What follows belongs to an exercise in optimizing a design on an open flow for small area; a production flow would make more cautious choices. In this exercise RTL edits were held to simulation tests only and were not proved equivalent to the original. Not every run is shown, and edits may drop behaviour that the tests do not exercise. No activity file was given, so power comes from the tool's default toggle rates.

==> flow/design.v <==
`default_nettype none
typedef struct packed {
  logic [31:0] pc;
  logic [31:0] instr;
} fetcher_output;
typedef struct packed {
  logic [4:0]  rd;
  logic [31:0] rs1;
  logic [31:0] rs2;
  logic [31:0] mem_addr;
  logic        is_valid_instr;
  logic        is_add;
  logic        is_sub;
  logic        is_xor;
  logic        is_or;
  logic        is_and;
  logic        is_mul;
  logic        is_mulh;
  logic        is_mulhu;
  logic        is_mulhsu;
  logic        is_div;
  logic        is_divu;
  logic        is_rem;
  logic        is_remu;
  logic        is_sll;
  logic        is_slt;
  logic        is_sltu;
  logic        is_srl;
  logic        is_sra;
  logic        is_lui;
  logic        is_lb;
  logic        is_lbu;
  logic        is_lhu;
  logic        is_lh;
  logic        is_lw;
  logic        is_sb;
  logic        is_sh;
  logic        is_sw;
  logic        is_ecall;
  logic        is_ebreak;
  logic        is_csrrw;
  logic        is_csrrs;
  logic        is_csrrc;
} decoder_output;
typedef struct packed {
  logic [4:0]  rd;
  logic [31:0] rd_data;
  logic [31:0] mem_addr;
  logic [31:0] mem_data;
  logic        is_lb;
  logic        is_lbu;
  logic        is_lh;
  logic        is_lhu;
  logic        is_lw;
  logic        is_sb;
  logic        is_sh;
  logic        is_sw;
} executor_output;
typedef struct packed {
  logic [4:0] rd;
  logic [31:0] rd_data;
} accessor_output;
typedef struct packed {
  logic        wen;
  logic [31:0] waddr;
  logic [31:0] wdata;
} writeback_output;
`timescale 1 ns / 1 ps
`default_nettype none
 `default_nettype none
module fetcher(
  input  logic clk,
  input  logic reset,
  input  logic [31:0] pc,
  output logic [31:0] imem_addr,
  input  logic [31:0] imem_data,
  output fetcher_output out
);
  assign imem_addr = pc;
  always_comb begin
    if (reset) begin
      out.pc = 32'b0;
      out.instr = 32'b0;
    end else begin
      out.instr = imem_data;
      out.pc = pc;
    end
  end
endmodule
`timescale 1 ns / 1 ps
`default_nettype none
module regfile(
  input  logic        clk,
  input  logic [4:0]  rs1,
  input  logic [4:0]  rs2,
  output logic [31:0] reg_rs1,
  output logic [31:0] reg_rs2,
  input  logic        wen,
  input  logic [4:0]  waddr,
  input  logic [31:0] wdata
);
  logic [31:0] regs[31:0];
  always_ff @(posedge clk) begin
    reg_rs1 <= rs1 > 0 ? regs[rs1] : 0;
    reg_rs2 <= rs2 > 0 ? regs[rs2] : 0;
    if (wen) begin
      if(waddr > 0) regs[waddr] <= wdata;
    end
  end
endmodule
`timescale 1 ns / 1 ps
`default_nettype none
 `default_nettype none
module decoder (
  input  logic clk,
  input  logic reset,
  input  fetcher_output in,
  input  logic [31:0] reg_rs1,
  input  logic [31:0] reg_rs2,
  output logic [31:0] pc,
  output logic [4:0] rs1,
  output logic [4:0] rs2,
  output decoder_output out
);
  logic [31:0] instr;
  assign instr = in.instr;
  logic [31:0] fetcher_pc;
  assign fetcher_pc = in.pc;
  logic [4:0] opcode;
  assign opcode = instr[6:2];
  logic [1:0] quadrant, cfunct2, cmath_funct2;
  assign quadrant = instr[1:0];
  logic uncompressed;
  assign uncompressed = quadrant == 2'b11;
  logic [2:0] funct3, cfunct3;
  logic [3:0] cfunct4;
  assign funct3 = instr[14:12];
  assign cfunct3 = instr[15:13];
  assign cfunct2 = instr[11:10];
  assign cmath_funct2 = instr[6:5];
  assign cfunct4 = instr[15:12];
  logic [5:0] cfunct6;
  assign cfunct6 = instr[15:10];
  logic [6:0] funct7;
  assign funct7 = instr[31:25];
  logic instr_auipc, instr_jal, instr_jalr, instr_beq, instr_bne, instr_blt, instr_bltu, instr_bge,
        instr_bgeu, instr_add, instr_sub, instr_mul, instr_mulh, instr_mulhu, instr_mulhsu,
        instr_div, instr_divu, instr_rem, instr_remu, instr_xor, instr_or, instr_and, instr_sll,
        instr_slt, instr_sltu, instr_srl, instr_sra, instr_lui, instr_lb, instr_lbu, instr_lhu,
        instr_lh, instr_lw, instr_sb, instr_sh, instr_sw, instr_ecall, instr_ebreak, instr_csrrw,
        instr_csrrs, instr_csrrc;
  logic [31:0] immediate, i_immediate, s_immediate, b_immediate, u_immediate, j_immediate;
  assign i_immediate = {{20{instr[31]}}, instr[31:20]};
  assign s_immediate = {{20{instr[31]}}, instr[31:25], instr[11:7]};
  assign b_immediate = {{20{instr[31]}}, instr[7], instr[30:25], instr[11:8], 1'b0};
  assign u_immediate = {instr[31], instr[30:20], instr[19:12], 12'b0};
  assign j_immediate = {{12{instr[31]}}, instr[19:12], instr[20], instr[30:21], 1'b0};
  logic [31:0] cl_immediate, clwsp_immediate, cli_immediate, css_immediate, cj_immediate,
    cb_immediate, clui_immediate, caddi_immediate, caddi16sp_immediate, caddi4spn_immediate;
  assign cl_immediate = {25'b0, instr[5], instr[12:10], instr[6], 2'b00};
  assign clwsp_immediate = {24'b0, instr[3:2], instr[12], instr[6:4], 2'b00};
  assign cli_immediate = {{26{instr[12]}}, instr[12], instr[6:2]};
  assign css_immediate = {24'b0, instr[8:7], instr[12:9], 2'b00};
  assign cj_immediate = {{20{instr[12]}}, instr[12], instr[8], instr[10], instr[9], instr[6],
                          instr[7], instr[2], instr[11], instr[5], instr[4], instr[3], 1'b0};
  assign cb_immediate = {{23{instr[12]}}, instr[12], instr[6:5], instr[2], instr[11:10], instr[4:3], 1'b0};
  assign clui_immediate = {{14{instr[12]}}, instr[12], instr[6:2], 12'b0};
  assign caddi_immediate = {{26{instr[12]}}, instr[12], instr[6:2]};
  assign caddi16sp_immediate = {{22{instr[12]}}, instr[12], instr[4:3], instr[5], instr[2], instr[6], 4'b0};
  assign caddi4spn_immediate = {22'b0, instr[10:7], instr[12:11], instr[5], instr[6], 2'b00};
  always_comb begin
    case (1'b1)
      instr_load_op || instr_jalr: immediate = i_immediate;
      instr_store_op: immediate = s_immediate;
      instr_lui_op || instr_auipc: immediate = u_immediate;
      instr_jal_op: immediate = j_immediate;
      instr_branch_op: immediate = b_immediate;
      instr_math_immediate_op: immediate = i_immediate;
      instr_clwsp: immediate = clwsp_immediate;
      instr_cswsp: immediate = css_immediate;
      instr_csw: immediate = cl_immediate;
      instr_clw: immediate = cl_immediate;
      instr_cj || instr_cjal: immediate = cj_immediate;
      instr_cbeqz || instr_cbnez: immediate = cb_immediate;
      instr_cli: immediate = cli_immediate;
      instr_clui: immediate = clui_immediate;
      instr_caddi: immediate = caddi_immediate;
      instr_caddi16sp: immediate = caddi16sp_immediate;
      instr_caddi4spn: immediate = caddi4spn_immediate;
      instr_candi: immediate = caddi_immediate;
      default: immediate = 32'b0;
    endcase
  end
  logic instr_lui_op, instr_jal_op, instr_jalr_op, instr_cj, instr_cjal, instr_cjr, instr_cjalr,
    instr_clui;
  assign instr_lui_op = opcode == 5'b01101 && uncompressed;
  assign instr_lui = instr_lui_op || instr_clui;
  assign instr_clui = quadrant == 2'b01 && cfunct3 == 3'b011 && clui_immediate != 0 &&
    instr[11:7] != 2;
  assign instr_auipc = opcode == 5'b00101 && uncompressed;
  assign instr_jal_op = opcode == 5'b11011 && uncompressed;
  assign instr_jal = instr_jal_op || instr_cj || instr_cjal;
  assign instr_jalr_op = opcode == 5'b11001 && uncompressed && funct3 == 3'b000;
  assign instr_jalr = instr_jalr_op || instr_cjr || instr_cjalr;
  assign instr_cj = quadrant == 2'b01 && cfunct3 == 3'b101;
  assign instr_cjal = quadrant == 2'b01 && cfunct3 == 3'b001;
  assign instr_cjr = quadrant == 2'b10 && cfunct3 == 3'b100 && instr[12] == 0 && instr[6:2] == 0 &&
    instr[11:7] != 0;
  assign instr_cjalr = quadrant == 2'b10 && cfunct3 == 3'b100 && instr[12] == 1 && instr[6:2] == 0 &&
    instr[11:7] != 0;
  logic instr_branch_op, instr_cbeqz, instr_cbnez;
  assign instr_branch_op = opcode == 5'b11000 && uncompressed;
  assign instr_beq = (instr_branch_op && funct3 == 3'b000) || instr_cbeqz;
  assign instr_bne = (instr_branch_op && funct3 == 3'b001) || instr_cbnez;
  assign instr_blt = instr_branch_op && funct3 == 3'b100;
  assign instr_bge = instr_branch_op && funct3 == 3'b101;
  assign instr_bltu = instr_branch_op && funct3 == 3'b110;
  assign instr_bgeu = instr_branch_op && funct3 == 3'b111;
  assign instr_cbeqz = quadrant == 2'b01 && cfunct3 == 3'b110;
  assign instr_cbnez = quadrant == 2'b01 && cfunct3 == 3'b111;
  logic instr_load_op, instr_clwsp, instr_clw;
  assign instr_load_op = opcode == 5'b00000 && uncompressed;
  assign instr_lb = instr_load_op && funct3 == 3'b000;
  assign instr_lh = instr_load_op && funct3 == 3'b001;
  assign instr_lw = (instr_load_op && funct3 == 3'b010) || instr_clwsp || instr_clw;
  assign instr_lbu = instr_load_op && funct3 == 3'b100;
  assign instr_lhu = instr_load_op && funct3 == 3'b101;
  assign instr_clwsp = quadrant == 2'b10 && cfunct3 == 3'b010 && instr[11:7] != 5'b0;
  assign instr_clw = quadrant == 2'b00 && cfunct3 == 3'b010;
  logic instr_store_op, instr_cswsp, instr_csw;
  assign instr_store_op = opcode == 5'b01000 && uncompressed;
  assign instr_sb = instr_store_op && funct3 == 3'b000;
  assign instr_sh = instr_store_op && funct3 == 3'b001;
  assign instr_sw = (instr_store_op && funct3 == 3'b010) || instr_cswsp || instr_csw;
  assign instr_cswsp = quadrant == 2'b10 && cfunct3 == 3'b110;
  assign instr_csw = quadrant == 2'b00 && cfunct3 == 3'b110;
  logic math_low;
  assign math_low = funct7 == 7'b0000000;
  logic math_high;
  assign math_high = funct7 == 7'b0100000;
  logic instr_math_immediate, instr_math_immediate_op, instr_cli, instr_caddi, instr_caddi16sp,
    instr_caddi4spn, instr_cslli, instr_csrli, instr_csrai, instr_candi, instr_addi, instr_slti,
    instr_sltiu, instr_xori, instr_ori, instr_andi, instr_slli, instr_srli, instr_srai;
  assign instr_math_immediate_op = opcode == 5'b00100 && uncompressed;
  assign instr_addi = (instr_math_immediate_op && funct3 == 3'b000) || instr_cli || instr_caddi ||
    instr_caddi16sp || instr_caddi4spn;
  assign instr_caddi = quadrant == 2'b01 && cfunct3 == 3'b000;
  assign instr_caddi16sp = quadrant == 2'b01 && cfunct3 == 3'b011 && instr[11:7] == 2 &&
    caddi16sp_immediate != 0;
  assign instr_caddi4spn = quadrant == 2'b00 && cfunct3 == 3'b000 && caddi4spn_immediate != 0;
  assign instr_cli = quadrant == 2'b01 && cfunct3 == 3'b010;
  assign instr_slti = instr_math_immediate_op && funct3 == 3'b010;
  assign instr_sltiu = instr_math_immediate_op && funct3 == 3'b011;
  assign instr_xori = instr_math_immediate_op && funct3 == 3'b100;
  assign instr_ori = instr_math_immediate_op && funct3 == 3'b110;
  assign instr_andi = (instr_math_immediate_op && funct3 == 3'b111) || instr_candi;
  assign instr_candi = quadrant == 2'b01 && cfunct3 == 3'b100 && cfunct2 == 2'b10;
  assign instr_slli = (instr_math_immediate_op && math_low && funct3 == 3'b001) || instr_cslli;
  assign instr_srli = (instr_math_immediate_op && math_low && funct3 == 3'b101) || instr_csrli;
  assign instr_srai = (instr_math_immediate_op && math_high && funct3 == 3'b101) || instr_csrai;
  assign instr_cslli = quadrant == 2'b10 && cfunct4 == 4'b0000;
  assign instr_csrli = quadrant == 2'b01 && cfunct4 == 4'b1000 && cfunct2 == 2'b00;
  assign instr_csrai = quadrant == 2'b01 && cfunct4 == 4'b1000 && cfunct2 == 2'b01;
  assign instr_math_immediate = instr_addi || instr_slti || instr_sltiu || instr_xori || instr_ori || instr_andi ||
    instr_slli || instr_srli || instr_srai;
  logic instr_math_op, instr_cmv, instr_cadd, instr_cand, instr_cor, instr_cxor, instr_csub;
  assign instr_math_op = opcode == 5'b01100 && uncompressed;
  assign instr_add = (instr_math_op && math_low && funct3 == 3'b000) || instr_cmv || instr_cadd || instr_addi;
  assign instr_cmv = quadrant == 2'b10 && cfunct4 == 4'b1000 && instr[6:2] != 0;
  assign instr_cadd = quadrant == 2'b10 && cfunct4 == 4'b1001 && instr[6:2] != 0;
  assign instr_sub = (instr_math_op && math_high && funct3 == 3'b000) || instr_csub;
  assign instr_csub = quadrant == 2'b01 && cfunct6 == 6'b100011 && cmath_funct2 == 2'b00;
  assign instr_sll = instr_math_op && math_low && funct3 == 3'b001 || instr_slli;
  assign instr_slt = instr_math_op && math_low && funct3 == 3'b010 || instr_slti;
  assign instr_sltu = instr_math_op && math_low && funct3 == 3'b011 || instr_sltiu;
  assign instr_xor = (instr_math_op && math_low && funct3 == 3'b100) || instr_cxor || instr_xori;
  assign instr_cxor = quadrant == 2'b01 && cfunct6 == 6'b100011 && cmath_funct2 == 2'b01;
  assign instr_srl = instr_math_op && math_low && funct3 == 3'b101 || instr_srli;
  assign instr_sra = instr_math_op && math_high && funct3 == 3'b101 || instr_srai;
  assign instr_or = (instr_math_op && math_low && funct3 == 3'b110) || instr_cor || instr_ori;
  assign instr_cor = quadrant == 2'b01 && cfunct6 == 6'b100011 && cmath_funct2 == 2'b10;
  assign instr_and = (instr_math_op && math_low && funct3 == 3'b111) || instr_cand || instr_andi;
  assign instr_cand = quadrant == 2'b01 && cfunct6 == 6'b100011 && cmath_funct2 == 2'b11;
  logic instr_m;
  assign instr_m = instr_math_op && funct7 == 7'b0000001;
  assign instr_mul = instr_m && funct3 == 3'b000;
  assign instr_mulh = instr_m && funct3 == 3'b001;
  assign instr_mulhu = instr_m && funct3 == 3'b011;
  assign instr_mulhsu = instr_m && funct3 == 3'b010;
  assign instr_div = instr_m && funct3 == 3'b100;
  assign instr_divu = instr_m && funct3 == 3'b101;
  assign instr_rem = instr_m && funct3 == 3'b110;
  assign instr_remu = instr_m && funct3 == 3'b111;
  logic instr_csr, instr_csrrwi, instr_csrrsi, instr_csrrci;
  assign instr_csr = opcode == 5'b11100 && uncompressed;
  assign instr_csrrw = instr_csr && funct3 == 3'b001 || instr_csrrwi;
  assign instr_csrrs = instr_csr && funct3 == 3'b010 || instr_csrrsi;
  assign instr_csrrc = instr_csr && funct3 == 3'b011 || instr_csrrci;
  assign instr_csrrwi = instr_csr && funct3 == 3'b101;
  assign instr_csrrsi = instr_csr && funct3 == 3'b110;
  assign instr_csrrci = instr_csr && funct3 == 3'b111;
  logic instr_error;
  assign instr_error = opcode == 5'b11100 && uncompressed && funct3 == 0 && rs1 == 0 && rd == 0;
  assign instr_ecall = instr_error && !{|instr[31:20]};
  assign instr_ebreak = instr_error && |instr[31:20];
  logic instr_valid;
  assign instr_valid = instr_auipc || instr_jal || instr_jalr || instr_beq || instr_bne || instr_blt
    || instr_bltu || instr_bge || instr_bgeu || instr_add || instr_sub || instr_xor || instr_or ||
    instr_and || instr_mul || instr_mulh || instr_mulhu || instr_mulhsu || instr_div || instr_divu
    || instr_rem || instr_remu || instr_sll || instr_slt || instr_sltu || instr_srl || instr_sra ||
    instr_lui || instr_lb || instr_lbu || instr_lh || instr_lhu || instr_lw || instr_sb || instr_sh
    || instr_sw || instr_ecall || instr_ebreak;
  logic [4:0] rd;
  always_comb begin
    case (1'b1)
      instr_beq || instr_bne || instr_blt || instr_bge || instr_bltu || instr_bgeu ||
        instr_sb || instr_sh || instr_sw || instr_cj || instr_cjr: rd = 0;
      instr_cjal || instr_cjalr: rd = 1;
      instr_clw || instr_caddi4spn: rd = {2'b01, instr[4:2]};
      instr_csrai || instr_csrli || instr_candi || instr_cand ||
        instr_cor || instr_cxor || instr_csub: rd = {2'b01, instr[9:7]};
      default: rd = instr[11:7];
    endcase
  end
  always_comb begin
    case (1'b1)
      instr_clwsp || instr_cswsp || instr_caddi4spn: rs1 = 2;
      instr_clw || instr_csw || instr_cbeqz || instr_cbnez ||
        instr_csrai || instr_csrli || instr_candi || instr_cand ||
        instr_cor || instr_cxor || instr_csub: rs1 = {2'b01, instr[9:7]};
      instr_cjr || instr_cjalr || instr_cslli: rs1 = instr[11:7];
      instr_cli || instr_cmv: rs1 = 0;
      instr_caddi || instr_caddi16sp || instr_cadd: rs1 = instr[11:7];
      default: rs1 = instr[19:15];
    endcase  
  end
  always_comb begin
    case(1'b1)
      instr_cswsp || instr_cslli || instr_csrai || instr_csrli || instr_cmv || instr_cadd: rs2 = instr[6:2];
      instr_csw || instr_cand || instr_cor || instr_cxor || instr_csub: rs2 = {2'b01, instr[4:2]};
      instr_cbeqz || instr_cbnez: rs2 = 0;
      default: rs2 = instr[24:20];
    endcase
  end
  logic instr_math, instr_shift;
  assign instr_math = instr_add || instr_sub || instr_sll || instr_slt || instr_sltu || instr_xor || instr_srl ||
    instr_sra || instr_or || instr_and || instr_mul || instr_mulh || instr_mulhu || instr_mulhsu || instr_div ||
    instr_divu || instr_rem || instr_remu;
  assign instr_shift = instr_sll || instr_slt || instr_sltu || instr_xor || instr_srl || instr_sra;
  logic [31:0] math_arg;
  always_comb
    if (instr_math_immediate) math_arg = instr_shift ? {27'b0, rs2} : immediate;
    else math_arg = reg_rs2;
  logic [31:0] pc_inc;
  assign pc_inc = uncompressed ? 4 : 2;
  always_ff @(posedge clk) begin
    if (reset) begin
      pc <= 0;
      out <= 0;
    end else begin
      pc <= fetcher_pc + pc_inc;
      out.mem_addr <= $signed(immediate) + $signed(reg_rs1);
      out.rs1 <= instr_lui ? immediate : reg_rs1;
      out.rs2 <= instr_math ? math_arg : reg_rs2;
      out.rd <= rd;
      out.is_add <= instr_add;
      out.is_sub <= instr_sub;
      out.is_xor <= instr_xor;
      out.is_or <= instr_or;
      out.is_and <= instr_and;
      out.is_mul <= instr_mul;
      out.is_mulh <= instr_mulh;
      out.is_mulhu <= instr_mulhu;
      out.is_mulhsu <= instr_mulhsu;
      out.is_div <= instr_div;
      out.is_divu <= instr_divu;
      out.is_rem <= instr_rem;
      out.is_remu <= instr_remu;
      out.is_sll <= instr_sll;
      out.is_slt <= instr_slt;
      out.is_sltu <= instr_sltu;
      out.is_srl <= instr_srl;
      out.is_sra <= instr_sra;
      out.is_lui <= instr_lui;
      out.is_lb <= instr_lb;
      out.is_lbu <= instr_lbu;
      out.is_lhu <= instr_lhu;
      out.is_lh <= instr_lh;
      out.is_lw <= instr_lw;
      out.is_sb <= instr_sb;
      out.is_sh <= instr_sh;
      out.is_sw <= instr_sw;
      out.is_ecall <= instr_ecall;
      out.is_ebreak <= instr_ebreak;
      out.is_csrrw <= instr_csrrw;
      out.is_csrrs <= instr_csrrs;
      out.is_csrrc <= instr_csrrc;
      out.is_valid_instr <= instr_valid;
      case(1'b1)
        instr_auipc: begin
          out.rd <= rd;
          out.rs1 <= reg_rs1;
          out.rs2 <= reg_rs2;
          out.is_add <= 1;
        end
        instr_jal || instr_jalr: begin
          pc <= instr_jalr ?
            ($signed(immediate) + $signed(reg_rs1)) & 32'hfffffffe :
            $signed(fetcher_pc) + $signed(immediate);
          out.rs1 <= fetcher_pc;
          out.rs2 <= pc_inc;
          out.rd <= rd;
          out.is_add <= 1;
        end
        instr_beq || instr_bne || instr_blt || instr_bltu || instr_bge || instr_bgeu: begin
          case(1'b1)
            instr_beq: pc <= reg_rs1 == reg_rs2 ? fetcher_pc + immediate : fetcher_pc + pc_inc;
            instr_bne: pc <= reg_rs1 != reg_rs2 ? fetcher_pc + immediate : fetcher_pc + pc_inc;
            instr_blt: pc <= $signed(reg_rs1) < $signed(reg_rs2) ? fetcher_pc + immediate : fetcher_pc + pc_inc;
            instr_bltu: pc <= reg_rs1 < reg_rs2 ? fetcher_pc + immediate : fetcher_pc + pc_inc;
            instr_bge: pc <= $signed(reg_rs1) >= $signed(reg_rs2) ? fetcher_pc + immediate : fetcher_pc + pc_inc;
            instr_bgeu: pc <= reg_rs1 >= reg_rs2 ? fetcher_pc + immediate : fetcher_pc + pc_inc;
          endcase  
          out.rs1 <= 0;
          out.rs2 <= 0;
          out.rd <= 0;
        end
      endcase
    end
  end
endmodule
`timescale 1 ns / 1 ps
`default_nettype none
 `default_nettype none
module executor(
  input  logic clk,
  input  logic reset,
  input  decoder_output in,
  output executor_output out
);
  logic [31:0] rs1, rs2;
  assign rs1 = in.rs1;
  assign rs2 = in.rs2;
  logic [1:0]  state;
  localparam init = 2'b00;
  localparam divide = 2'b10;
  logic [6:0]  mul_div_counter;
  logic [63:0] mul_div_x, mul_div_y;
  logic [63:0] mul_div_store;
  logic stalled;
  always_comb
    stalled = state != init;
  logic mul_sign_x, mul_sign_y;
  logic signed [63:0] multiply;
  assign mul_sign_x = in.rs1[0] & in.is_mulh;
  assign mul_sign_y = in.rs2[0] & (in.is_mulh | in.is_mulhsu);
  assign multiply = {mul_sign_x, in.rs1} * {mul_sign_y, in.rs2};
  always_ff @(posedge clk) begin
    if (reset) begin
      state <= init;
      out <= 0;
      mul_div_counter <= 0;
      mul_div_store <= 0;
      mul_div_x <= 0;
      mul_div_y <= 0;
    end else begin
      case (state)
        init: begin
          out.rd <= in.rd;
          out.rd_data <= 0;
          out.mem_addr <= in.mem_addr;
          out.mem_data <= in.rs2;
          out.is_lb <= in.is_lb;
          out.is_lbu <= in.is_lbu;
          out.is_lh <= in.is_lh;
          out.is_lhu <= in.is_lhu;
          out.is_lw <= in.is_lw;
          out.is_sb <= in.is_sb;
          out.is_sh <= in.is_sh;
          out.is_sw <= in.is_sw;
          case (1'b1)
            in.is_add: out.rd_data <= rs1 + rs2;
            in.is_lui: out.rd_data <= rs1;
            in.is_sub: out.rd_data <= rs1 - rs2;
            in.is_sll: out.rd_data <= rs1 << rs2;
            in.is_slt: out.rd_data <= {31'b0, $signed(rs1) < $signed(rs2)};
            in.is_sltu: out.rd_data <= {31'b0, rs1 < rs2};
            in.is_xor: out.rd_data <= rs1 ^ rs2;
            in.is_srl: out.rd_data <= rs1 >> rs2;
            in.is_sra: out.rd_data <= $signed(rs1) >>> rs2;
            in.is_or: out.rd_data <= rs1 | rs2;
            in.is_and: out.rd_data <= rs1 & rs2;
            in.is_mul || in.is_mulh || in.is_mulhu || in.is_mulhsu: begin
              if (in.is_mul) begin
                out.rd_data <= multiply[31:0];
              end else begin
                out.rd_data <= multiply[63:32];
              end
            end
            in.is_div || in.is_divu || in.is_rem || in.is_remu: begin
              mul_div_counter <= 65;
              state <= divide;
              mul_div_store <= 0;
              mul_div_x <= {32'b0, rs1};
              mul_div_y <= {1'b0, rs2, 31'b0};
            end
            in.is_ecall || in.is_ebreak || in.is_csrrw || in.is_csrrs || in.is_csrrc: ;
            in.is_valid_instr: ;
          endcase  
        end  
        divide: begin
          if (mul_div_counter > 0) begin
            if (mul_div_x <= mul_div_y) begin
              mul_div_store <= (mul_div_store << 1) | 1;
              mul_div_x <= mul_div_x - mul_div_y;
            end else begin
              mul_div_store <= mul_div_store << 1;
            end
            mul_div_y <= mul_div_y >> 1;
            mul_div_counter <= mul_div_counter - 1;
          end else begin
            case (1'b1)
              in.is_div: out.rd_data <= in.rs1[31] != in.rs2[31] ? -mul_div_store[31:0] : mul_div_store[31:0];
              in.is_divu: out.rd_data <= mul_div_store[31:0];
              in.is_rem: out.rd_data <= in.rs1[31] ? -mul_div_x[31:0] : mul_div_x[31:0];
              in.is_remu: out.rd_data <= mul_div_x[31:0];
            endcase
            state <= init;
          end
        end  
        default: ;
      endcase
    end
  end
endmodule
`timescale 1 ns / 1 ps
`default_nettype none
 `default_nettype none
module accessor(
    input  logic clk,
    input  logic reset,
    input  executor_output in,
    output logic [31:0] mem_addr,
    output logic [3:0]  mem_wstrb,
    output logic [31:0] mem_wdata,
    input  logic [31:0] mem_rdata,
    output accessor_output out
);
  logic addr16;
  assign addr16 = in.mem_addr[1];
  logic [1:0] addr24;
  assign addr24 = in.mem_addr[1:0];
  logic [31:0] write_request;
  always_comb begin
    if(reset) begin
      mem_addr = 0;
      mem_wstrb = 0;
      write_request = 0;
    end else begin
      mem_addr = {in.mem_addr[31:2], 2'b00};
      mem_wstrb = 4'b0000;
      write_request = in.mem_data;
      case (1'b1)
        in.is_lw || in.is_lh || in.is_lhu || in.is_lb || in.is_lbu: begin
          mem_wstrb = 4'b0000;
          mem_addr = {in.mem_addr[31:2], 2'b00};
        end
        in.is_sw || in.is_sh || in.is_sb: begin
          case (1'b1)
            in.is_sw: begin
              mem_addr = in.mem_addr;
              mem_wstrb = 4'b1111;
              write_request = in.mem_data;
            end
            in.is_sh: begin
              mem_wstrb = in.mem_addr[1] ? 4'b1100 : 4'b0011;
              write_request = {2{in.mem_data[15:0]}};
            end
            in.is_sb: begin
              mem_wstrb = 4'b0001 << in.mem_addr[1:0];
              write_request = {4{in.mem_data[7:0]}};
            end
          endcase  
          mem_addr = {in.mem_addr[31:2], 2'b00};
        end  
      endcase  
    end  
  end  
  always_ff @(posedge clk) begin
    if (reset) begin
      out <= 0;
      mem_wdata <= 0;
    end else begin
      mem_wdata <= write_request;
      out.rd_data <= in.rd_data;
      out.rd <= in.rd;
      case (1'b1)
        in.is_lb: begin
          case (addr24)
            2'b00: out.rd_data <= {{24{mem_rdata[7]}}, mem_rdata[7:0]};
            2'b01: out.rd_data <= {{24{mem_rdata[15]}}, mem_rdata[15:8]};
            2'b10: out.rd_data <= {{24{mem_rdata[23]}}, mem_rdata[23:16]};
            2'b11: out.rd_data <= {{24{mem_rdata[31]}}, mem_rdata[31:24]};
          endcase
        end
        in.is_lbu: begin
          case (addr24)
            2'b00: out.rd_data <= {24'b0, mem_rdata[7:0]};
            2'b01: out.rd_data <= {24'b0, mem_rdata[15:8]};
            2'b10: out.rd_data <= {24'b0, mem_rdata[23:16]};
            2'b11: out.rd_data <= {24'b0, mem_rdata[31:24]};
          endcase
        end
        in.is_lh: begin
          case (addr16)
            1'b0: out.rd_data <= {{16{mem_rdata[15]}}, mem_rdata[15:0]};
            1'b1: out.rd_data <= {{16{mem_rdata[31]}}, mem_rdata[31:16]};
          endcase
        end
        in.is_lhu: begin
          case (addr16)
            1'b0: out.rd_data <= {16'b0, mem_rdata[15:0]};
            1'b1: out.rd_data <= {16'b0, mem_rdata[31:16]};
          endcase
        end
        in.is_lw: out.rd_data <= mem_rdata;
      endcase
    end  
  end
endmodule
`timescale 1 ns / 1 ps
`default_nettype none
 `default_nettype none
module writeback(
  input  logic clk,
  input  logic reset,
  input accessor_output in,
  output logic wen,
  output logic [4:0] waddr,
  output logic [31:0] wdata
);
  always_comb begin
    if(reset) begin
      wen = 0;
      waddr = 0;
      wdata = 32'b0;
    end else begin
      wen = 1;
      waddr = in.rd;
      wdata = in.rd_data;
    end
  end  
endmodule
`timescale 1 ns / 1 ps
`default_nettype none
 `default_nettype none
module littlecpu(
  input  logic clk,
  input  logic reset,
  output logic [31:0] imem_addr,
  input  logic [31:0] imem_data,
  output logic [31:0] mem_addr,
  output logic [31:0] mem_wdata,
  output logic [3:0]  mem_wstrb,
  input  logic [31:0] mem_rdata,
  output logic trap
  );
  assign trap = 0;
  logic  [31:0] pc;
  fetcher_output fetcher_out;
  fetcher fetcher(
    .clk(clk),
    .reset(reset),
    .pc(pc),
    .imem_data(imem_data),
    .out(fetcher_out),
    .imem_addr(imem_addr)
  );
  logic [31:0] reg_rs1, reg_rs2, wdata;
  logic [4:0]  rs1, rs2;
  logic [4:0]  waddr;
  logic        wen;
  regfile regfile(
    .clk(clk),
    .rs1(rs1),
    .rs2(rs2),
    .reg_rs1(reg_rs1),
    .reg_rs2(reg_rs2),
    .wen(wen),
    .waddr(waddr),
    .wdata(wdata)
  );
  decoder_output decoder_out;
  decoder decoder(
    .clk(clk),
    .reset(reset),
    .in(fetcher_out),
    .reg_rs1(reg_rs1),
    .reg_rs2(reg_rs2),
    .pc(pc),
    .rs1(rs1),
    .rs2(rs2),
    .out(decoder_out)
  );
  executor_output executor_out;
  executor executor(
    .clk(clk),
    .reset(reset),
    .in(decoder_out),
    .out(executor_out)
  );
  accessor_output accessor_out;
  accessor accessor(
    .clk(clk),
    .reset(reset),
    .in(executor_out),
    .mem_addr(mem_addr),
    .mem_wstrb(mem_wstrb),
    .mem_wdata(mem_wdata),
    .mem_rdata(mem_rdata),
    .out(accessor_out)
  );
  logic writeback_ready;
  writeback writeback(
    .clk(clk),
    .reset(reset),
    .in(accessor_out),
    .wen(wen),
    .waddr(waddr),
    .wdata(wdata)
  );
endmodule
==> flow/run.sh <==
#!/bin/bash
# synth_recipe.tcl (not shown) runs the flow's synth.tcl, then flattens the netlist and writes it again
# the make line also repeats each setting of config.mk as NAME=value (left out here)
make -C /OpenROAD-flow-scripts/flow DESIGN_CONFIG=/design/flow/config.mk WORK_HOME=/design/flow/orfs CLKGATE_MAP_FILE= SYNTH_SCRIPT=/design/flow/synth_recipe.tcl finish
==> flow/config.mk <==
export PLATFORM = sky130hd
export DESIGN_NAME = littlecpu
export DESIGN_NICKNAME = littlecpu
export VERILOG_FILES = /design/flow/design.v
export SDC_FILE = /design/flow/constraint.sdc
export NUM_CORES = 4
export LEC_CHECK = 0
export CAP_MARGIN = 20
export CORE_MARGIN = 2
export CORE_UTILIZATION = 40
export SLEW_MARGIN = 20
==> flow/constraint.sdc <==
create_clock -name core_clock -period 12.0 [get_ports {clk}]
set_input_delay 2.4000 -clock core_clock [delete_from_list [all_inputs] [get_ports {clk}]]
set_output_delay 2.4000 -clock core_clock [all_outputs]
set_load 0.01 [all_outputs]
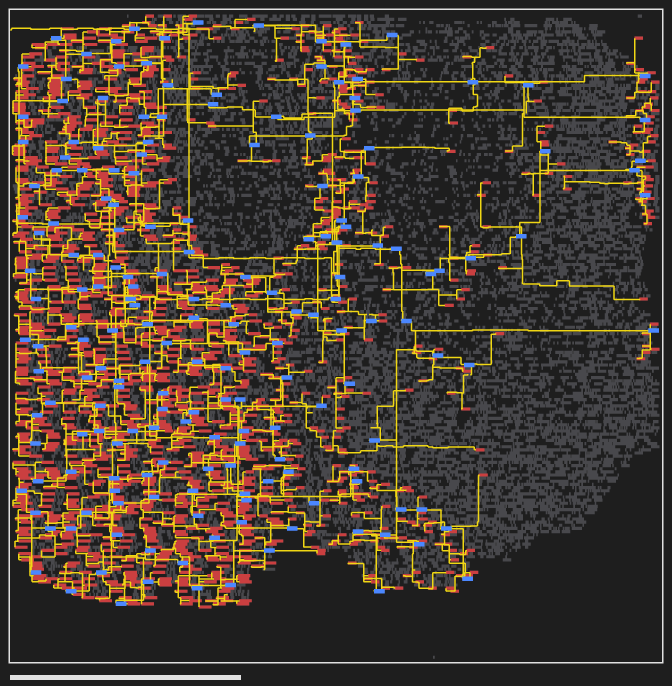
*Clock wires, drivers and flops, run 1*
Bar = 200 um.
[blue] cells driving clock nets | count: 187
[yellow] clock wires | length: 23.9 mm
[red] flip-flops | count: 1593
routed clock nets: 188

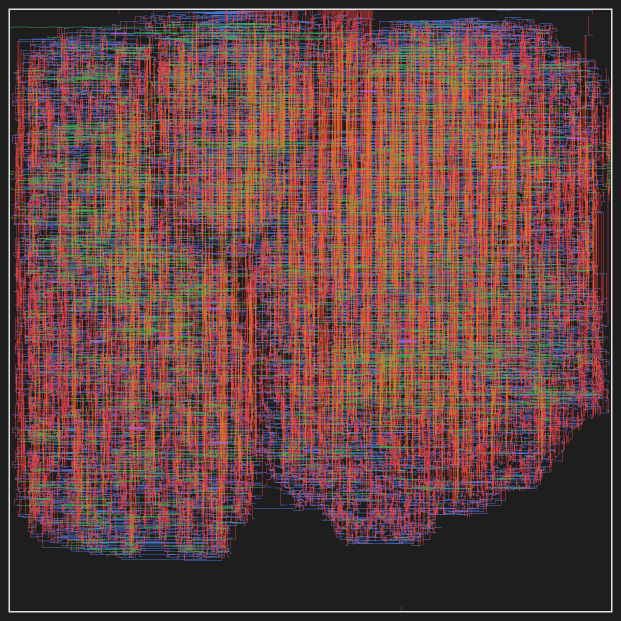
*Wiring by layer, run 1*
| colour | layer | wire length |
|---|---|---|
| red | met2 | 262 mm |
| blue | met1 | 217 mm |
| orange | met4 | 53.4 mm |
| purple | met5 | 179 um |
| green | met3 | 62.8 mm |

==> flow_metrics.tcl, run 1 <==
set metrics [dict create \
    status "no timing/DRC/antenna violations" \
    cts_made_buffers 187 \
    hold_violations 0 \
    fp.dieH_um 564 \
    yosys_warnings 6 \
    post-cts-setup-buffers 0 \
    critPathArrivalTime_ns 11.17 \
    crit_path_end_kind "register" \
    grt_pass1_vias 110000 \
    async_flop_share_pct 0 \
    rsz0062_at_grt "false" \
    fin_crit_sh_pct 86.9 \
    p_per_area_nw_per_um2 136 \
    preCtsSetupSlack_ns 1.95 \
    io-pin-count 167 \
    ctsHoldBuffers 0 \
    cap_violations 0 \
    ant_nets 0 \
    instances_no_fill 18100 \
    yosysTopAreaCell "edfxtp_1" \
    grt_busiest_layer "met2" \
    syn-instance-count 14100 \
    synthAdderAreaFrac_pct 20.4 \
    synth_xor_area_share_pct 2.01 \
    synth_edf_count 1024 \
    die_w_um 564 \
    cts_repair_resize_count 0 \
    insertion_delay_ns 0.94 \
    grtUsageMet2_pct 56.4 \
    tritoncts "built" \
    core_um2 312000 \
    crit_family "adder cells" \
    crit_type "reg -> reg" \
    synth_top_area_share_pct 24.5 \
    syn_to_final_growth_pct 9.70 \
    drt_iter0_markers 15200 \
    placed_area_um2 131000 \
    slew_headroom_pct 14.5 \
    cp_slowest_stage_delay_ns 0.86 \
    ys_types 124 \
    numClockSinks 1593 \
    met3RoutedLength_um 62800 \
    synth.mux.area_fraction_pct 3.21 \
    io_buffer_count 163 \
    design.die.area_um2 318000 \
    clock_skew_ns 0.153 \
    ys.flop_type "edfxtp_1" \
    ys_seq_area_share_pct 33.6 \
    synth_top_family_by_area "adder cells" \
    design_area_um2 138000 \
    synth.area.top_cells "edfxtp_1, fa_1, dfxtp_1, nand2_1, ha_1" \
    worst_setup_path_start_kind "register" \
    hpwlAfterDp_um 420000 \
    setup_viol 0 \
    placementRows 205 \
    syn_area_um2 126000 \
    total_power_mw 18.7 \
    required_ns 12.75 \
    cpMostUsedCell "fa_1" \
    grt_max_degree 173 \
    yosys.area_share.simple_pct 16.9 \
    setup_tns_ns 0 \
    synth-seq-cells 1593 \
    critical-path-slowest-cell "clkinv_1" \
    leakage_nw 54.0 \
    synth-compound-area-share_pct 16.5 \
    critPathBufInv 8 \
    antenna_found_initial 48 \
    final_common_cell "nand2_1" \
    met1Wirelength_um 217000 \
    top_layer_used "met5" \
    wl_met2_um 262000 \
    syn_area_per_cell_um2 8.90 \
    drc 0 \
    drive_above_1_share_pct 6.56 \
    layout_common_cells "nand2_1, inv_1, nor2_1" \
    grt_pass1_wl_um 833000 \
    track_usage_pct 36.5 \
    via_per_inst 6.29 \
    vias 114000 \
    worst_pin_slew_ns 1.27 \
    path_clk_slew_ns 0.09 \
    clock-root-buffer "clkbuf_16" \
    critPathMaxFanout 26 \
    fin_nets 15400 \
    wl_per_cell_um 32.9 \
    gr-usage-met3_pct 8.94 \
    max_freq_mhz 96.0 \
    min_path_type "reg -> reg" \
    setup_slack_ns 1.58 \
    min_period_ns 10.42 \
    grt_use_met1_pct 44.2 \
    wirelength_um 595000 \
    initial_core_util_pct 40.2 \
    drv_slew 0 \
    clock_path_buffers 4 \
    place.gp.congestion 1.07 \
    dp_cells 17800 \
    dr.pass1.iters 9 \
    max-vdd-ir-drop_uv 132 \
    grt_overflow 0 \
    h-tree-depth 4 \
    fillerInstances 30600 \
]
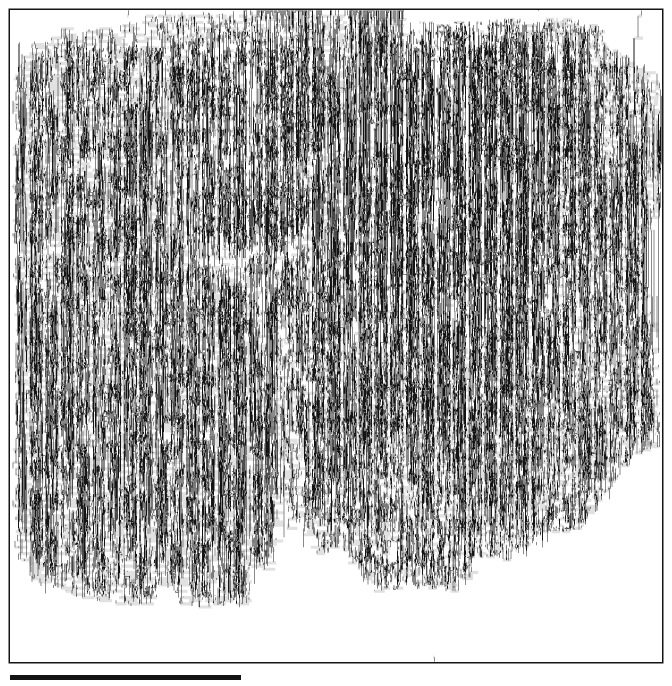
*Signal wires on met2, run 1*
Bar = 200 um. Cells faint in the background.
share of all routed wire: 44%
main direction: vertical

-- run 1: final timing paths --
path	startpoint	end	depth (start not counted)	slack, ns
max	decoder.out[110]$_SDFF_PP0_	executor.out[92]$_SDFFE_PP0P_	30	1.58
max reg2reg	decoder.out[110]$_SDFF_PP0_	executor.out[92]$_SDFFE_PP0P_	30	1.58
min	decoder.out[55]$_SDFF_PP0_	executor.out[62]$_SDFFE_PP0N_	2	0.39
min reg2reg	decoder.out[55]$_SDFF_PP0_	executor.out[62]$_SDFFE_PP0N_	2	0.39
-- run 1: final cells by class --
type	instances	area (um2)	area share, %
timing repair buffer	502	4410	3.20
multi-input combinational	10200	74800	54.3
tap	4140	5180	3.76
inverter	1316	4940	3.59
antenna	21	52.6	0.0381
clock buffer	247	5140	3.73
sequential	1593	42200	30.7
clock inverter	90	1030	0.746
-- run 1: state kept, by name, summed over array words and instances, names as in the netlist --
name,count
accessor.mem_wdata,32
accessor.out,37
decoder.out,128
decoder.pc,32
executor.mul_div_counter,7
executor.mul_div_store,32
executor.mul_div_x,64
executor.mul_div_y,63
executor.out,109
executor.state,1
regfile.reg_rs1,32
regfile.reg_rs2,32
regfile.regs,1024
-- run 1: cell usage after synthesis, types with 156 or more instances --
| cell type | n |
|---|---|
| nand2_1 | 2509 |
| a21oi_1 | 1048 |
| o221ai_1 | 286 |
| mux2i_1 | 312 |
| nand3_1 | 445 |
| clkbuf_1 | 631 |
| a22oi_1 | 162 |
| buf_2 | 246 |
| a21o_1 | 156 |
| edfxtp_1 | 1024 |
| inv_1 | 1284 |
| dfxtp_1 | 569 |
| o21ai_0 | 426 |
| nor2_1 | 1159 |
| fa_1 | 963 |
| xnor2_1 | 179 |
| ha_1 | 508 |
-- run 1: per-stage QoR --
stage / utilization [%] / hold slack [ns]
after floorplan: - / 0.424
after global placement: 42.1 / 0.440
after detailed placement: 42.1 / 0.448
after CTS: 44.1 / 0.393
after global routing: 44.1 / 0.430
final: 44.1 / 0.388
-- run 1: where the power goes --
part           total (mW)  leakage [nW]  internal (mW)  switching, mW
Sequential           6.41          14.2           5.99          0.415
Clock                5.93          2.98           3.38           2.55
Combinational        6.38          36.8           1.81           4.56
Total                18.7          54.0           11.2           7.53
-- run 1: tightest hold or removal path, stage by stage (launching register included) --
cell and delay (ns):
dfxtp_1 0.30, mux2i_1 0.06, nor2_1 0.08
==> run 2: too many edits to list; what changed since run 1 <==
flow/design.v: 732 -> 9371 lines; modules unchanged: 4
  regfile: edited, 19 -> 31 lines
  decoder: edited, 318 -> 329 lines
  executor: edited, 101 -> 103 lines
  mul33: new, 8614 lines
==> module executor as of run 2 <==
module executor(
  input  logic clk,
  input  logic reset,
  input  decoder_output in,
  output executor_output out
);
  logic [31:0] rs1, rs2;
  assign rs1 = in.rs1;
  assign rs2 = in.rs2;
  logic        busy;
  logic [6:0]  counter;
  logic mul_sign_x, mul_sign_y;
  logic [63:0] multiply;
  assign mul_sign_x = rs1[0] & in.is_mulh;
  assign mul_sign_y = rs2[0] & (in.is_mulh | in.is_mulhsu);
  mul33 mul(.a(rs1), .b(rs2), .sa(mul_sign_x), .sb(mul_sign_y), .p(multiply));
  logic        do_sub;
  logic [32:0] sum;
  assign do_sub = !in.is_add;
  assign sum = {1'b0, rs1} + {1'b0, rs2 ^ {32{do_sub}}} + {32'b0, do_sub};
  logic ltu, lts;
  assign ltu = !sum[32];
  assign lts = (rs1[31] ^ rs2[31]) ? rs1[31] : ltu;
  logic [31:0] sh_in, sh_out, sh_rev;
  logic        sh_big, sh_fill;
  always_comb
    for (int i = 0; i < 32; i++) sh_in[i] = in.is_sll ? rs1[31 - i] : rs1[i];
  assign sh_big = |rs2[31:5];
  assign sh_fill = in.is_sra & !in.is_sll & !in.is_srl & rs1[31];
  assign sh_out = sh_big ? {32{sh_fill}} : 32'($signed({sh_fill, sh_in}) >>> rs2[4:0]);
  always_comb
    for (int i = 0; i < 32; i++) sh_rev[i] = sh_out[31 - i];
  logic is_muls, is_divs, starts_div;
  assign is_muls = in.is_mul | in.is_mulh | in.is_mulhu | in.is_mulhsu;
  assign is_divs = in.is_div | in.is_divu | in.is_rem | in.is_remu;
  logic [31:0] result;
  always_comb begin
    starts_div = 0;
    case (1'b1)
      in.is_add: result = sum[31:0];
      in.is_lui: result = rs1;
      in.is_sub: result = sum[31:0];
      in.is_sll: result = sh_rev;
      in.is_slt: result = {31'b0, lts};
      in.is_sltu: result = {31'b0, ltu};
      in.is_xor: result = rs1 ^ rs2;
      in.is_srl: result = sh_out;
      in.is_sra: result = sh_out;
      in.is_or: result = rs1 | rs2;
      in.is_and: result = rs1 & rs2;
      is_muls: result = in.is_mul ? multiply[31:0] : multiply[63:32];
      default: begin
        result = 0;
        starts_div = is_divs;
      end
    endcase
  end
  logic [31:0] dx, dy, rem_x, quo;
  logic        y_zero, y_one, quo_ones, flip31, set30;
  assign dx = out.mem_addr;
  assign dy = out.mem_data;
  assign y_zero = dy == 0;
  assign y_one = dy == 1;
  assign quo_ones = y_zero & (dx == 0);
  assign flip31 = dy[0] & ((|dy[31:1]) | !dx[31]);
  assign set30 = y_one & (dx == 32'h80000000);
  assign rem_x = dx ^ {flip31, set30, 30'b0};
  always_ff @(posedge clk) begin
    if (reset) begin
      busy <= 0;
      counter <= 0;
      out <= 0;
    end else if (!busy) begin
      out.rd <= in.rd;
      out.rd_data <= result;
      out.mem_addr <= in.mem_addr;
      out.mem_data <= in.rs2;
      out.is_lb <= in.is_lb;
      out.is_lbu <= in.is_lbu;
      out.is_lh <= in.is_lh;
      out.is_lhu <= in.is_lhu;
      out.is_lw <= in.is_lw;
      out.is_sb <= in.is_sb;
      out.is_sh <= in.is_sh;
      out.is_sw <= in.is_sw;
      if (starts_div) begin
        busy <= 1;
        counter <= 65;
      end
    end else if (counter != 0) begin
      counter <= counter - 1;
    end else begin
      case (1'b1)
        in.is_div: out.rd_data <= {{31{quo_ones & !(in.rs1[31] ^ in.rs2[31])}}, quo_ones};
        in.is_divu: out.rd_data <= {32{quo_ones}};
        in.is_rem: out.rd_data <= in.rs1[31] ? -rem_x : rem_x;
        in.is_remu: out.rd_data <= rem_x;
        default: ;
      endcase
      busy <= 0;
    end
  end
endmodule
==> module regfile as of run 2 <==
module regfile(
  input  logic        clk,
  input  logic [4:0]  rs1,
  input  logic [4:0]  rs2,
  output logic [31:0] reg_rs1,
  output logic [31:0] reg_rs2,
  input  logic        wen,
  input  logic [4:0]  waddr,
  input  logic [31:0] wdata
);
  logic [31:0] regs[1:31];
  logic [31:0] sel1, sel2, rd1, rd2;
  assign sel1 = 32'b1 << rs1;
  assign sel2 = 32'b1 << rs2;
  always_comb begin
    rd1 = 0;
    rd2 = 0;
    for (int i = 1; i < 32; i++) begin
      rd1 = rd1 | ({32{sel1[i]}} & regs[i]);
      rd2 = rd2 | ({32{sel2[i]}} & regs[i]);
    end
  end
  always_ff @(posedge clk) begin
    reg_rs1 <= rd1;
    reg_rs2 <= rd2;
  end
  for (genvar g = 1; g < 32; g++) begin : r
    always_ff @(posedge clk)
      if (wen && waddr == g) regs[g] <= wdata;
  end
endmodule
==> run 2 against run 1 <==
  * Critical path depth is 8 higher
  * Die area decreased by 19%
  * Maximum frequency decreased by 5.8%
  * Non-clock buffer count is 37 higher
  * Via count decreased by 18%
  * Total power fell by 10%
  * Count of clock-buffer cells in the layout decreased by 66
  * Sequential share of layout area rose by 2.6 points
  * Critical path type unchanged
  * Largest cell class unchanged
==> flow_metrics.tcl, run 2 <==
set metrics [dict create \
    ys.flop_type "edfxtp_1" \
    syn_to_final_growth_pct 12.0 \
    core_um2 254000 \
    ys_seq_area_share_pct 37.2 \
    ctsHoldBuffers 0 \
    synth-seq-cells 1402 \
    drt_iter0_markers 17100 \
    slew_headroom_pct 8.45 \
    required_ns 12.72 \
    drive_above_1_share_pct 8.63 \
    combPwrFrac_pct 37.4 \
    drv_slew 0 \
    wirelength_um 543000 \
    grt_pass1_wl_um 738000 \
    fp.dieH_um 509 \
    hold_violations 0 \
    layout_common_cells "inv_1, fa_1, edfxtp_1" \
    setup_viol 0 \
    largest_reg_flops 992 \
    fillerInstances 23600 \
    clock_skew_ns 0.0444 \
    crit_type "reg -> reg" \
    dr.pass1.iters 14 \
    regMostFlops "regfile.regs" \
    numClockSinks 1402 \
    grt_pass1_vias 91000 \
    synth_common_cells "inv_1, nor2_1, fa_1, edfxtp_1, nand2_1" \
    synth_edf_count 992 \
    instances_no_fill 13700 \
    syn-instance-count 10100 \
    clockPowerShare_pct 29.9 \
    synth_top_area_share_pct 29.2 \
    status "no timing/DRC/antenna violations" \
    min_period_ns 11.06 \
    cts_repair_resize_count 0 \
    insertion_delay_ns 0.85 \
    final_util_pct 45.0 \
    io-pin-count 167 \
    setup_tns_ns 0 \
    worst_pin_slew_ns 1.37 \
    fin_crit_sh_pct 92.2 \
    vias 93000 \
    grt_max_degree 117 \
    yosysTopAreaCell "edfxtp_1" \
    path_clk_slew_ns 0.07 \
    worst_setup_path_start_kind "register" \
    max-vdd-ir-drop_uv 232 \
    initial_core_util_pct 40.2 \
    p_seq_share_pct 32.7 \
    top_regs "regfile.regs: 992 flops, decoder.out: 128 flops, executor.out: 109 flops" \
    critical-path-slowest-cell "inv_1" \
    fin_nets 11500 \
    cap_violations 0 \
    critPathMaxFanout 11 \
    cpMostUsedCell "fa_1" \
    design.die.area_um2 259000 \
    place.gp.congestion 1.01 \
    async_flop_share_pct 0 \
    grt_overflow 0 \
    design_area_um2 114000 \
    clock_path_buffers 3 \
    drc 0 \
    antenna_found_initial 51 \
    track_usage_pct 41.1 \
    total_power_mw 16.8 \
    p_per_area_nw_per_um2 147 \
    clock-root-buffer "clkbuf_16" \
    setup_slack_ns 0.939 \
    io_buffer_count 163 \
    syn_area_per_cell_um2 10.1 \
    hpwlAfterDp_um 364000 \
    critPathBufInv 9 \
]
-- run 2: cell types whose count changed after synthesis, sizes merged, moves of 146 or more --
| cell | change |
|---|---|
| clkbuf | -183 |
| a21oi | -671 |
| a22oi | +308 |
| inv | -146 |
| a22o | +151 |
| dfxtp | -159 |
| o21ai | -160 |
| ha | -219 |
| nand2 | -1524 |
| nand3 | -275 |
| buf | -183 |
| o221ai | -270 |
-- run 2: power groups by stage --
stage / Combinational, mW / Clock, mW / Sequential [mW]
2_1_floorplan: 3.24 / 0 / 5.45
3_3_place_gp: 6.01 / 0 / 5.59
3_5_place_dp: 6.02 / 0 / 5.59
4_1_cts: 6.05 / 5.02 / 5.49
5_1_grt: 6.59 / 5.20 / 5.49
6_report: 6.30 / 5.03 / 5.50
-- run 2: cells by family after synthesis --
group,count (synthesis),share of synthesized area [%]
mux,256,2.94
xor+xnor,210,1.80
simple gates,2972,13.0
other cells,1,0.00367
fa+ha+maj,1283,23.0
buf+inv,1827,6.87
compound gates,2144,15.1
flops,1402,37.2
-- run 2: worst paths after layout --
kind | from | depth (start not counted) | slack, ns | end
worst max-delay path | decoder.out[114]$_SDFF_PP0_ | 38 | 0.94 | executor.out[92]$_SDFFE_PP0P_
worst min-delay path | executor.out[79]$_SDFFE_PP0P_ | 1 | 0.46 | executor.out[79]$_SDFFE_PP0P_
worst max register to register | decoder.out[114]$_SDFF_PP0_ | 38 | 0.94 | executor.out[92]$_SDFFE_PP0P_
worst min register to register | executor.out[79]$_SDFFE_PP0P_ | 1 | 0.46 | executor.out[79]$_SDFFE_PP0P_
-- run 2: area by class of cell --
type / instances / area, um2 / share of cell area, %
clock buffers: 181 / 4000 / 3.50
well taps: 3366 / 4210 / 3.68
flip-flops and latches: 1402 / 38000 / 33.2
clock inverters: 95 / 1240 / 1.08
diodes: 38 / 95.1 / 0.0831
repair buffers: 539 / 4530 / 3.96
inverters: 1168 / 4380 / 3.83
multi-input cells: 6868 / 57900 / 50.6
-- run 2: per-layer routing --
metal	vias to the layer above	track usage, %	share of wire [%]
met5	-	0	0.047
met4	38	34.8	11
met3	3009	14.6	14
met2	8949	61.5	43
met1	45500	46.9	33
li1	35500	-	-
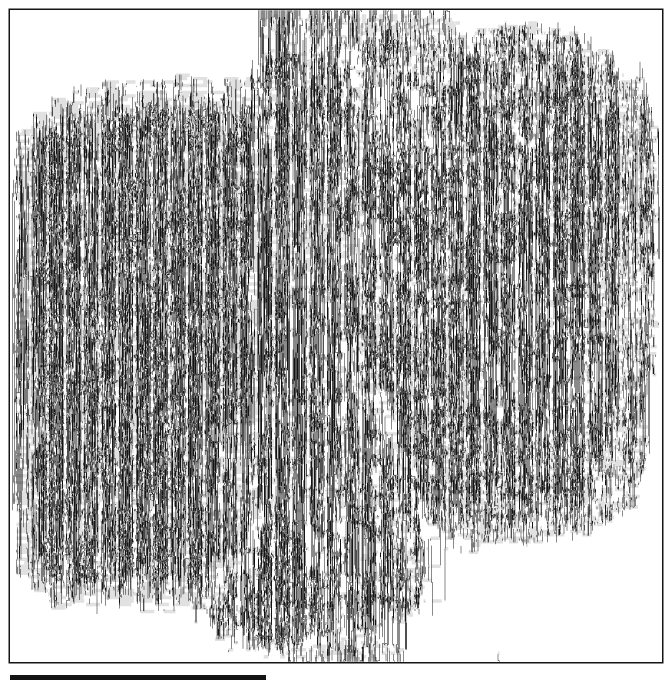
*Signal wires on met2, run 2*
Bar = 200 um. Cells faint in the background.
longest straight run: 248 um
share of all routed wire: 43%
main direction: vertical

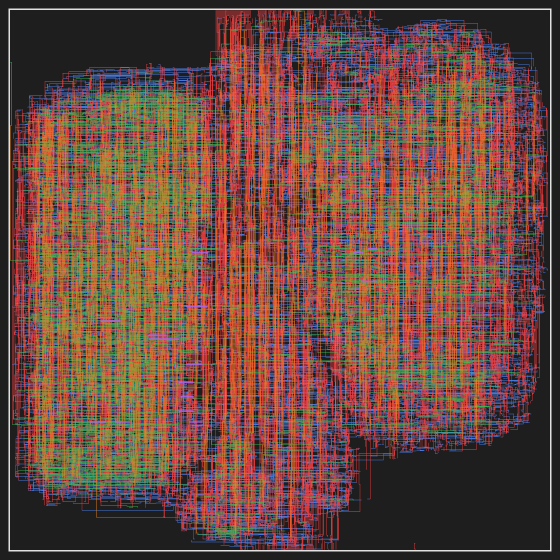
*Wiring by layer, run 2*
| colour | layer | wire length |
|---|---|---|
| blue | met1 | 177 mm |
| orange | met4 | 60.0 mm |
| purple | met5 | 257 um |
| red | met2 | 231 mm |
| green | met3 | 73.8 mm |

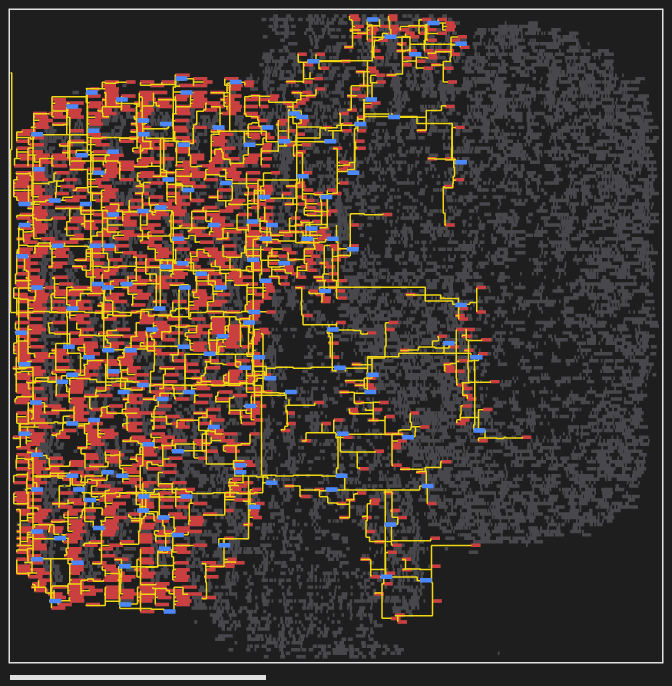
*Clock wires, drivers and flops, run 2*
Bar = 200 um.
[red] flip-flops | count: 1402
[yellow] clock wires | length: 18200 um
[blue] cells driving clock nets | count: 149
routed clock nets: 150

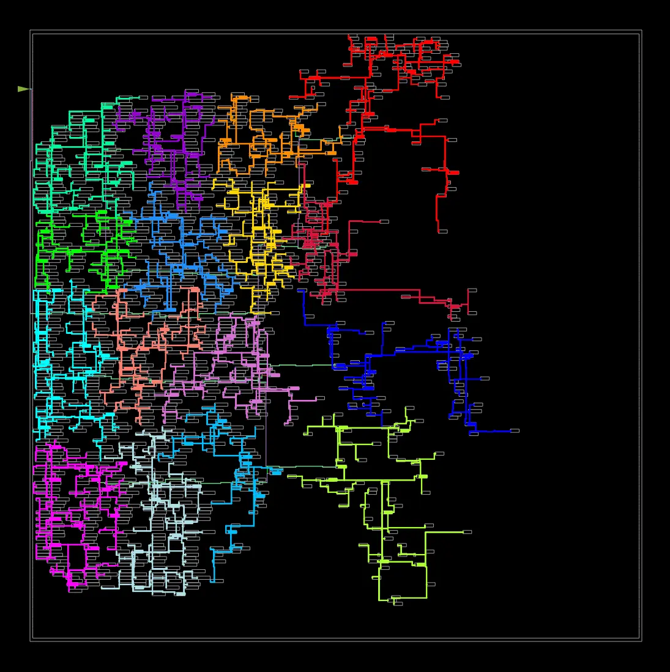
*Clock tree branches, run 2*
H-tree depth: 4
seq_cells: 1402
total CTS buffers: 149

==> run 3: changes to the inputs <==
==> flow/flow/run.sh (new file) <==
#!/bin/bash
# Own flow: the standard synthesis, then an area-oriented remap of the combinational logic
# (full-adder polarity choice + ABC area mapping; flip-flops, full and half adders kept as they
# are, checked equivalent with ABC's cec), then the standard layout from the floorplan on.
# Each tool writes its full output to a log of its own in this folder.
set -euo pipefail
W=$(pwd)
F=$W/flow
R=$W/orfs/results/$FLOW_PLATFORM/littlecpu/base
LIB=$FLOW_HOME/platforms/$FLOW_PLATFORM/lib/sky130_fd_sc_hd__tt_025C_1v80.lib
YBIN=$FLOW_HOME/../tools/install/yosys/bin
YOSYS=$(command -v yosys || echo $YBIN/yosys)
ABC=$(command -v yosys-abc || echo $YBIN/yosys-abc)

bash standard.sh synth > $W/std_synth.log 2>&1
cp $R/1_2_yosys.v $W/std_synth.v

remap() {
  python3 $F/fapol.py $W/std_synth.v $W/fapol.v > $W/fapol.log 2>&1
  $YOSYS -p "read_liberty -ignore_miss_func $LIB; write_verilog -noattr $W/models_all.v" > $W/models.log 2>&1
  python3 $F/mkmodels.py $W/models_all.v $W/models_remap.v $W/models_eq.v >> $W/models.log 2>&1
  local du
  du=$(grep -A40 "DONT_USE_CELLS +=" $FLOW_HOME/platforms/$FLOW_PLATFORM/config.mk | grep -o "sky130_fd_sc_hd__[a-z0-9_]*" | sed 's/^/-dont_use /' | tr '\n' ' ')
  $YOSYS -p "read_liberty -lib $LIB; read_verilog $W/fapol.v; hierarchy -top $FLOW_TOP; \
    techmap -map $W/models_remap.v; techmap; opt -purge; \
    abc -liberty $LIB $du -script $F/area.abc; opt_clean -purge; \
    splitnets; opt_clean -purge; \
    hilomap -singleton -hicell sky130_fd_sc_hd__conb_1 HI -locell sky130_fd_sc_hd__conb_1 LO; \
    insbuf -buf sky130_fd_sc_hd__buf_4 A X; \
    write_verilog -noattr -nohex -nodec $W/remap.v; stat -liberty $LIB" > $W/remap.log 2>&1
  grep -oE "sky130_fd_sc_hd__[a-z0-9]*df[a-z0-9_]* +\S+" $W/std_synth.v | sort > $W/ff_std.txt
  grep -oE "sky130_fd_sc_hd__[a-z0-9]*df[a-z0-9_]* +\S+" $W/remap.v | sort > $W/ff_remap.txt
  cmp $W/ff_std.txt $W/ff_remap.txt > $W/ff_cmp.log 2>&1
  # and the logic between them the same
  python3 $F/cutff.py $W/std_synth.v $W/cut_std.v > $W/cut.log 2>&1
  python3 $F/cutff.py $W/remap.v $W/cut_remap.v >> $W/cut.log 2>&1
  for x in std remap; do
    $YOSYS -p "read_liberty -lib $LIB; read_verilog $W/cut_$x.v; hierarchy -top $FLOW_TOP; \
      techmap -map $W/models_eq.v; techmap; opt_clean; flatten; write_blif $W/cut_$x.blif" > $W/blif_$x.log 2>&1
  done
  $ABC -c "cec $W/cut_std.blif $W/cut_remap.blif" > $W/cec.log 2>&1
  grep -q "Networks are equivalent" $W/cec.log
}
if remap; then
  cp $W/remap.v $R/1_2_yosys.v
  echo "remap used" > $W/remap_status.txt
else
  echo "remap failed; standard netlist kept" > $W/remap_status.txt
fi
touch $R/1_2_yosys.v
bash standard.sh finish > $W/layout.log 2>&1
==> flow/flow/area.abc (new file) <==
strash
&get -n
&st
&syn2
&dch -f
&nf -a
&put
topo
==> flow/flow/cutff.py (new file) <==
#!/usr/bin/env python3
"""Cut a mapped netlist at its flip-flops for a combinational equivalence check: each flip-flop
instance is removed, its output becomes an input port and its inputs output ports, named after
the instance. usage: cutff.py IN.v OUT.v"""
import re, sys
src = open(sys.argv[1]).read()
inst_re = re.compile(r'^\s*(sky130_fd_sc_hd__\w+)\s+(\S+)\s*\((.*?)\);\n', re.S | re.M)
ports_in, ports_out, assigns = [], [], []
def keep(m):
    t, name, body = m.group(1), m.group(2), m.group(3)
    if not re.search(r'__(e|s|se)?df', t):
        return m.group(0)
    key = re.sub(r'[^A-Za-z0-9_]', '_', name.lstrip('\\'))
    for p, n in re.findall(r'\.(\w+)\((.*?)\)\s*(?:,|$)', body, re.S):
        n = n.strip()
        if p == 'CLK' or n == '': continue
        pn = f"ff_{key}_{p}"
        if p in ('Q', 'Q_N'):
            ports_in.append(pn); assigns.append(f"  assign {n} = {pn} ;\n")
        else:
            ports_out.append(pn); assigns.append(f"  assign {pn} = {n} ;\n")
    return ''
body = inst_re.sub(keep, src)
m = re.search(r'module\s+(\S+)\s*\((.*?)\);', body, re.S)
allp = m.group(2).strip() + ''.join(', ' + p for p in ports_in + ports_out)
body = body[:m.start()] + f"module {m.group(1)}({allp});\n" + ''.join(f"  input {p};\n" for p in ports_in) + ''.join(f"  output {p};\n" for p in ports_out) + body[m.end():]
i = body.rindex('endmodule')
body = body[:i] + ''.join(assigns) + body[i:]
open(sys.argv[2], 'w').write(body)
print(len(ports_in), 'flip-flop outputs cut')
==> flow/flow/fapol.py (new file) <==
#!/usr/bin/env python3
"""Flip the polarity of full adders in a mapped netlist to remove inverters between them.
A full adder is self-dual: FA(~a,~b,~c) = (~sum, ~cout). Flipping one means putting inverters
on its three inputs and two outputs, which leaves the logic unchanged; a later ABC pass folds
the inverter pairs this creates. usage: fapol.py IN.v OUT.v"""
import re, sys
src = open(sys.argv[1]).read()
inst_re = re.compile(r'^(\s*)(sky130_fd_sc_hd__\w+)\s+(\S+)\s*\((.*?)\);\n', re.S | re.M)
pin_re = re.compile(r'\.(\w+)\(\s*(.*?)\s*\)(?=\s*[,)]|\s*$)', re.S)
insts = []
for m in inst_re.finditer(src):
    pins = {}
    for pm in re.finditer(r'\.(\w+)\((.*?)\)\s*(?:,|$)', m.group(4), re.S):
        pins[pm.group(1)] = pm.group(2).strip()
    insts.append(dict(type=m.group(2), name=m.group(3), pins=pins, span=m.span()))
OUTP = {'X', 'Y', 'Q', 'Q_N', 'SUM', 'COUT', 'HI', 'LO'}
drv = {}
loads = {}
for k, it in enumerate(insts):
    for p, n in it['pins'].items():
        if p in OUTP: drv[n] = (k, p)
        else: loads.setdefault(n, []).append((k, p))
def kind(t):
    t = t.replace('sky130_fd_sc_hd__', '')
    if re.match(r'(clk)?inv', t): return 'inv'
    if re.match(r'(clk)?buf_|clkbuf', t): return 'buf'
    if re.match(r'fa_', t): return 'fa'
    if re.match(r'ha_', t): return 'ha'
    if re.match(r'(e|s)?df|sdf|dl', t): return 'ff'
    if t.startswith('conb'): return 'const'
    return 'logic'
kinds = [kind(it['type']) for it in insts]
def trace(n):
    par = 0
    while n in drv and kinds[drv[n][0]] in ('inv', 'buf'):
        k = drv[n][0]
        if kinds[k] == 'inv': par ^= 1
        n = insts[k]['pins']['A']
    if n in drv:
        k, p = drv[n]
        return n, par, kinds[k], k
    return n, par, 'pi', None
fas = [k for k in range(len(insts)) if kinds[k] == 'fa']
fa_index = {k: i for i, k in enumerate(fas)}
# input terms: for FA j pin: (src_fa or None, parity, fixed_cost_kind)
terms = []
for k in range(len(insts)):
    kd = kinds[k]
    if kd not in ('fa', 'ha'): continue
    for p in ('A', 'B', 'CIN'):
        if p not in insts[k]['pins']: continue
        root, par, rk, rkidx = trace(insts[k]['pins'][p])
        me = fa_index.get(k) if kd == 'fa' else None
        if rk in ('fa', 'ha'):
            terms.append((fa_index.get(rkidx) if rk == 'fa' else None, me, par, 1.0))
        elif rk in ('ff', 'pi', 'const'):
            terms.append((None, me, par, 1.0))
        else:
            terms.append((None, me, par, 0.0))
# FA outputs going (through inv/buf chains) to flops / outputs
for k in fas:
    for p in ('SUM', 'COUT'):
        n0 = insts[k]['pins'].get(p)
        stack = [(n0, 0)]
        while stack:
            n, par = stack.pop()
            for (l, lp) in loads.get(n, []):
                if kinds[l] in ('inv', 'buf'):
                    stack.append((insts[l]['pins'][kinds[l] == 'inv' and 'Y' or 'X'], par ^ (kinds[l] == 'inv')))
                elif kinds[l] == 'ff':
                    terms.append((fa_index[k], None, par, 1.0))
N = len(fas)
f = [0] * N
adj = [[] for _ in range(N)]
for t, (a, b, w, wt) in enumerate(terms):
    if wt == 0: continue
    if a is not None: adj[a].append(t)
    if b is not None and b != a: adj[b].append(t)
def tcost(t):
    a, b, w, wt = terms[t]
    v = w ^ (f[a] if a is not None else 0) ^ (f[b] if b is not None else 0)
    return wt * v
def total(): return sum(tcost(t) for t in range(len(terms)))
before = total()
changed = True
it = 0
while changed and it < 50:
    changed = False; it += 1
    for i in range(N):
        c0 = sum(tcost(t) for t in adj[i])
        f[i] ^= 1
        c1 = sum(tcost(t) for t in adj[i])
        if c1 < c0: changed = True
        else: f[i] ^= 1
after = total()
sys.stderr.write(f"fapol: {N} full adders, inverter cost {before:.0f} -> {after:.0f}, flipped {sum(f)}\n")
# emit
out = []
pos = 0
cnt = [0]
def newnet():
    cnt[0] += 1
    return f"fapol_n{cnt[0]}"
newwires = []
extra = []
for k, it_ in enumerate(insts):
    s, e = it_['span']
    out.append(src[pos:s]); pos = e
    if kinds[k] == 'fa' and f[fa_index[k]]:
        pins = dict(it_['pins'])
        for p in ('A', 'B', 'CIN'):
            nn = newnet(); newwires.append(nn)
            extra.append(f"  sky130_fd_sc_hd__inv_1 fapol_i{cnt[0]} (.A({pins[p]} ), .Y({nn}));\n")
            pins[p] = nn
        for p in ('SUM', 'COUT'):
            nn = newnet(); newwires.append(nn)
            extra.append(f"  sky130_fd_sc_hd__inv_1 fapol_i{cnt[0]} (.A({nn}), .Y({pins[p]} ));\n")
            pins[p] = nn
        body = ",\n".join(f"    .{p}({n} )" for p, n in pins.items())
        out.append(f"  {it_['type']} {it_['name']} (\n{body}\n  );\n")
    else:
        out.append(src[s:e])
out.append(src[pos:])
res = "".join(out)
i = res.rindex("endmodule")
res = res[:i] + "".join(f"  wire {w};\n" for w in newwires) + "".join(extra) + res[i:]
open(sys.argv[2], 'w').write(res)
==> flow/flow/mkmodels.py (new file) <==
#!/usr/bin/env python3
"""From a Yosys write_verilog of the liberty file, keep the combinational cell models as a techmap
file: without full/half adders for the remap (OUT_REMAP), with them for the equivalence check
(OUT_EQ). usage: mkmodels.py ALL.v OUT_REMAP.v OUT_EQ.v"""
import re, sys
s = open(sys.argv[1]).read()
remap, eq = [], []
for body, name in re.findall(r'(module (\S+)\(.*?endmodule\n)', s, re.S):
    if 'always' in body or 'reg ' in body: continue
    if re.search(r'tap|fill|decap|diode|probe|lpflow|ebuf|einv|dlclkp|sdlclkp', name): continue
    if 'assign' not in body: continue
    eq.append(body)
    if not re.search(r'__(fa|ha)_\d', name): remap.append(body)
open(sys.argv[2], 'w').write('\n'.join(remap))
open(sys.argv[3], 'w').write('\n'.join(eq))
print(len(remap), len(eq), 'models')
==> flow/standard.sh (new file) <==
#!/bin/bash
# synth_recipe.tcl (not shown) runs the flow's synth.tcl, then flattens the netlist and writes it again
# the make line also repeats each setting of config.mk as NAME=value (left out here)
make -C /OpenROAD-flow-scripts/flow DESIGN_CONFIG=/design/flow/config.mk WORK_HOME=/design/flow/orfs CLKGATE_MAP_FILE= SYNTH_SCRIPT=/design/flow/synth_recipe.tcl "${@:-finish}"
removed: flow/run.sh
==> run 3 against run 2 <==
  * Sequential power barely moved
  * Register-to-register slack got worse by 0.53 ns
  * Final cell count shrank 9.6%
  * Critical path type unchanged
==> flow_metrics.tcl, run 3 <==
set metrics [dict create \
    status "no timing/DRC/antenna violations" \
    path_clk_slew_ns 0.06 \
    fp.dieH_um 488 \
    required_ns 12.71 \
    setup_tns_ns 0 \
    crit_path_end_kind "register" \
    r2r-start "decoder.out[87]$_SDFF_PP0_" \
    tritoncts "built" \
    clock_path_buffers 3 \
    grt_overflow 0 \
    combPwrFrac_pct 30.6 \
    rsz0062_at_grt "false" \
    post-cts-setup-buffers 0 \
    syn_area_um2 93700 \
    worst-path-stages 37 \
    top_regs "regfile.regs: 992 flops, decoder.out: 128 flops, executor.out: 109 flops" \
    max_freq_mhz 86.3 \
    clockPowerShare_pct 33.1 \
    power.switching_mw 5.67 \
    core_um2 233000 \
    cpMostUsedCell "fa_1" \
    insertion_delay_ns 0.86 \
    seqCellArea_um2 38000 \
    syn_area_per_cell_um2 11.2 \
    p_seq_share_pct 36.3 \
    critical-path-slowest-cell "a211oi_1" \
    syn-instance-count 8353 \
    min_period_ns 11.59 \
    p_sw_share_pct 37.2 \
    critPathMaxFanout 9 \
    min_path_type "reg -> reg" \
    via_per_inst 7.14 \
    vias 88200 \
    yosys_warnings 7 \
    wirelength_um 533000 \
    drv_slew 0 \
    regMostFlops "regfile.regs" \
    internal_power_mw 9.58 \
    placementRows 177 \
    ant_nets 0 \
    dr.pass1.iters 17 \
    placed_area_um2 103000 \
    multi_input_area_um2 55100 \
    r2r_slack_ns 0.41 \
    r2r_end "executor.out[103]$_SDFFE_PP0P_" \
    crit_start "decoder.out[87]$_SDFF_PP0_" \
    final_util_pct 46.6 \
    reg2reg_depth 37 \
    grt_max_degree 75 \
    clock_skew_ns 0.0519 \
    track_usage_pct 43.9 \
    drive_above_1_share_pct 8.76 \
    wl_per_cell_um 43.2 \
    fillerInstances 21400 \
    worst_setup_path_start_kind "register" \
    io-pin-count 167 \
    antenna_found_initial 42 \
    fin_crit_sh_pct 96.6 \
    setup_viol 0 \
    crit_family "adder cells" \
    critPathBufInv 3 \
    cap_violations 0 \
    leakage_nw 41.2 \
    h-tree-depth 4 \
    cp_slowest_stage_delay_ns 0.79 \
    drc 0 \
    drt_iter0_markers 19500 \
    max-vdd-ir-drop_uv 168 \
    syn_to_final_growth_pct 15.9 \
    hpwlAfterDp_um 368000 \
    grt_pass1_wl_um 717000 \
    cp-endpoint "executor.out[103]$_SDFFE_PP0P_" \
    die_w_um 488 \
    p_per_area_nw_per_um2 140 \
    final_common_cell "nor2_1" \
    crit_type "reg -> reg" \
    io_buffer_count 163 \
    place.gp.congestion 1.08 \
    critPathArrivalTime_ns 12.30 \
    initial_core_util_pct 40.2 \
    fin_nets 10400 \
    worst_pin_slew_ns 1.28 \
    total_power_mw 15.2 \
    design.die.area_um2 238000 \
    slew_headroom_pct 14.7 \
    design_area_um2 109000 \
    layout_common_cells "nor2_1, fa_1, edfxtp_1" \
    largest_reg_flops 992 \
    grt_pass1_vias 86000 \
    numClockSinks 1402 \
    hold_violations 0 \
]
==> run 3: final cells by class <==
type	count	area share (%)
multi-input combinational	6584	50.7
sequential	1402	35.0
timing repair buffer	574	4.55
clock buffer	198	3.88
tap	3132	3.61
inverter	332	1.15
clock inverter	90	0.997
antenna	33	0.0761
==> run 3: worst min path at each step <==
| stage | from | to | slack (ns) | cells after the start |
|---|---|---|---|---|
| after floorplan | decoder.out[5]$_SDFF_PP0_ | executor.out[0]$_SDFFE_PP0N_ | 0.42 | 1 |
| final | decoder.out[62]$_SDFF_PP0_ | executor.out[69]$_SDFFE_PP0N_ | 0.41 | 1 |
| after detailed placement | decoder.out[44]$_SDFF_PP0_ | executor.out[51]$_SDFFE_PP0N_ | 0.42 | 1 |
| after global placement | decoder.out[52]$_SDFF_PP0_ | executor.out[59]$_SDFFE_PP0N_ | 0.42 | 1 |
| after CTS | decoder.out[62]$_SDFF_PP0_ | executor.out[69]$_SDFFE_PP0N_ | 0.41 | 1 |
| after global routing | decoder.out[62]$_SDFF_PP0_ | executor.out[69]$_SDFFE_PP0N_ | 0.43 | 1 |
==> run 3: stage by stage <==
step | std cells | hold slack [ns] | worst slack [ns]
after global placement | 12000 | 0.422 | 0.342
after detailed placement | 12000 | 0.425 | 0.535
after global routing | 12300 | 0.429 | 0.0124
after floorplan | 8355 | 0.420 | 0.431
after CTS | 12300 | 0.406 | 0.486
final | 12300 | 0.413 | 0.410
==> run 3: what timing repair did <==
item / 4_1_cts / 5_1_grt
hold buffers: 0 / 0
gates resized for setup: 0 / 1
setup endpoints to repair: 0 / 2
==> run 3: power groups by stage <==
stage / Combinational [mW] / Clock [mW] / Sequential, mW
final: 4.67 / 5.05 / 5.53
after global routing: 4.84 / 5.21 / 5.52
after CTS: 4.46 / 5.04 / 5.52
after detailed placement: 4.44 / 0 / 5.62
after global placement: 4.42 / 0 / 5.62
after floorplan: 2.38 / 0 / 5.52
==> run 3: metal layers <==
metal,global-route usage (%),wire length [um],share of wire (%),vias up
met5,0.572,659,0.12,-
met4,38.1,61000,11,46
met3,17.4,78600,15,2990
met2,64.1,221000,42,8991
met1,50.1,171000,32,43200
li1,-,-,-,33000
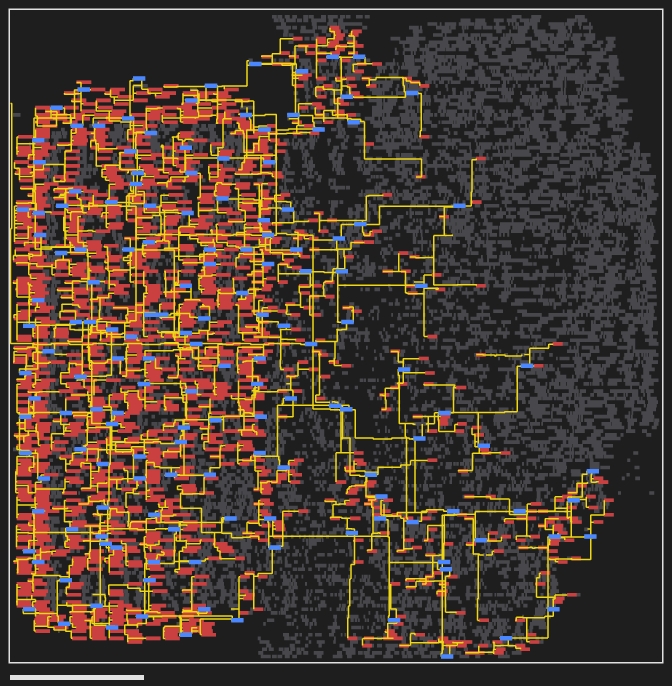
*Clock wires, drivers and flops, run 3*
Bar = 100 um.
[blue] cells driving clock nets | count: 155
[yellow] clock wires | length: 18800 um
[red] flip-flops | count: 1402
routed clock nets: 156

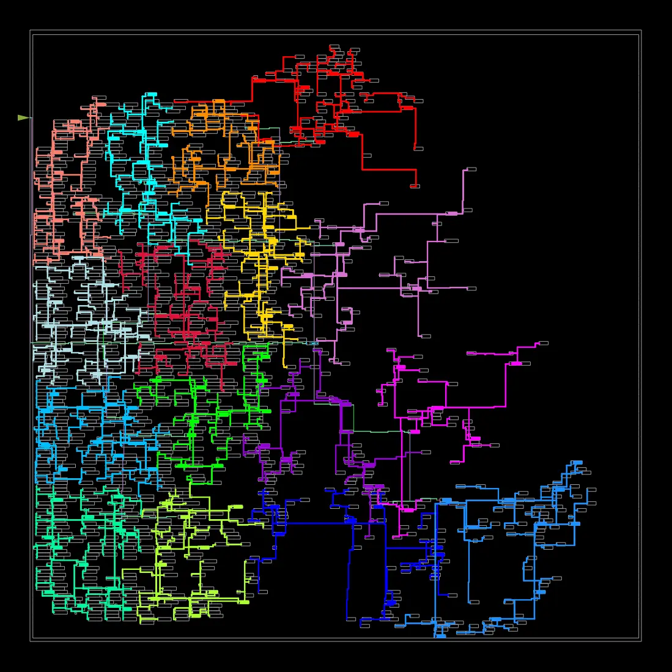
*Clock tree branches, run 3*
total CTS buffers: 155
root buffer cell: clkbuf_16

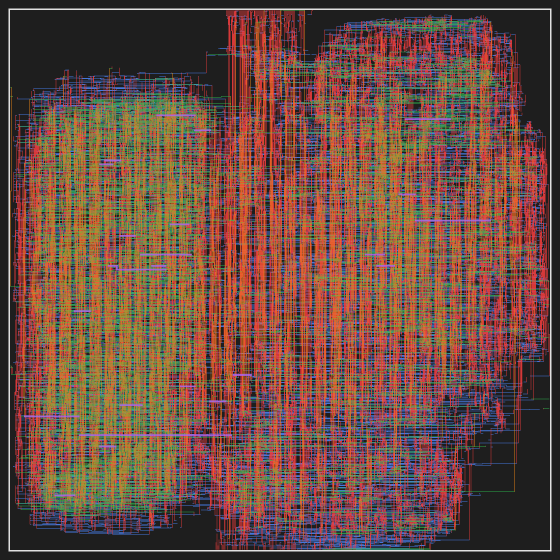
*Wiring by layer, run 3*
| colour | layer | wire length |
|---|---|---|
| red | met2 | 221 mm |
| purple | met5 | 660 um |
| green | met3 | 78.6 mm |
| orange | met4 | 61.0 mm |
| blue | met1 | 171 mm |

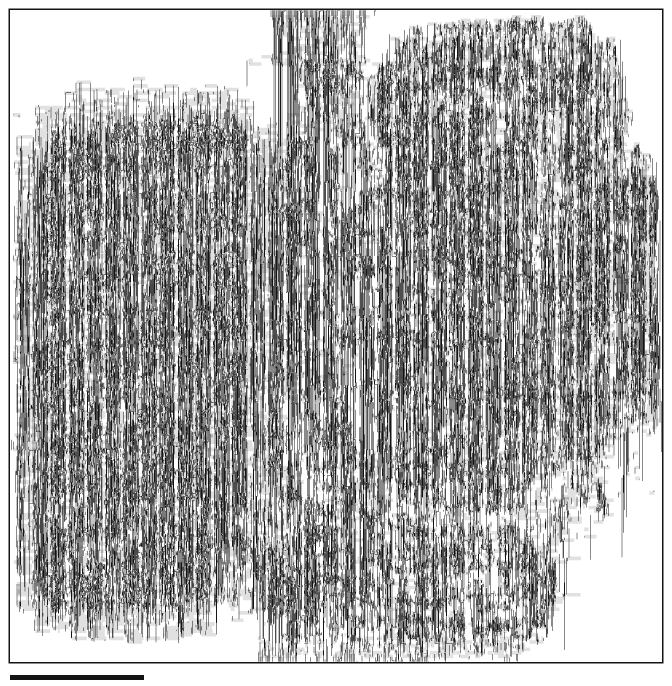
*Signal wires on met2, run 3*
Bar = 100 um. Cells faint in the background.
main direction: vertical
wire length on this layer: 221 mm

==> run 4: changes to the inputs <==
--- a/flow/design.v
+++ b/flow/design.v
@@ -78,13 +78,6 @@
 );
   assign imem_addr = pc;
-  always_comb begin
-    if (reset) begin
-      out.pc = 32'b0;
-      out.instr = 32'b0;
-    end else begin
-      out.instr = imem_data;
-      out.pc = pc;
-    end
-  end
+  assign out.instr = imem_data;
+  assign out.pc = pc;
 endmodule
 `timescale 1 ns / 1 ps
@@ -101,22 +94,29 @@
 );
   logic [31:0] regs[1:31];
-  logic [31:0] sel1, sel2, rd1, rd2;
-  assign sel1 = 32'b1 << rs1;
-  assign sel2 = 32'b1 << rs2;
+  logic [4:0]  ra1, ra2;
+  logic        wen_q;
+  logic [4:0]  waddr_q;
+  logic [31:0] wdata_q;
+  always_ff @(posedge clk) begin
+    ra1 <= rs1;
+    ra2 <= rs2;
+    wen_q <= wen;
+    waddr_q <= waddr;
+    wdata_q <= wdata;
+  end
+  logic [31:0] sel1, sel2;
+  assign sel1 = 32'b1 << ra1;
+  assign sel2 = 32'b1 << ra2;
   always_comb begin
-    rd1 = 0;
-    rd2 = 0;
+    reg_rs1 = 0;
+    reg_rs2 = 0;
     for (int i = 1; i < 32; i++) begin
-      rd1 = rd1 | ({32{sel1[i]}} & regs[i]);
-      rd2 = rd2 | ({32{sel2[i]}} & regs[i]);
+      reg_rs1 = reg_rs1 | ({32{sel1[i]}} & regs[i]);
+      reg_rs2 = reg_rs2 | ({32{sel2[i]}} & regs[i]);
     end
   end
-  always_ff @(posedge clk) begin
-    reg_rs1 <= rd1;
-    reg_rs2 <= rd2;
-  end
   for (genvar g = 1; g < 32; g++) begin : r
     always_ff @(posedge clk)
-      if (wen && waddr == g) regs[g] <= wdata;
+      if (wen_q && waddr_q == g) regs[g] <= wdata_q;
   end
 endmodule
@@ -131,10 +131,13 @@
   input  logic [31:0] reg_rs2,
   output logic [31:0] pc,
-  output logic [4:0] rs1,
-  output logic [4:0] rs2,
+  output logic [4:0] rs1_out,
+  output logic [4:0] rs2_out,
   output decoder_output out
 );
   logic [31:0] instr;
   assign instr = in.instr;
+  logic [4:0] rs1, rs2;
+  assign rs1_out = reset ? 5'b0 : rs1;
+  assign rs2_out = reset ? 5'b0 : rs2;
   logic [31:0] fetcher_pc;
   assign fetcher_pc = in.pc;
@@ -366,13 +369,23 @@
   logic [31:0] pc_inc;
   assign pc_inc = uncompressed ? 4 : 2;
-  logic [31:0] pc_plus, pc_target, rs1_imm;
-  assign pc_plus = fetcher_pc + pc_inc;
-  assign pc_target = fetcher_pc + immediate;
-  assign rs1_imm = immediate + reg_rs1;
-  logic [32:0] cmp;
+  logic [31:0] pc_plus, pc_target, rs1_imm, cmp;
+  logic        pc_c, rs1_imm_c, cmp_c;
+  logic [31:0] inc_c;
+  assign pc_plus[0] = fetcher_pc[0];
+  assign inc_c[0] = 1'b0;
+  assign pc_plus[1] = fetcher_pc[1] ^ !uncompressed;
+  assign inc_c[1] = fetcher_pc[1] & !uncompressed;
+  assign pc_plus[2] = fetcher_pc[2] ^ (uncompressed | inc_c[1]);
+  assign inc_c[2] = fetcher_pc[2] & (uncompressed | inc_c[1]);
+  for (genvar i = 3; i < 32; i++) begin : inc
+    assign pc_plus[i] = fetcher_pc[i] ^ inc_c[i-1];
+    assign inc_c[i] = fetcher_pc[i] & inc_c[i-1];
+  end
+  bkadd #(32) add_target(.a(fetcher_pc), .b(immediate), .ci(1'b0), .s(pc_target), .co(pc_c));
+  bkadd #(32) add_rs1_imm(.a(immediate), .b(reg_rs1), .ci(1'b0), .s(rs1_imm), .co(rs1_imm_c));
+  bkadd #(32) add_cmp(.a(reg_rs1), .b(~reg_rs2), .ci(1'b1), .s(cmp), .co(cmp_c));
   logic br_eq, br_ltu, br_lt, taken;
-  assign cmp = {1'b0, reg_rs1} - {1'b0, reg_rs2};
   assign br_eq = reg_rs1 == reg_rs2;
-  assign br_ltu = cmp[32];
+  assign br_ltu = !cmp_c;
   assign br_lt = (reg_rs1[31] ^ reg_rs2[31]) ? reg_rs1[31] : br_ltu;
   always_comb begin
@@ -453,4 +466,39 @@
   end
 endmodule
+module bkadd #(parameter W = 32) (input [W-1:0] a, input [W-1:0] b, input ci, output [W-1:0] s, output co);
+  localparam L = W <= 2 ? 1 : W <= 4 ? 2 : W <= 8 ? 3 : W <= 16 ? 4 : W <= 32 ? 5 : W <= 64 ? 6 : 7;
+  wire [W-1:0] g0 = a & b;
+  wire [W-1:0] p0 = a ^ b;
+  wire [W-1:0] gg [0:2*L-1];
+  wire [W-1:0] pp [0:2*L-1];
+  assign gg[0] = {g0[W-1:1], g0[0] | (p0[0] & ci)};
+  assign pp[0] = p0;
+  genvar l, i;
+  for (l = 0; l < L; l = l + 1) begin : up
+    for (i = 0; i < W; i = i + 1) begin : b
+      if ((i % (2 << l)) == (2 << l) - 1) begin : op
+        assign gg[l+1][i] = gg[l][i] | (pp[l][i] & gg[l][i - (1 << l)]);
+        assign pp[l+1][i] = pp[l][i] & pp[l][i - (1 << l)];
+      end else begin : pass
+        assign gg[l+1][i] = gg[l][i];
+        assign pp[l+1][i] = pp[l][i];
+      end
+    end
+  end
+  for (l = L - 1; l > 0; l = l - 1) begin : dn
+    for (i = 0; i < W; i = i + 1) begin : b
+      if ((i % (1 << l)) == (1 << (l - 1)) - 1 && i >= (1 << l)) begin : op
+        assign gg[2*L-l][i] = gg[2*L-l-1][i] | (pp[2*L-l-1][i] & gg[2*L-l-1][i - (1 << (l - 1))]);
+        assign pp[2*L-l][i] = pp[2*L-l-1][i] & pp[2*L-l-1][i - (1 << (l - 1))];
+      end else begin : pass
+        assign gg[2*L-l][i] = gg[2*L-l-1][i];
+        assign pp[2*L-l][i] = pp[2*L-l-1][i];
+      end
+    end
+  end
+  wire [W-1:0] c = gg[2*L-1];    
+  assign s = p0 ^ {c[W-2:0], ci};
+  assign co = c[W-1];
+endmodule
 `timescale 1 ns / 1 ps
 `default_nettype none
@@ -475,5 +523,5 @@
   logic [32:0] sum;
   assign do_sub = !in.is_add;
-  assign sum = {1'b0, rs1} + {1'b0, rs2 ^ {32{do_sub}}} + {32'b0, do_sub};
+  bkadd #(32) alu_add(.a(rs1), .b(rs2 ^ {32{do_sub}}), .ci(do_sub), .s(sum[31:0]), .co(sum[32]));
   logic ltu, lts;
   assign ltu = !sum[32];
@@ -9279,15 +9327,7 @@
   output logic [31:0] wdata
 );
-  always_comb begin
-    if(reset) begin
-      wen = 0;
-      waddr = 0;
-      wdata = 32'b0;
-    end else begin
-      wen = 1;
-      waddr = in.rd;
-      wdata = in.rd_data;
-    end
-  end  
+  assign wen = !reset;
+  assign waddr = in.rd;
+  assign wdata = in.rd_data;
 endmodule
 `timescale 1 ns / 1 ps
@@ -9338,6 +9378,6 @@
     .reg_rs2(reg_rs2),
     .pc(pc),
-    .rs1(rs1),
-    .rs2(rs2),
+    .rs1_out(rs1),
+    .rs2_out(rs2),
     .out(decoder_out)
   );
==> flow/flow/run.sh (replaced) <==
#!/bin/bash
set -euo pipefail
W=$(pwd)
F=$W/flow
R=$W/orfs/results/$FLOW_PLATFORM/littlecpu/base
LIB=$FLOW_HOME/platforms/$FLOW_PLATFORM/lib/sky130_fd_sc_hd__tt_025C_1v80.lib
YBIN=$FLOW_HOME/../tools/install/yosys/bin
YOSYS=$(command -v yosys || echo $YBIN/yosys)
ABC=$(command -v yosys-abc || echo $YBIN/yosys-abc)
OPENROAD=$(command -v openroad || echo $FLOW_HOME/../tools/install/OpenROAD/bin/openroad)

bash standard.sh synth > $W/std_synth.log 2>&1
cp $R/1_2_yosys.v $W/std_synth.v

prep() {
  python3 $F/fapol.py $W/std_synth.v $W/fapol.v > $W/fapol.log 2>&1
  $YOSYS -p "read_liberty -ignore_miss_func $LIB; write_verilog -noattr $W/models_all.v" > $W/models.log 2>&1
  python3 $F/mkmodels.py $W/models_all.v $W/models_remap.v $W/models_eq.v >> $W/models.log 2>&1
  grep -oE "sky130_fd_sc_hd__[a-z0-9]*df[a-z0-9_]* +\S+" $W/std_synth.v | sort > $W/ff_std.txt
  python3 $F/cutff.py $W/std_synth.v $W/cut_std.v > $W/cut_std.log 2>&1
  $YOSYS -p "read_liberty -lib $LIB; read_verilog $W/cut_std.v; hierarchy -top $FLOW_TOP; \
    techmap -map $W/models_eq.v; techmap; opt_clean; flatten; write_blif $W/cut_std.blif" > $W/blif_std.log 2>&1
}

remap() {
  local t=$1 du
  du=$(grep -A40 "DONT_USE_CELLS +=" $FLOW_HOME/platforms/$FLOW_PLATFORM/config.mk | grep -o "sky130_fd_sc_hd__[a-z0-9_]*" | sed 's/^/-dont_use /' | tr '\n' ' ')
  $YOSYS -p "read_liberty -lib $LIB; read_verilog $W/fapol.v; hierarchy -top $FLOW_TOP; \
    techmap -map $W/models_remap.v; techmap; opt -purge; \
    abc -liberty $LIB $du -script $F/$t.abc; opt_clean -purge; \
    splitnets; opt_clean -purge; \
    hilomap -singleton -hicell sky130_fd_sc_hd__conb_1 HI -locell sky130_fd_sc_hd__conb_1 LO; \
    insbuf -buf sky130_fd_sc_hd__buf_4 A X; \
    write_verilog -noattr -nohex -nodec $W/remap_$t.v; stat -liberty $LIB" > $W/remap_$t.log 2>&1
  grep -oE "sky130_fd_sc_hd__[a-z0-9]*df[a-z0-9_]* +\S+" $W/remap_$t.v | sort > $W/ff_$t.txt
  cmp $W/ff_std.txt $W/ff_$t.txt > $W/ff_cmp_$t.log 2>&1
  python3 $F/cutff.py $W/remap_$t.v $W/cut_$t.v > $W/cut_$t.log 2>&1
  $YOSYS -p "read_liberty -lib $LIB; read_verilog $W/cut_$t.v; hierarchy -top $FLOW_TOP; \
    techmap -map $W/models_eq.v; techmap; opt_clean; flatten; write_blif $W/cut_$t.blif" > $W/blif_$t.log 2>&1
  $ABC -c "cec $W/cut_std.blif $W/cut_$t.blif" > $W/cec_$t.log 2>&1
  grep -q "Networks are equivalent" $W/cec_$t.log
  NET=$W/remap_$t.v $OPENROAD -no_init -exit $F/sta.tcl > $W/sta_$t.log 2>&1
  local area slack
  area=$(grep "Chip area for module" $W/remap_$t.log | tail -1 | awk '{print $NF}')
  slack=$(grep "^SLACK" $W/sta_$t.log | awk '{print $2}')
  echo "$t $area $slack" >> $W/remap_results.txt
}

best=""
if prep; then
  : > $W/remap_results.txt
  for t in m1 m2 m3 m4; do remap $t || echo "$t failed" >> $W/remap_results.txt; done
  best=$(awk 'NF == 3 && $3 >= 2e-10 { print $2, $1 }' $W/remap_results.txt | sort -g | head -1 | awk '{print $2}')
fi
if [[ -n "$best" ]]; then
  cp $W/remap_$best.v $R/1_2_yosys.v
  echo "remap $best used" > $W/remap_status.txt
else
  echo "no remap used; standard netlist kept" > $W/remap_status.txt
fi
touch $R/1_2_yosys.v
bash standard.sh "BUFFER_PORTS_ARGS=-buffer_cell sky130_fd_sc_hd__buf_1" \
  "CTS_ARGS=-sink_clustering_enable -repair_clock_nets -buf_list sky130_fd_sc_hd__clkbuf_8 -sink_clustering_size 12 -sink_clustering_max_diameter 60 -dont_use_dummy_load" \
  finish > $W/layout.log 2>&1
==> flow/flow/m1.abc (new file) <==
strash
&get -n
&st
&dc2
&dc2
&syn2
&dch -f
&nf -a -R 1000
&put
topo
==> flow/flow/m2.abc (new file) <==
strash
&get -n
&st
&dc2
&syn3
&dch -f
&nf -a -R 1000
&put
topo
==> flow/flow/m3.abc (new file) <==
strash
&get -n
&st
&dc2
&syn2
&dch -f
&nf -a -R 1000
&put
strash
&get -n
&st
&dc2
&syn2
&dch -f
&nf -a -R 1000
&put
topo
==> flow/flow/m4.abc (new file) <==
strash
&get -n
&st
&dc2
&syn2
&dch -f
&nf -a -R 1000
&put
topo
==> flow/flow/sta.tcl (new file) <==
# pre-layout setup slack of a mapped netlist (no wires)
set P $::env(FLOW_HOME)/platforms/$::env(FLOW_PLATFORM)
read_lef $P/lef/sky130_fd_sc_hd.tlef
read_lef $P/lef/sky130_fd_sc_hd_merged.lef
read_liberty $P/lib/sky130_fd_sc_hd__tt_025C_1v80.lib
read_verilog $::env(NET)
link_design $::env(FLOW_TOP)
read_sdc $::env(FLOW_SDC)
puts "SLACK [sta::worst_slack_cmd max]"
removed: flow/flow/area.abc
==> run 4 against run 3 <==
  * Via count decreased by 6.6%
  * Core utilization decreased by 1.2 points
  * Non-clock buffer count grew 147
  * Sequential share of layout area up 1.8 points
  * Still clean
  * Worst hold slack got worse by 0.083 ns
  * First-iteration DRC count shrank 6.9%
  * Critical path type unchanged
  * Critical path depth up 4
==> flow_metrics.tcl, run 4 <==
set metrics [dict create \
    tritoncts "built" \
    io-pin-count 167 \
    grt_pass1_vias 80800 \
    yosys_warnings 6 \
    ant_nets 0 \
    fin_crit_sh_pct 96.8 \
    hold_violations 0 \
    h-tree-depth 4 \
    placementRows 174 \
    dr.pass1.iters 15 \
    core_um2 225000 \
    fin_nets 9944 \
    instances_no_fill 11600 \
    drc 0 \
    regMostFlops "regfile.regs" \
    grt_pass1_wl_um 677000 \
    critPathArrivalTime_ns 12.39 \
    drv_slew 0 \
    vias 82400 \
    layout_common_cells "nor2_1, fa_1, edfxtp_1" \
    dp_cells 11300 \
    leakage_nw 40.7 \
    syn_to_final_growth_pct 12.8 \
    critPathMaxFanout 5 \
    p_per_area_nw_per_um2 128 \
    grt_overflow 0 \
    io_buffer_count 163 \
    via_per_inst 7.13 \
    placed_area_um2 99800 \
    min_period_ns 11.62 \
    cap_violations 0 \
    drive_above_1_share_pct 10.3 \
    drt_iter0_markers 18100 \
    status "no timing/DRC/antenna violations" \
    syn_area_per_cell_um2 11.8 \
    antenna_found_initial 53 \
    fp.dieH_um 480 \
    final_common_cell "nor2_1" \
    place.gp.congestion 1.05 \
    worst_setup_path_start_kind "register" \
    ctsHoldBuffers 0 \
    crit_path_end_kind "register" \
    path_clk_slew_ns 0.08 \
    fillerInstances 21000 \
    die_w_um 480 \
    largest_reg_flops 992 \
    clock_path_buffers 3 \
    cp_slowest_stage_delay_ns 0.83 \
    crit_type "reg -> reg" \
    insertion_delay_ns 0.98 \
    track_usage_pct 42.8 \
    hpwlAfterDp_um 345000 \
    cpMostUsedCell "a21o_1" \
    critical-path-slowest-cell "dfxtp_1" \
    top_regs "regfile.regs: 992 flops, decoder.out: 128 flops, executor.out: 109 flops" \
    initial_core_util_pct 40.3 \
    min_path_type "reg -> reg" \
    setup_viol 0 \
    grt_max_degree 120 \
    max-vdd-ir-drop_uv 121 \
    final_util_pct 45.5 \
    syn_area_um2 90700 \
    wirelength_um 503000 \
    max_freq_mhz 86.1 \
    worst_pin_slew_ns 1.22 \
    clock_skew_ns 0.139 \
    design.die.area_um2 231000 \
    design_area_um2 102000 \
    slew_headroom_pct 18.7 \
    setup_tns_ns 0 \
    wl_per_cell_um 43.5 \
    required_ns 12.77 \
    syn-instance-count 7710 \
]
run 4: repair_timing:
action | 4_1_cts | 5_1_grt
gates resized for setup | 0 | 58
setup buffers | 0 | 23
setup endpoints to repair | 0 | 5
run 4: path summary, 6_finish.rpt:
check | cells past startpoint | to | start | slack [ns]
worst max-delay path | 41 | executor.out[102]$_SDFFE_PP0P_ | decoder.out[128]$_SDFF_PP0_ | 0.38
worst min-delay path | 0 | regfile.wdata_q[28]$_DFF_P_ | accessor.out[28]$_SDFF_PP0_ | 0.33
worst max register to register | 41 | executor.out[102]$_SDFFE_PP0P_ | decoder.out[128]$_SDFF_PP0_ | 0.38
worst min register to register | 0 | regfile.wdata_q[28]$_DFF_P_ | accessor.out[28]$_SDFF_PP0_ | 0.33
run 4: cell type report:
class | instances | area (um2) | area share [%]
Antenna cell | 36 | 90.1 | 0.0880
Sequential cell | 1386 | 37700 | 36.8
Timing Repair Buffer | 721 | 5180 | 5.06
Clock buffer | 147 | 2020 | 1.98
Inverter | 204 | 822 | 0.803
Tap cell | 2992 | 3740 | 3.66
Multi-Input combinational cell | 6069 | 52800 | 51.6
run 4: power breakdown:
group	internal, mW	switching [mW]
registers	5.21	0.195
clock network	1.08	1.66
logic	1.53	3.43
total	7.83	5.29
run 4: critical path: cells and delay by family, from the launching register on:
family / cells / cell delay (ns)
adder cells (fa/ha/maj): 9 / 4.40
flip-flops: 1 / 0.83
AND/OR/NAND/NOR: 4 / 0.77
AO/OA/AOI/OAI: 25 / 5.00
buffers and inverters: 3 / 0.50
run 4: metrics by stage:
step	setup slack (ns)	hold WS, ns	total power, mW
5_1_grt	-0.00350	0.349	13.5
2_1_floorplan	0.384	0.310	7.77
6_report	0.379	0.330	13.1
3_3_place_gp	0.153	0.318	10.2
3_5_place_dp	0.147	0.312	10.2
4_1_cts	0.0846	0.332	12.9
run 4: routing by layer:
metal / share of wire (%) / routed length (um) / GRT usage [%]
met5: 0.084 / 421 / 0.394
met4: 9.0 / 45300 / 29.2
met3: 15 / 76700 / 17.0
met2: 41 / 207000 / 61.3
met1: 34 / 174000 / 52.9
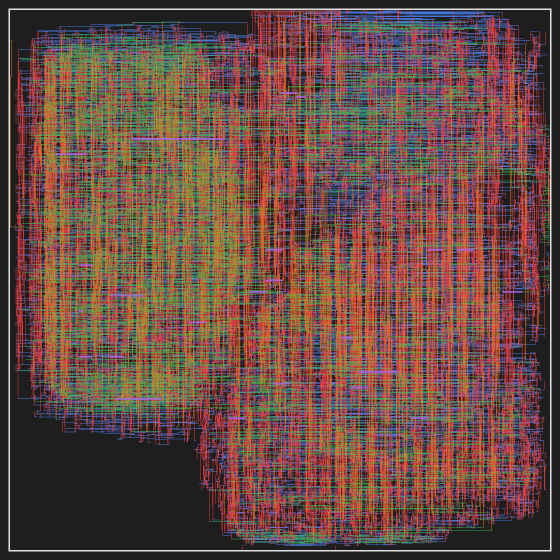
*Wiring by layer, run 4*
| colour | layer | wire length |
|---|---|---|
| purple | met5 | 421 um |
| green | met3 | 76.7 mm |
| blue | met1 | 174 mm |
| red | met2 | 207 mm |
| orange | met4 | 45.3 mm |

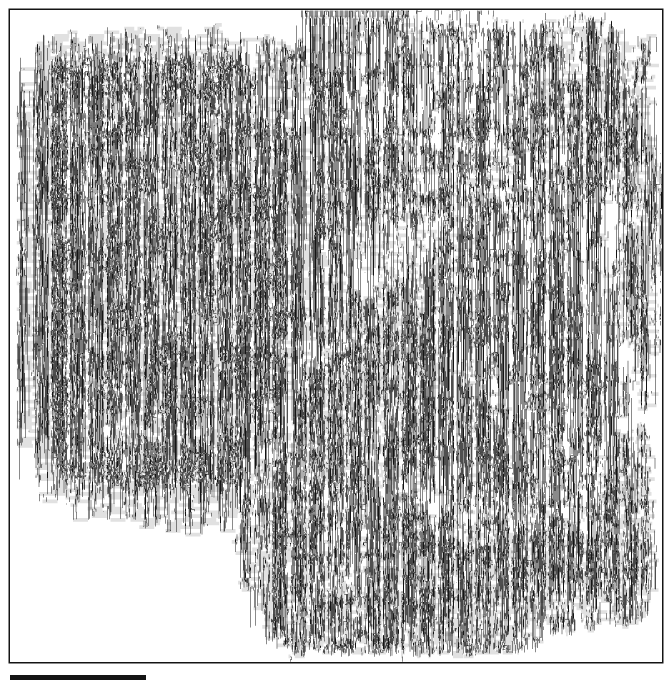
*Signal wires on met2, run 4*
Bar = 100 um. Cells faint in the background.
wire length on this layer: 207 mm
main direction: vertical
longest straight run: 171 um
share of all routed wire: 41%
nets with wire on the layer: 8720

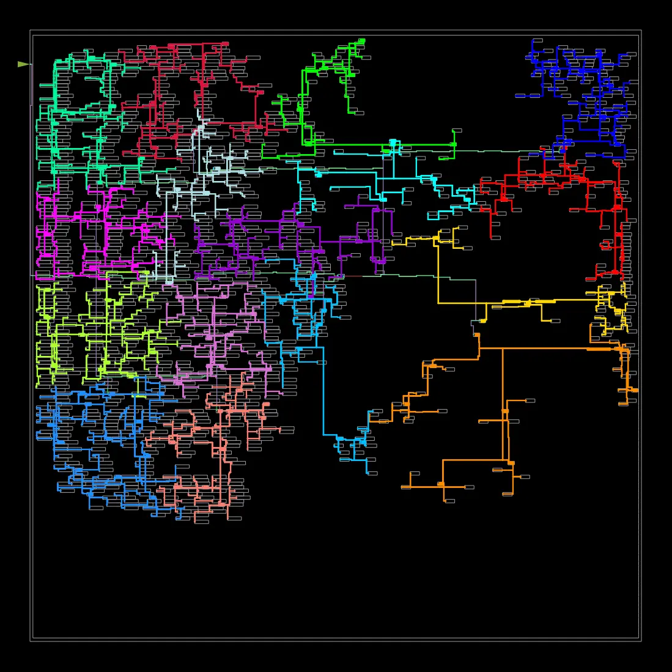
*Clock tree branches, run 4*
seq_cells: 1386
total CTS buffers: 147
root buffer cell: clkbuf_8
Clock Sinks: 1386

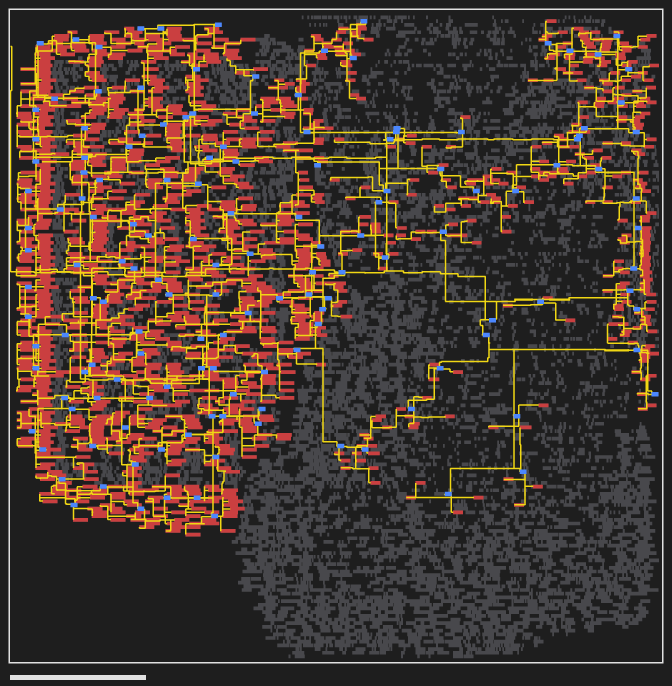
*Clock wires, drivers and flops, run 4*
Bar = 100 um.
[blue] cells driving clock nets | count: 147
[red] flip-flops | count: 1386
[yellow] clock wires | length: 17200 um
routed clock nets: 148

==> run 5: changes to the inputs <==
--- a/flow/config.mk
+++ b/flow/config.mk
@@ -6,6 +6,6 @@
 export NUM_CORES = 4
 export LEC_CHECK = 0
-export CAP_MARGIN = 20
+export CAP_MARGIN = 10
 export CORE_MARGIN = 2
 export CORE_UTILIZATION = 40
-export SLEW_MARGIN = 20
+export SLEW_MARGIN = 10
==> run 5 against run 4 <==
  * Worst setup slack worse by 0.0065 ns
  * Area after synthesis did not move
  * Largest cell class unchanged
  * Routed wire length about the same
  * Die area is the same
  * Sequential share of layout area up 0.11 points
  * Worst hold slack got worse by 0.039 ns
  * Core utilization shrank 0.14 points
  * Count of clock-buffer cells in the layout is 1 lower
  * Non-clock buffer count decreased by 14
  * Critical path depth unchanged
  * The layout now fails its checks (max-capacitance violations)
==> flow_metrics.tcl, run 5 <==
set metrics [dict create \
    ant_nets 0 \
    hpwlAfterDp_um 345000 \
    core_um2 225000 \
    regMostFlops "regfile.regs" \
    cap_violations 1 \
    syn_to_final_growth_pct 12.5 \
    largest_reg_flops 992 \
    wl_per_cell_um 43.6 \
    clock_path_buffers 3 \
    required_ns 12.82 \
    placementRows 174 \
    r2r_slack_ns 0.37 \
    p_seq_share_pct 41.4 \
    leakage_nw 40.5 \
    clock_skew_ns 0.151 \
    fin_nets 9929 \
    final_common_cell "nor2_1" \
    setup_tns_ns 0 \
    status "complete, but fails checks" \
    drv_slew 0 \
    power.switching_mw 5.27 \
    grt_pass1_wl_um 677000 \
    clock-root-buffer "clkbuf_8" \
    wirelength_um 503000 \
    min_path_type "reg -> reg" \
    dr.pass1.iters 15 \
    vias 82300 \
    grt_overflow 0 \
    syn_area_um2 90700 \
    drc 0 \
    cpMostUsedCell "a21o_1" \
    syn_area_per_cell_um2 11.8 \
    critPathBufInv 2 \
    max_freq_mhz 86.0 \
    fillerInstances 20900 \
    path_clk_slew_ns 0.09 \
    grt_pass1_vias 80700 \
    crit_family "compound AO/OA/AOI/OAI gates" \
    fp.dieH_um 480 \
    worst-path-stages 41 \
    reg2reg_depth 41 \
    io-pin-count 167 \
    internal_power_mw 7.80 \
    fin_crit_sh_pct 96.9 \
    h-tree-depth 4 \
    cp_slowest_stage_delay_ns 0.58 \
    design.die.area_um2 231000 \
    placed_area_um2 99700 \
    worst_setup_path_start_kind "register" \
    min_period_ns 11.63 \
    top_regs "regfile.regs: 992 flops, decoder.out: 128 flops, executor.out: 109 flops" \
    setup_viol 0 \
    grt_max_degree 120 \
    yosys_warnings 6 \
    io_buffer_count 163 \
    tritoncts "built" \
    critPathArrivalTime_ns 12.45 \
    critPathMaxFanout 4 \
    insertion_delay_ns 1.01 \
    ctsHoldBuffers 0 \
    initial_core_util_pct 40.3 \
    hold_path_depth 0 \
    critical-path-slowest-cell "fa_1" \
    via_per_inst 7.13 \
    crit_type "reg -> reg" \
    seqCellArea_um2 37700 \
    die_w_um 480 \
    p_sw_share_pct 40.3 \
    hold_violations 0 \
    clockPowerShare_pct 21.0 \
    slew_headroom_pct 1.76 \
    p_per_area_nw_per_um2 128 \
    layout_common_cells "nor2_1, fa_1, edfxtp_1" \
    drive_above_1_share_pct 9.86 \
    place.gp.congestion 1.05 \
    multi_input_area_um2 52700 \
    syn-instance-count 7710 \
    antenna_found_initial 43 \
    drt_iter0_markers 17600 \
    combPwrFrac_pct 37.7 \
    track_usage_pct 42.8 \
    so_faults "max-capacitance violations" \
    crit_path_end_kind "register" \
    final_util_pct 45.3 \
    design_area_um2 102000 \
    worst_pin_slew_ns 1.46 \
    numClockSinks 1386 \
    max-vdd-ir-drop_uv 123 \
]
[run 5: worst register-to-register path: cells and delay by family (launching register included)]
kind | cells | cell delay (ns)
xor+xnor | 2 | 0.30
simple gates | 5 | 1.06
compound gates | 22 | 4.74
buf+inv | 2 | 0.38
fa+ha+maj | 10 | 4.60
flops | 1 | 0.47
[run 5: final timing paths]
| check | from | to |
|---|---|---|
| min | accessor.out[10]$_SDFF_PP0_ | regfile.wdata_q[10]$_DFF_P_ |
| min reg2reg | accessor.out[10]$_SDFF_PP0_ | regfile.wdata_q[10]$_DFF_P_ |
| max | decoder.out[100]$_SDFF_PP0_ | executor.out[103]$_SDFFE_PP0P_ |
| max reg2reg | decoder.out[100]$_SDFF_PP0_ | executor.out[103]$_SDFFE_PP0P_ |
[run 5: power groups by stage]
stage | combinational [mW] | sequential [mW] | clock [mW]
floorplan | 2.32 | 5.45 | 0
global placement | 4.67 | 5.50 | 0
detailed placement | 4.70 | 5.50 | 0
CTS | 4.73 | 5.39 | 2.73
global route | 5.11 | 5.41 | 2.90
finish | 4.92 | 5.41 | 2.74
[run 5: layout make-up]
cell class / instances / area share, %
clock buffer: 146 / 1.97
tap: 2992 / 3.67
antenna: 35 / 0.0859
sequential: 1386 / 36.9
timing repair buffer: 707 / 4.93
inverter: 204 / 0.787
multi-input combinational: 6069 / 51.6
[run 5: layer usage]
metal,global-route usage [%],share of wire (%),up-vias
met1,52.8,34,41100
met5,0,0.052,-
met2,61.1,41,8179
met4,28.9,8.8,28
met3,17.5,16,2271
li1,-,-,30700
[run 5: stage by stage]
step                      setup slack [ns]  instances  hold slack (ns)  power (mW)
after floorplan                      0.384       7712            0.310        7.77
after global placement               0.153      11300            0.318        10.2
after detailed placement             0.145      11300            0.312        10.2
after CTS                            0.119      11500            0.307        12.8
after global routing               -0.0189      11500            0.309        13.4
final                                0.373      11500            0.291        13.1
[run 5: what timing repair did]
action	4_1_cts	5_1_grt
gates resized for setup	0	30
setup endpoints to repair	0	4
buffers inserted	0	9
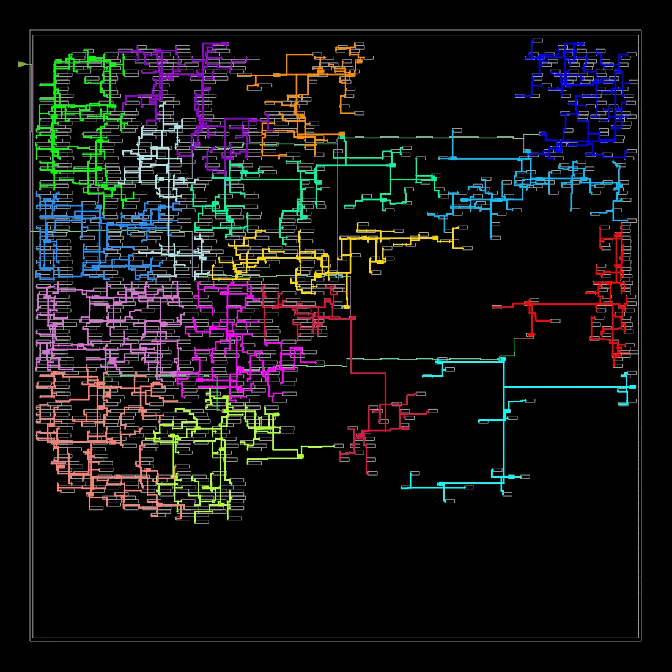
*Clock tree branches, run 5*
total CTS buffers: 146

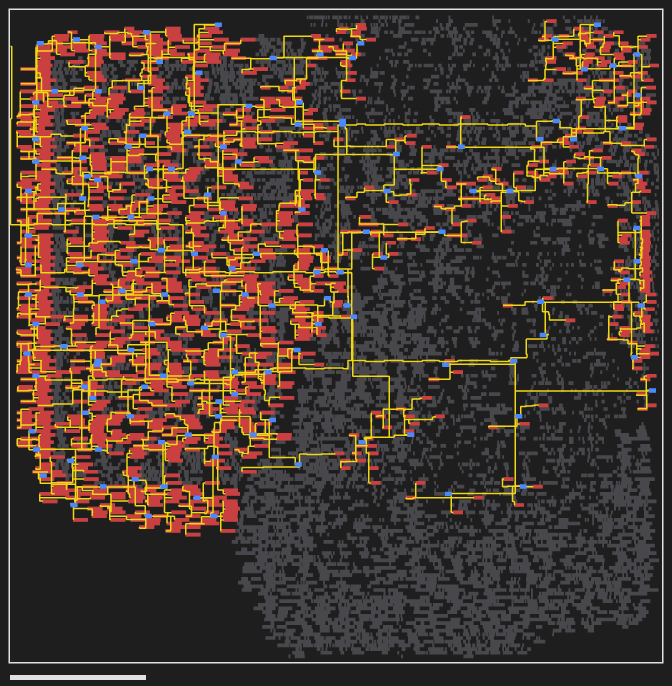
*Clock wires, drivers and flops, run 5*
Bar = 100 um.
[red] flip-flops | count: 1386
[blue] cells driving clock nets | count: 146
[yellow] clock wires | length: 17300 um
routed clock nets: 147

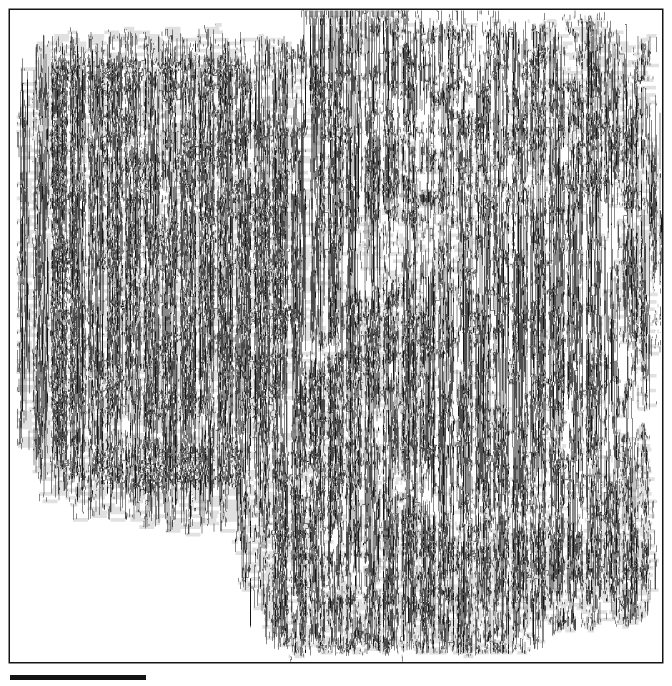
*Signal wires on met2, run 5*
Bar = 100 um. Cells faint in the background.
main direction: vertical
longest straight run: 158 um

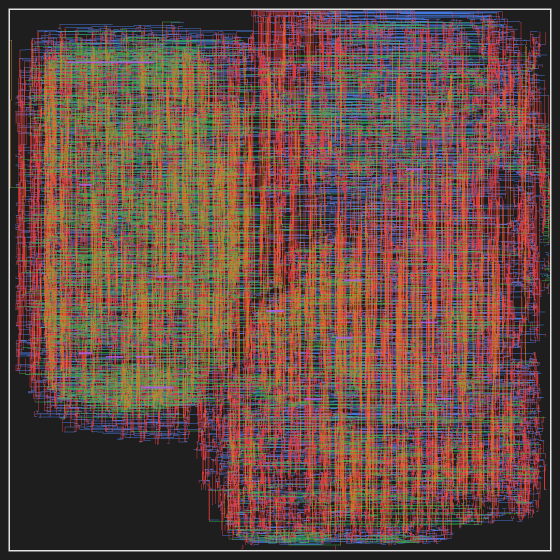
*Wiring by layer, run 5*
| colour | layer | wire length |
|---|---|---|
| green | met3 | 78.1 mm |
| blue | met1 | 173 mm |
| purple | met5 | 262 um |
| orange | met4 | 44.3 mm |
| red | met2 | 208 mm |

[what the ideal ports hide]
The results above use ideal ports. As a check the final layouts listed here were re-extracted and re-timed, cells and wires unchanged. Step 1 assumes that a clkbuf_16 drives the clock port and a buf_2 every other input. Step 2 times the ports against the registers' clock, not the clock port: input delays grow and output delays shrink by t, the midpoint of the rising clock arrivals with the driver on. Three values: ideal ports, drivers, drivers and shift; two values: the first two.
| run | t (ns) | slack for setup (ns) | worst setup path at the end |
|---|---|---|---|
| run 1 | 0.979 | 1.578 / 1.578 / 1.578 | register to register |
| run 2 | 0.913 | 0.939 / 0.939 / 0.939 | register to register |
| run 3 | 0.918 | 0.410 / 0.410 / 0.410 | register to register |
| run 4 | 0.994 | 0.379 / 0.379 / -0.108 | input to register |
| run 5 | 1.016 | 0.373 / 0.373 / 0.007 | input to register |
With both steps, setup timing fails in run 4, where it was met with ideal ports. The setup slack of run 4, which loses most, moves by 0.000 ns with the drivers and by -0.487 ns with both steps.
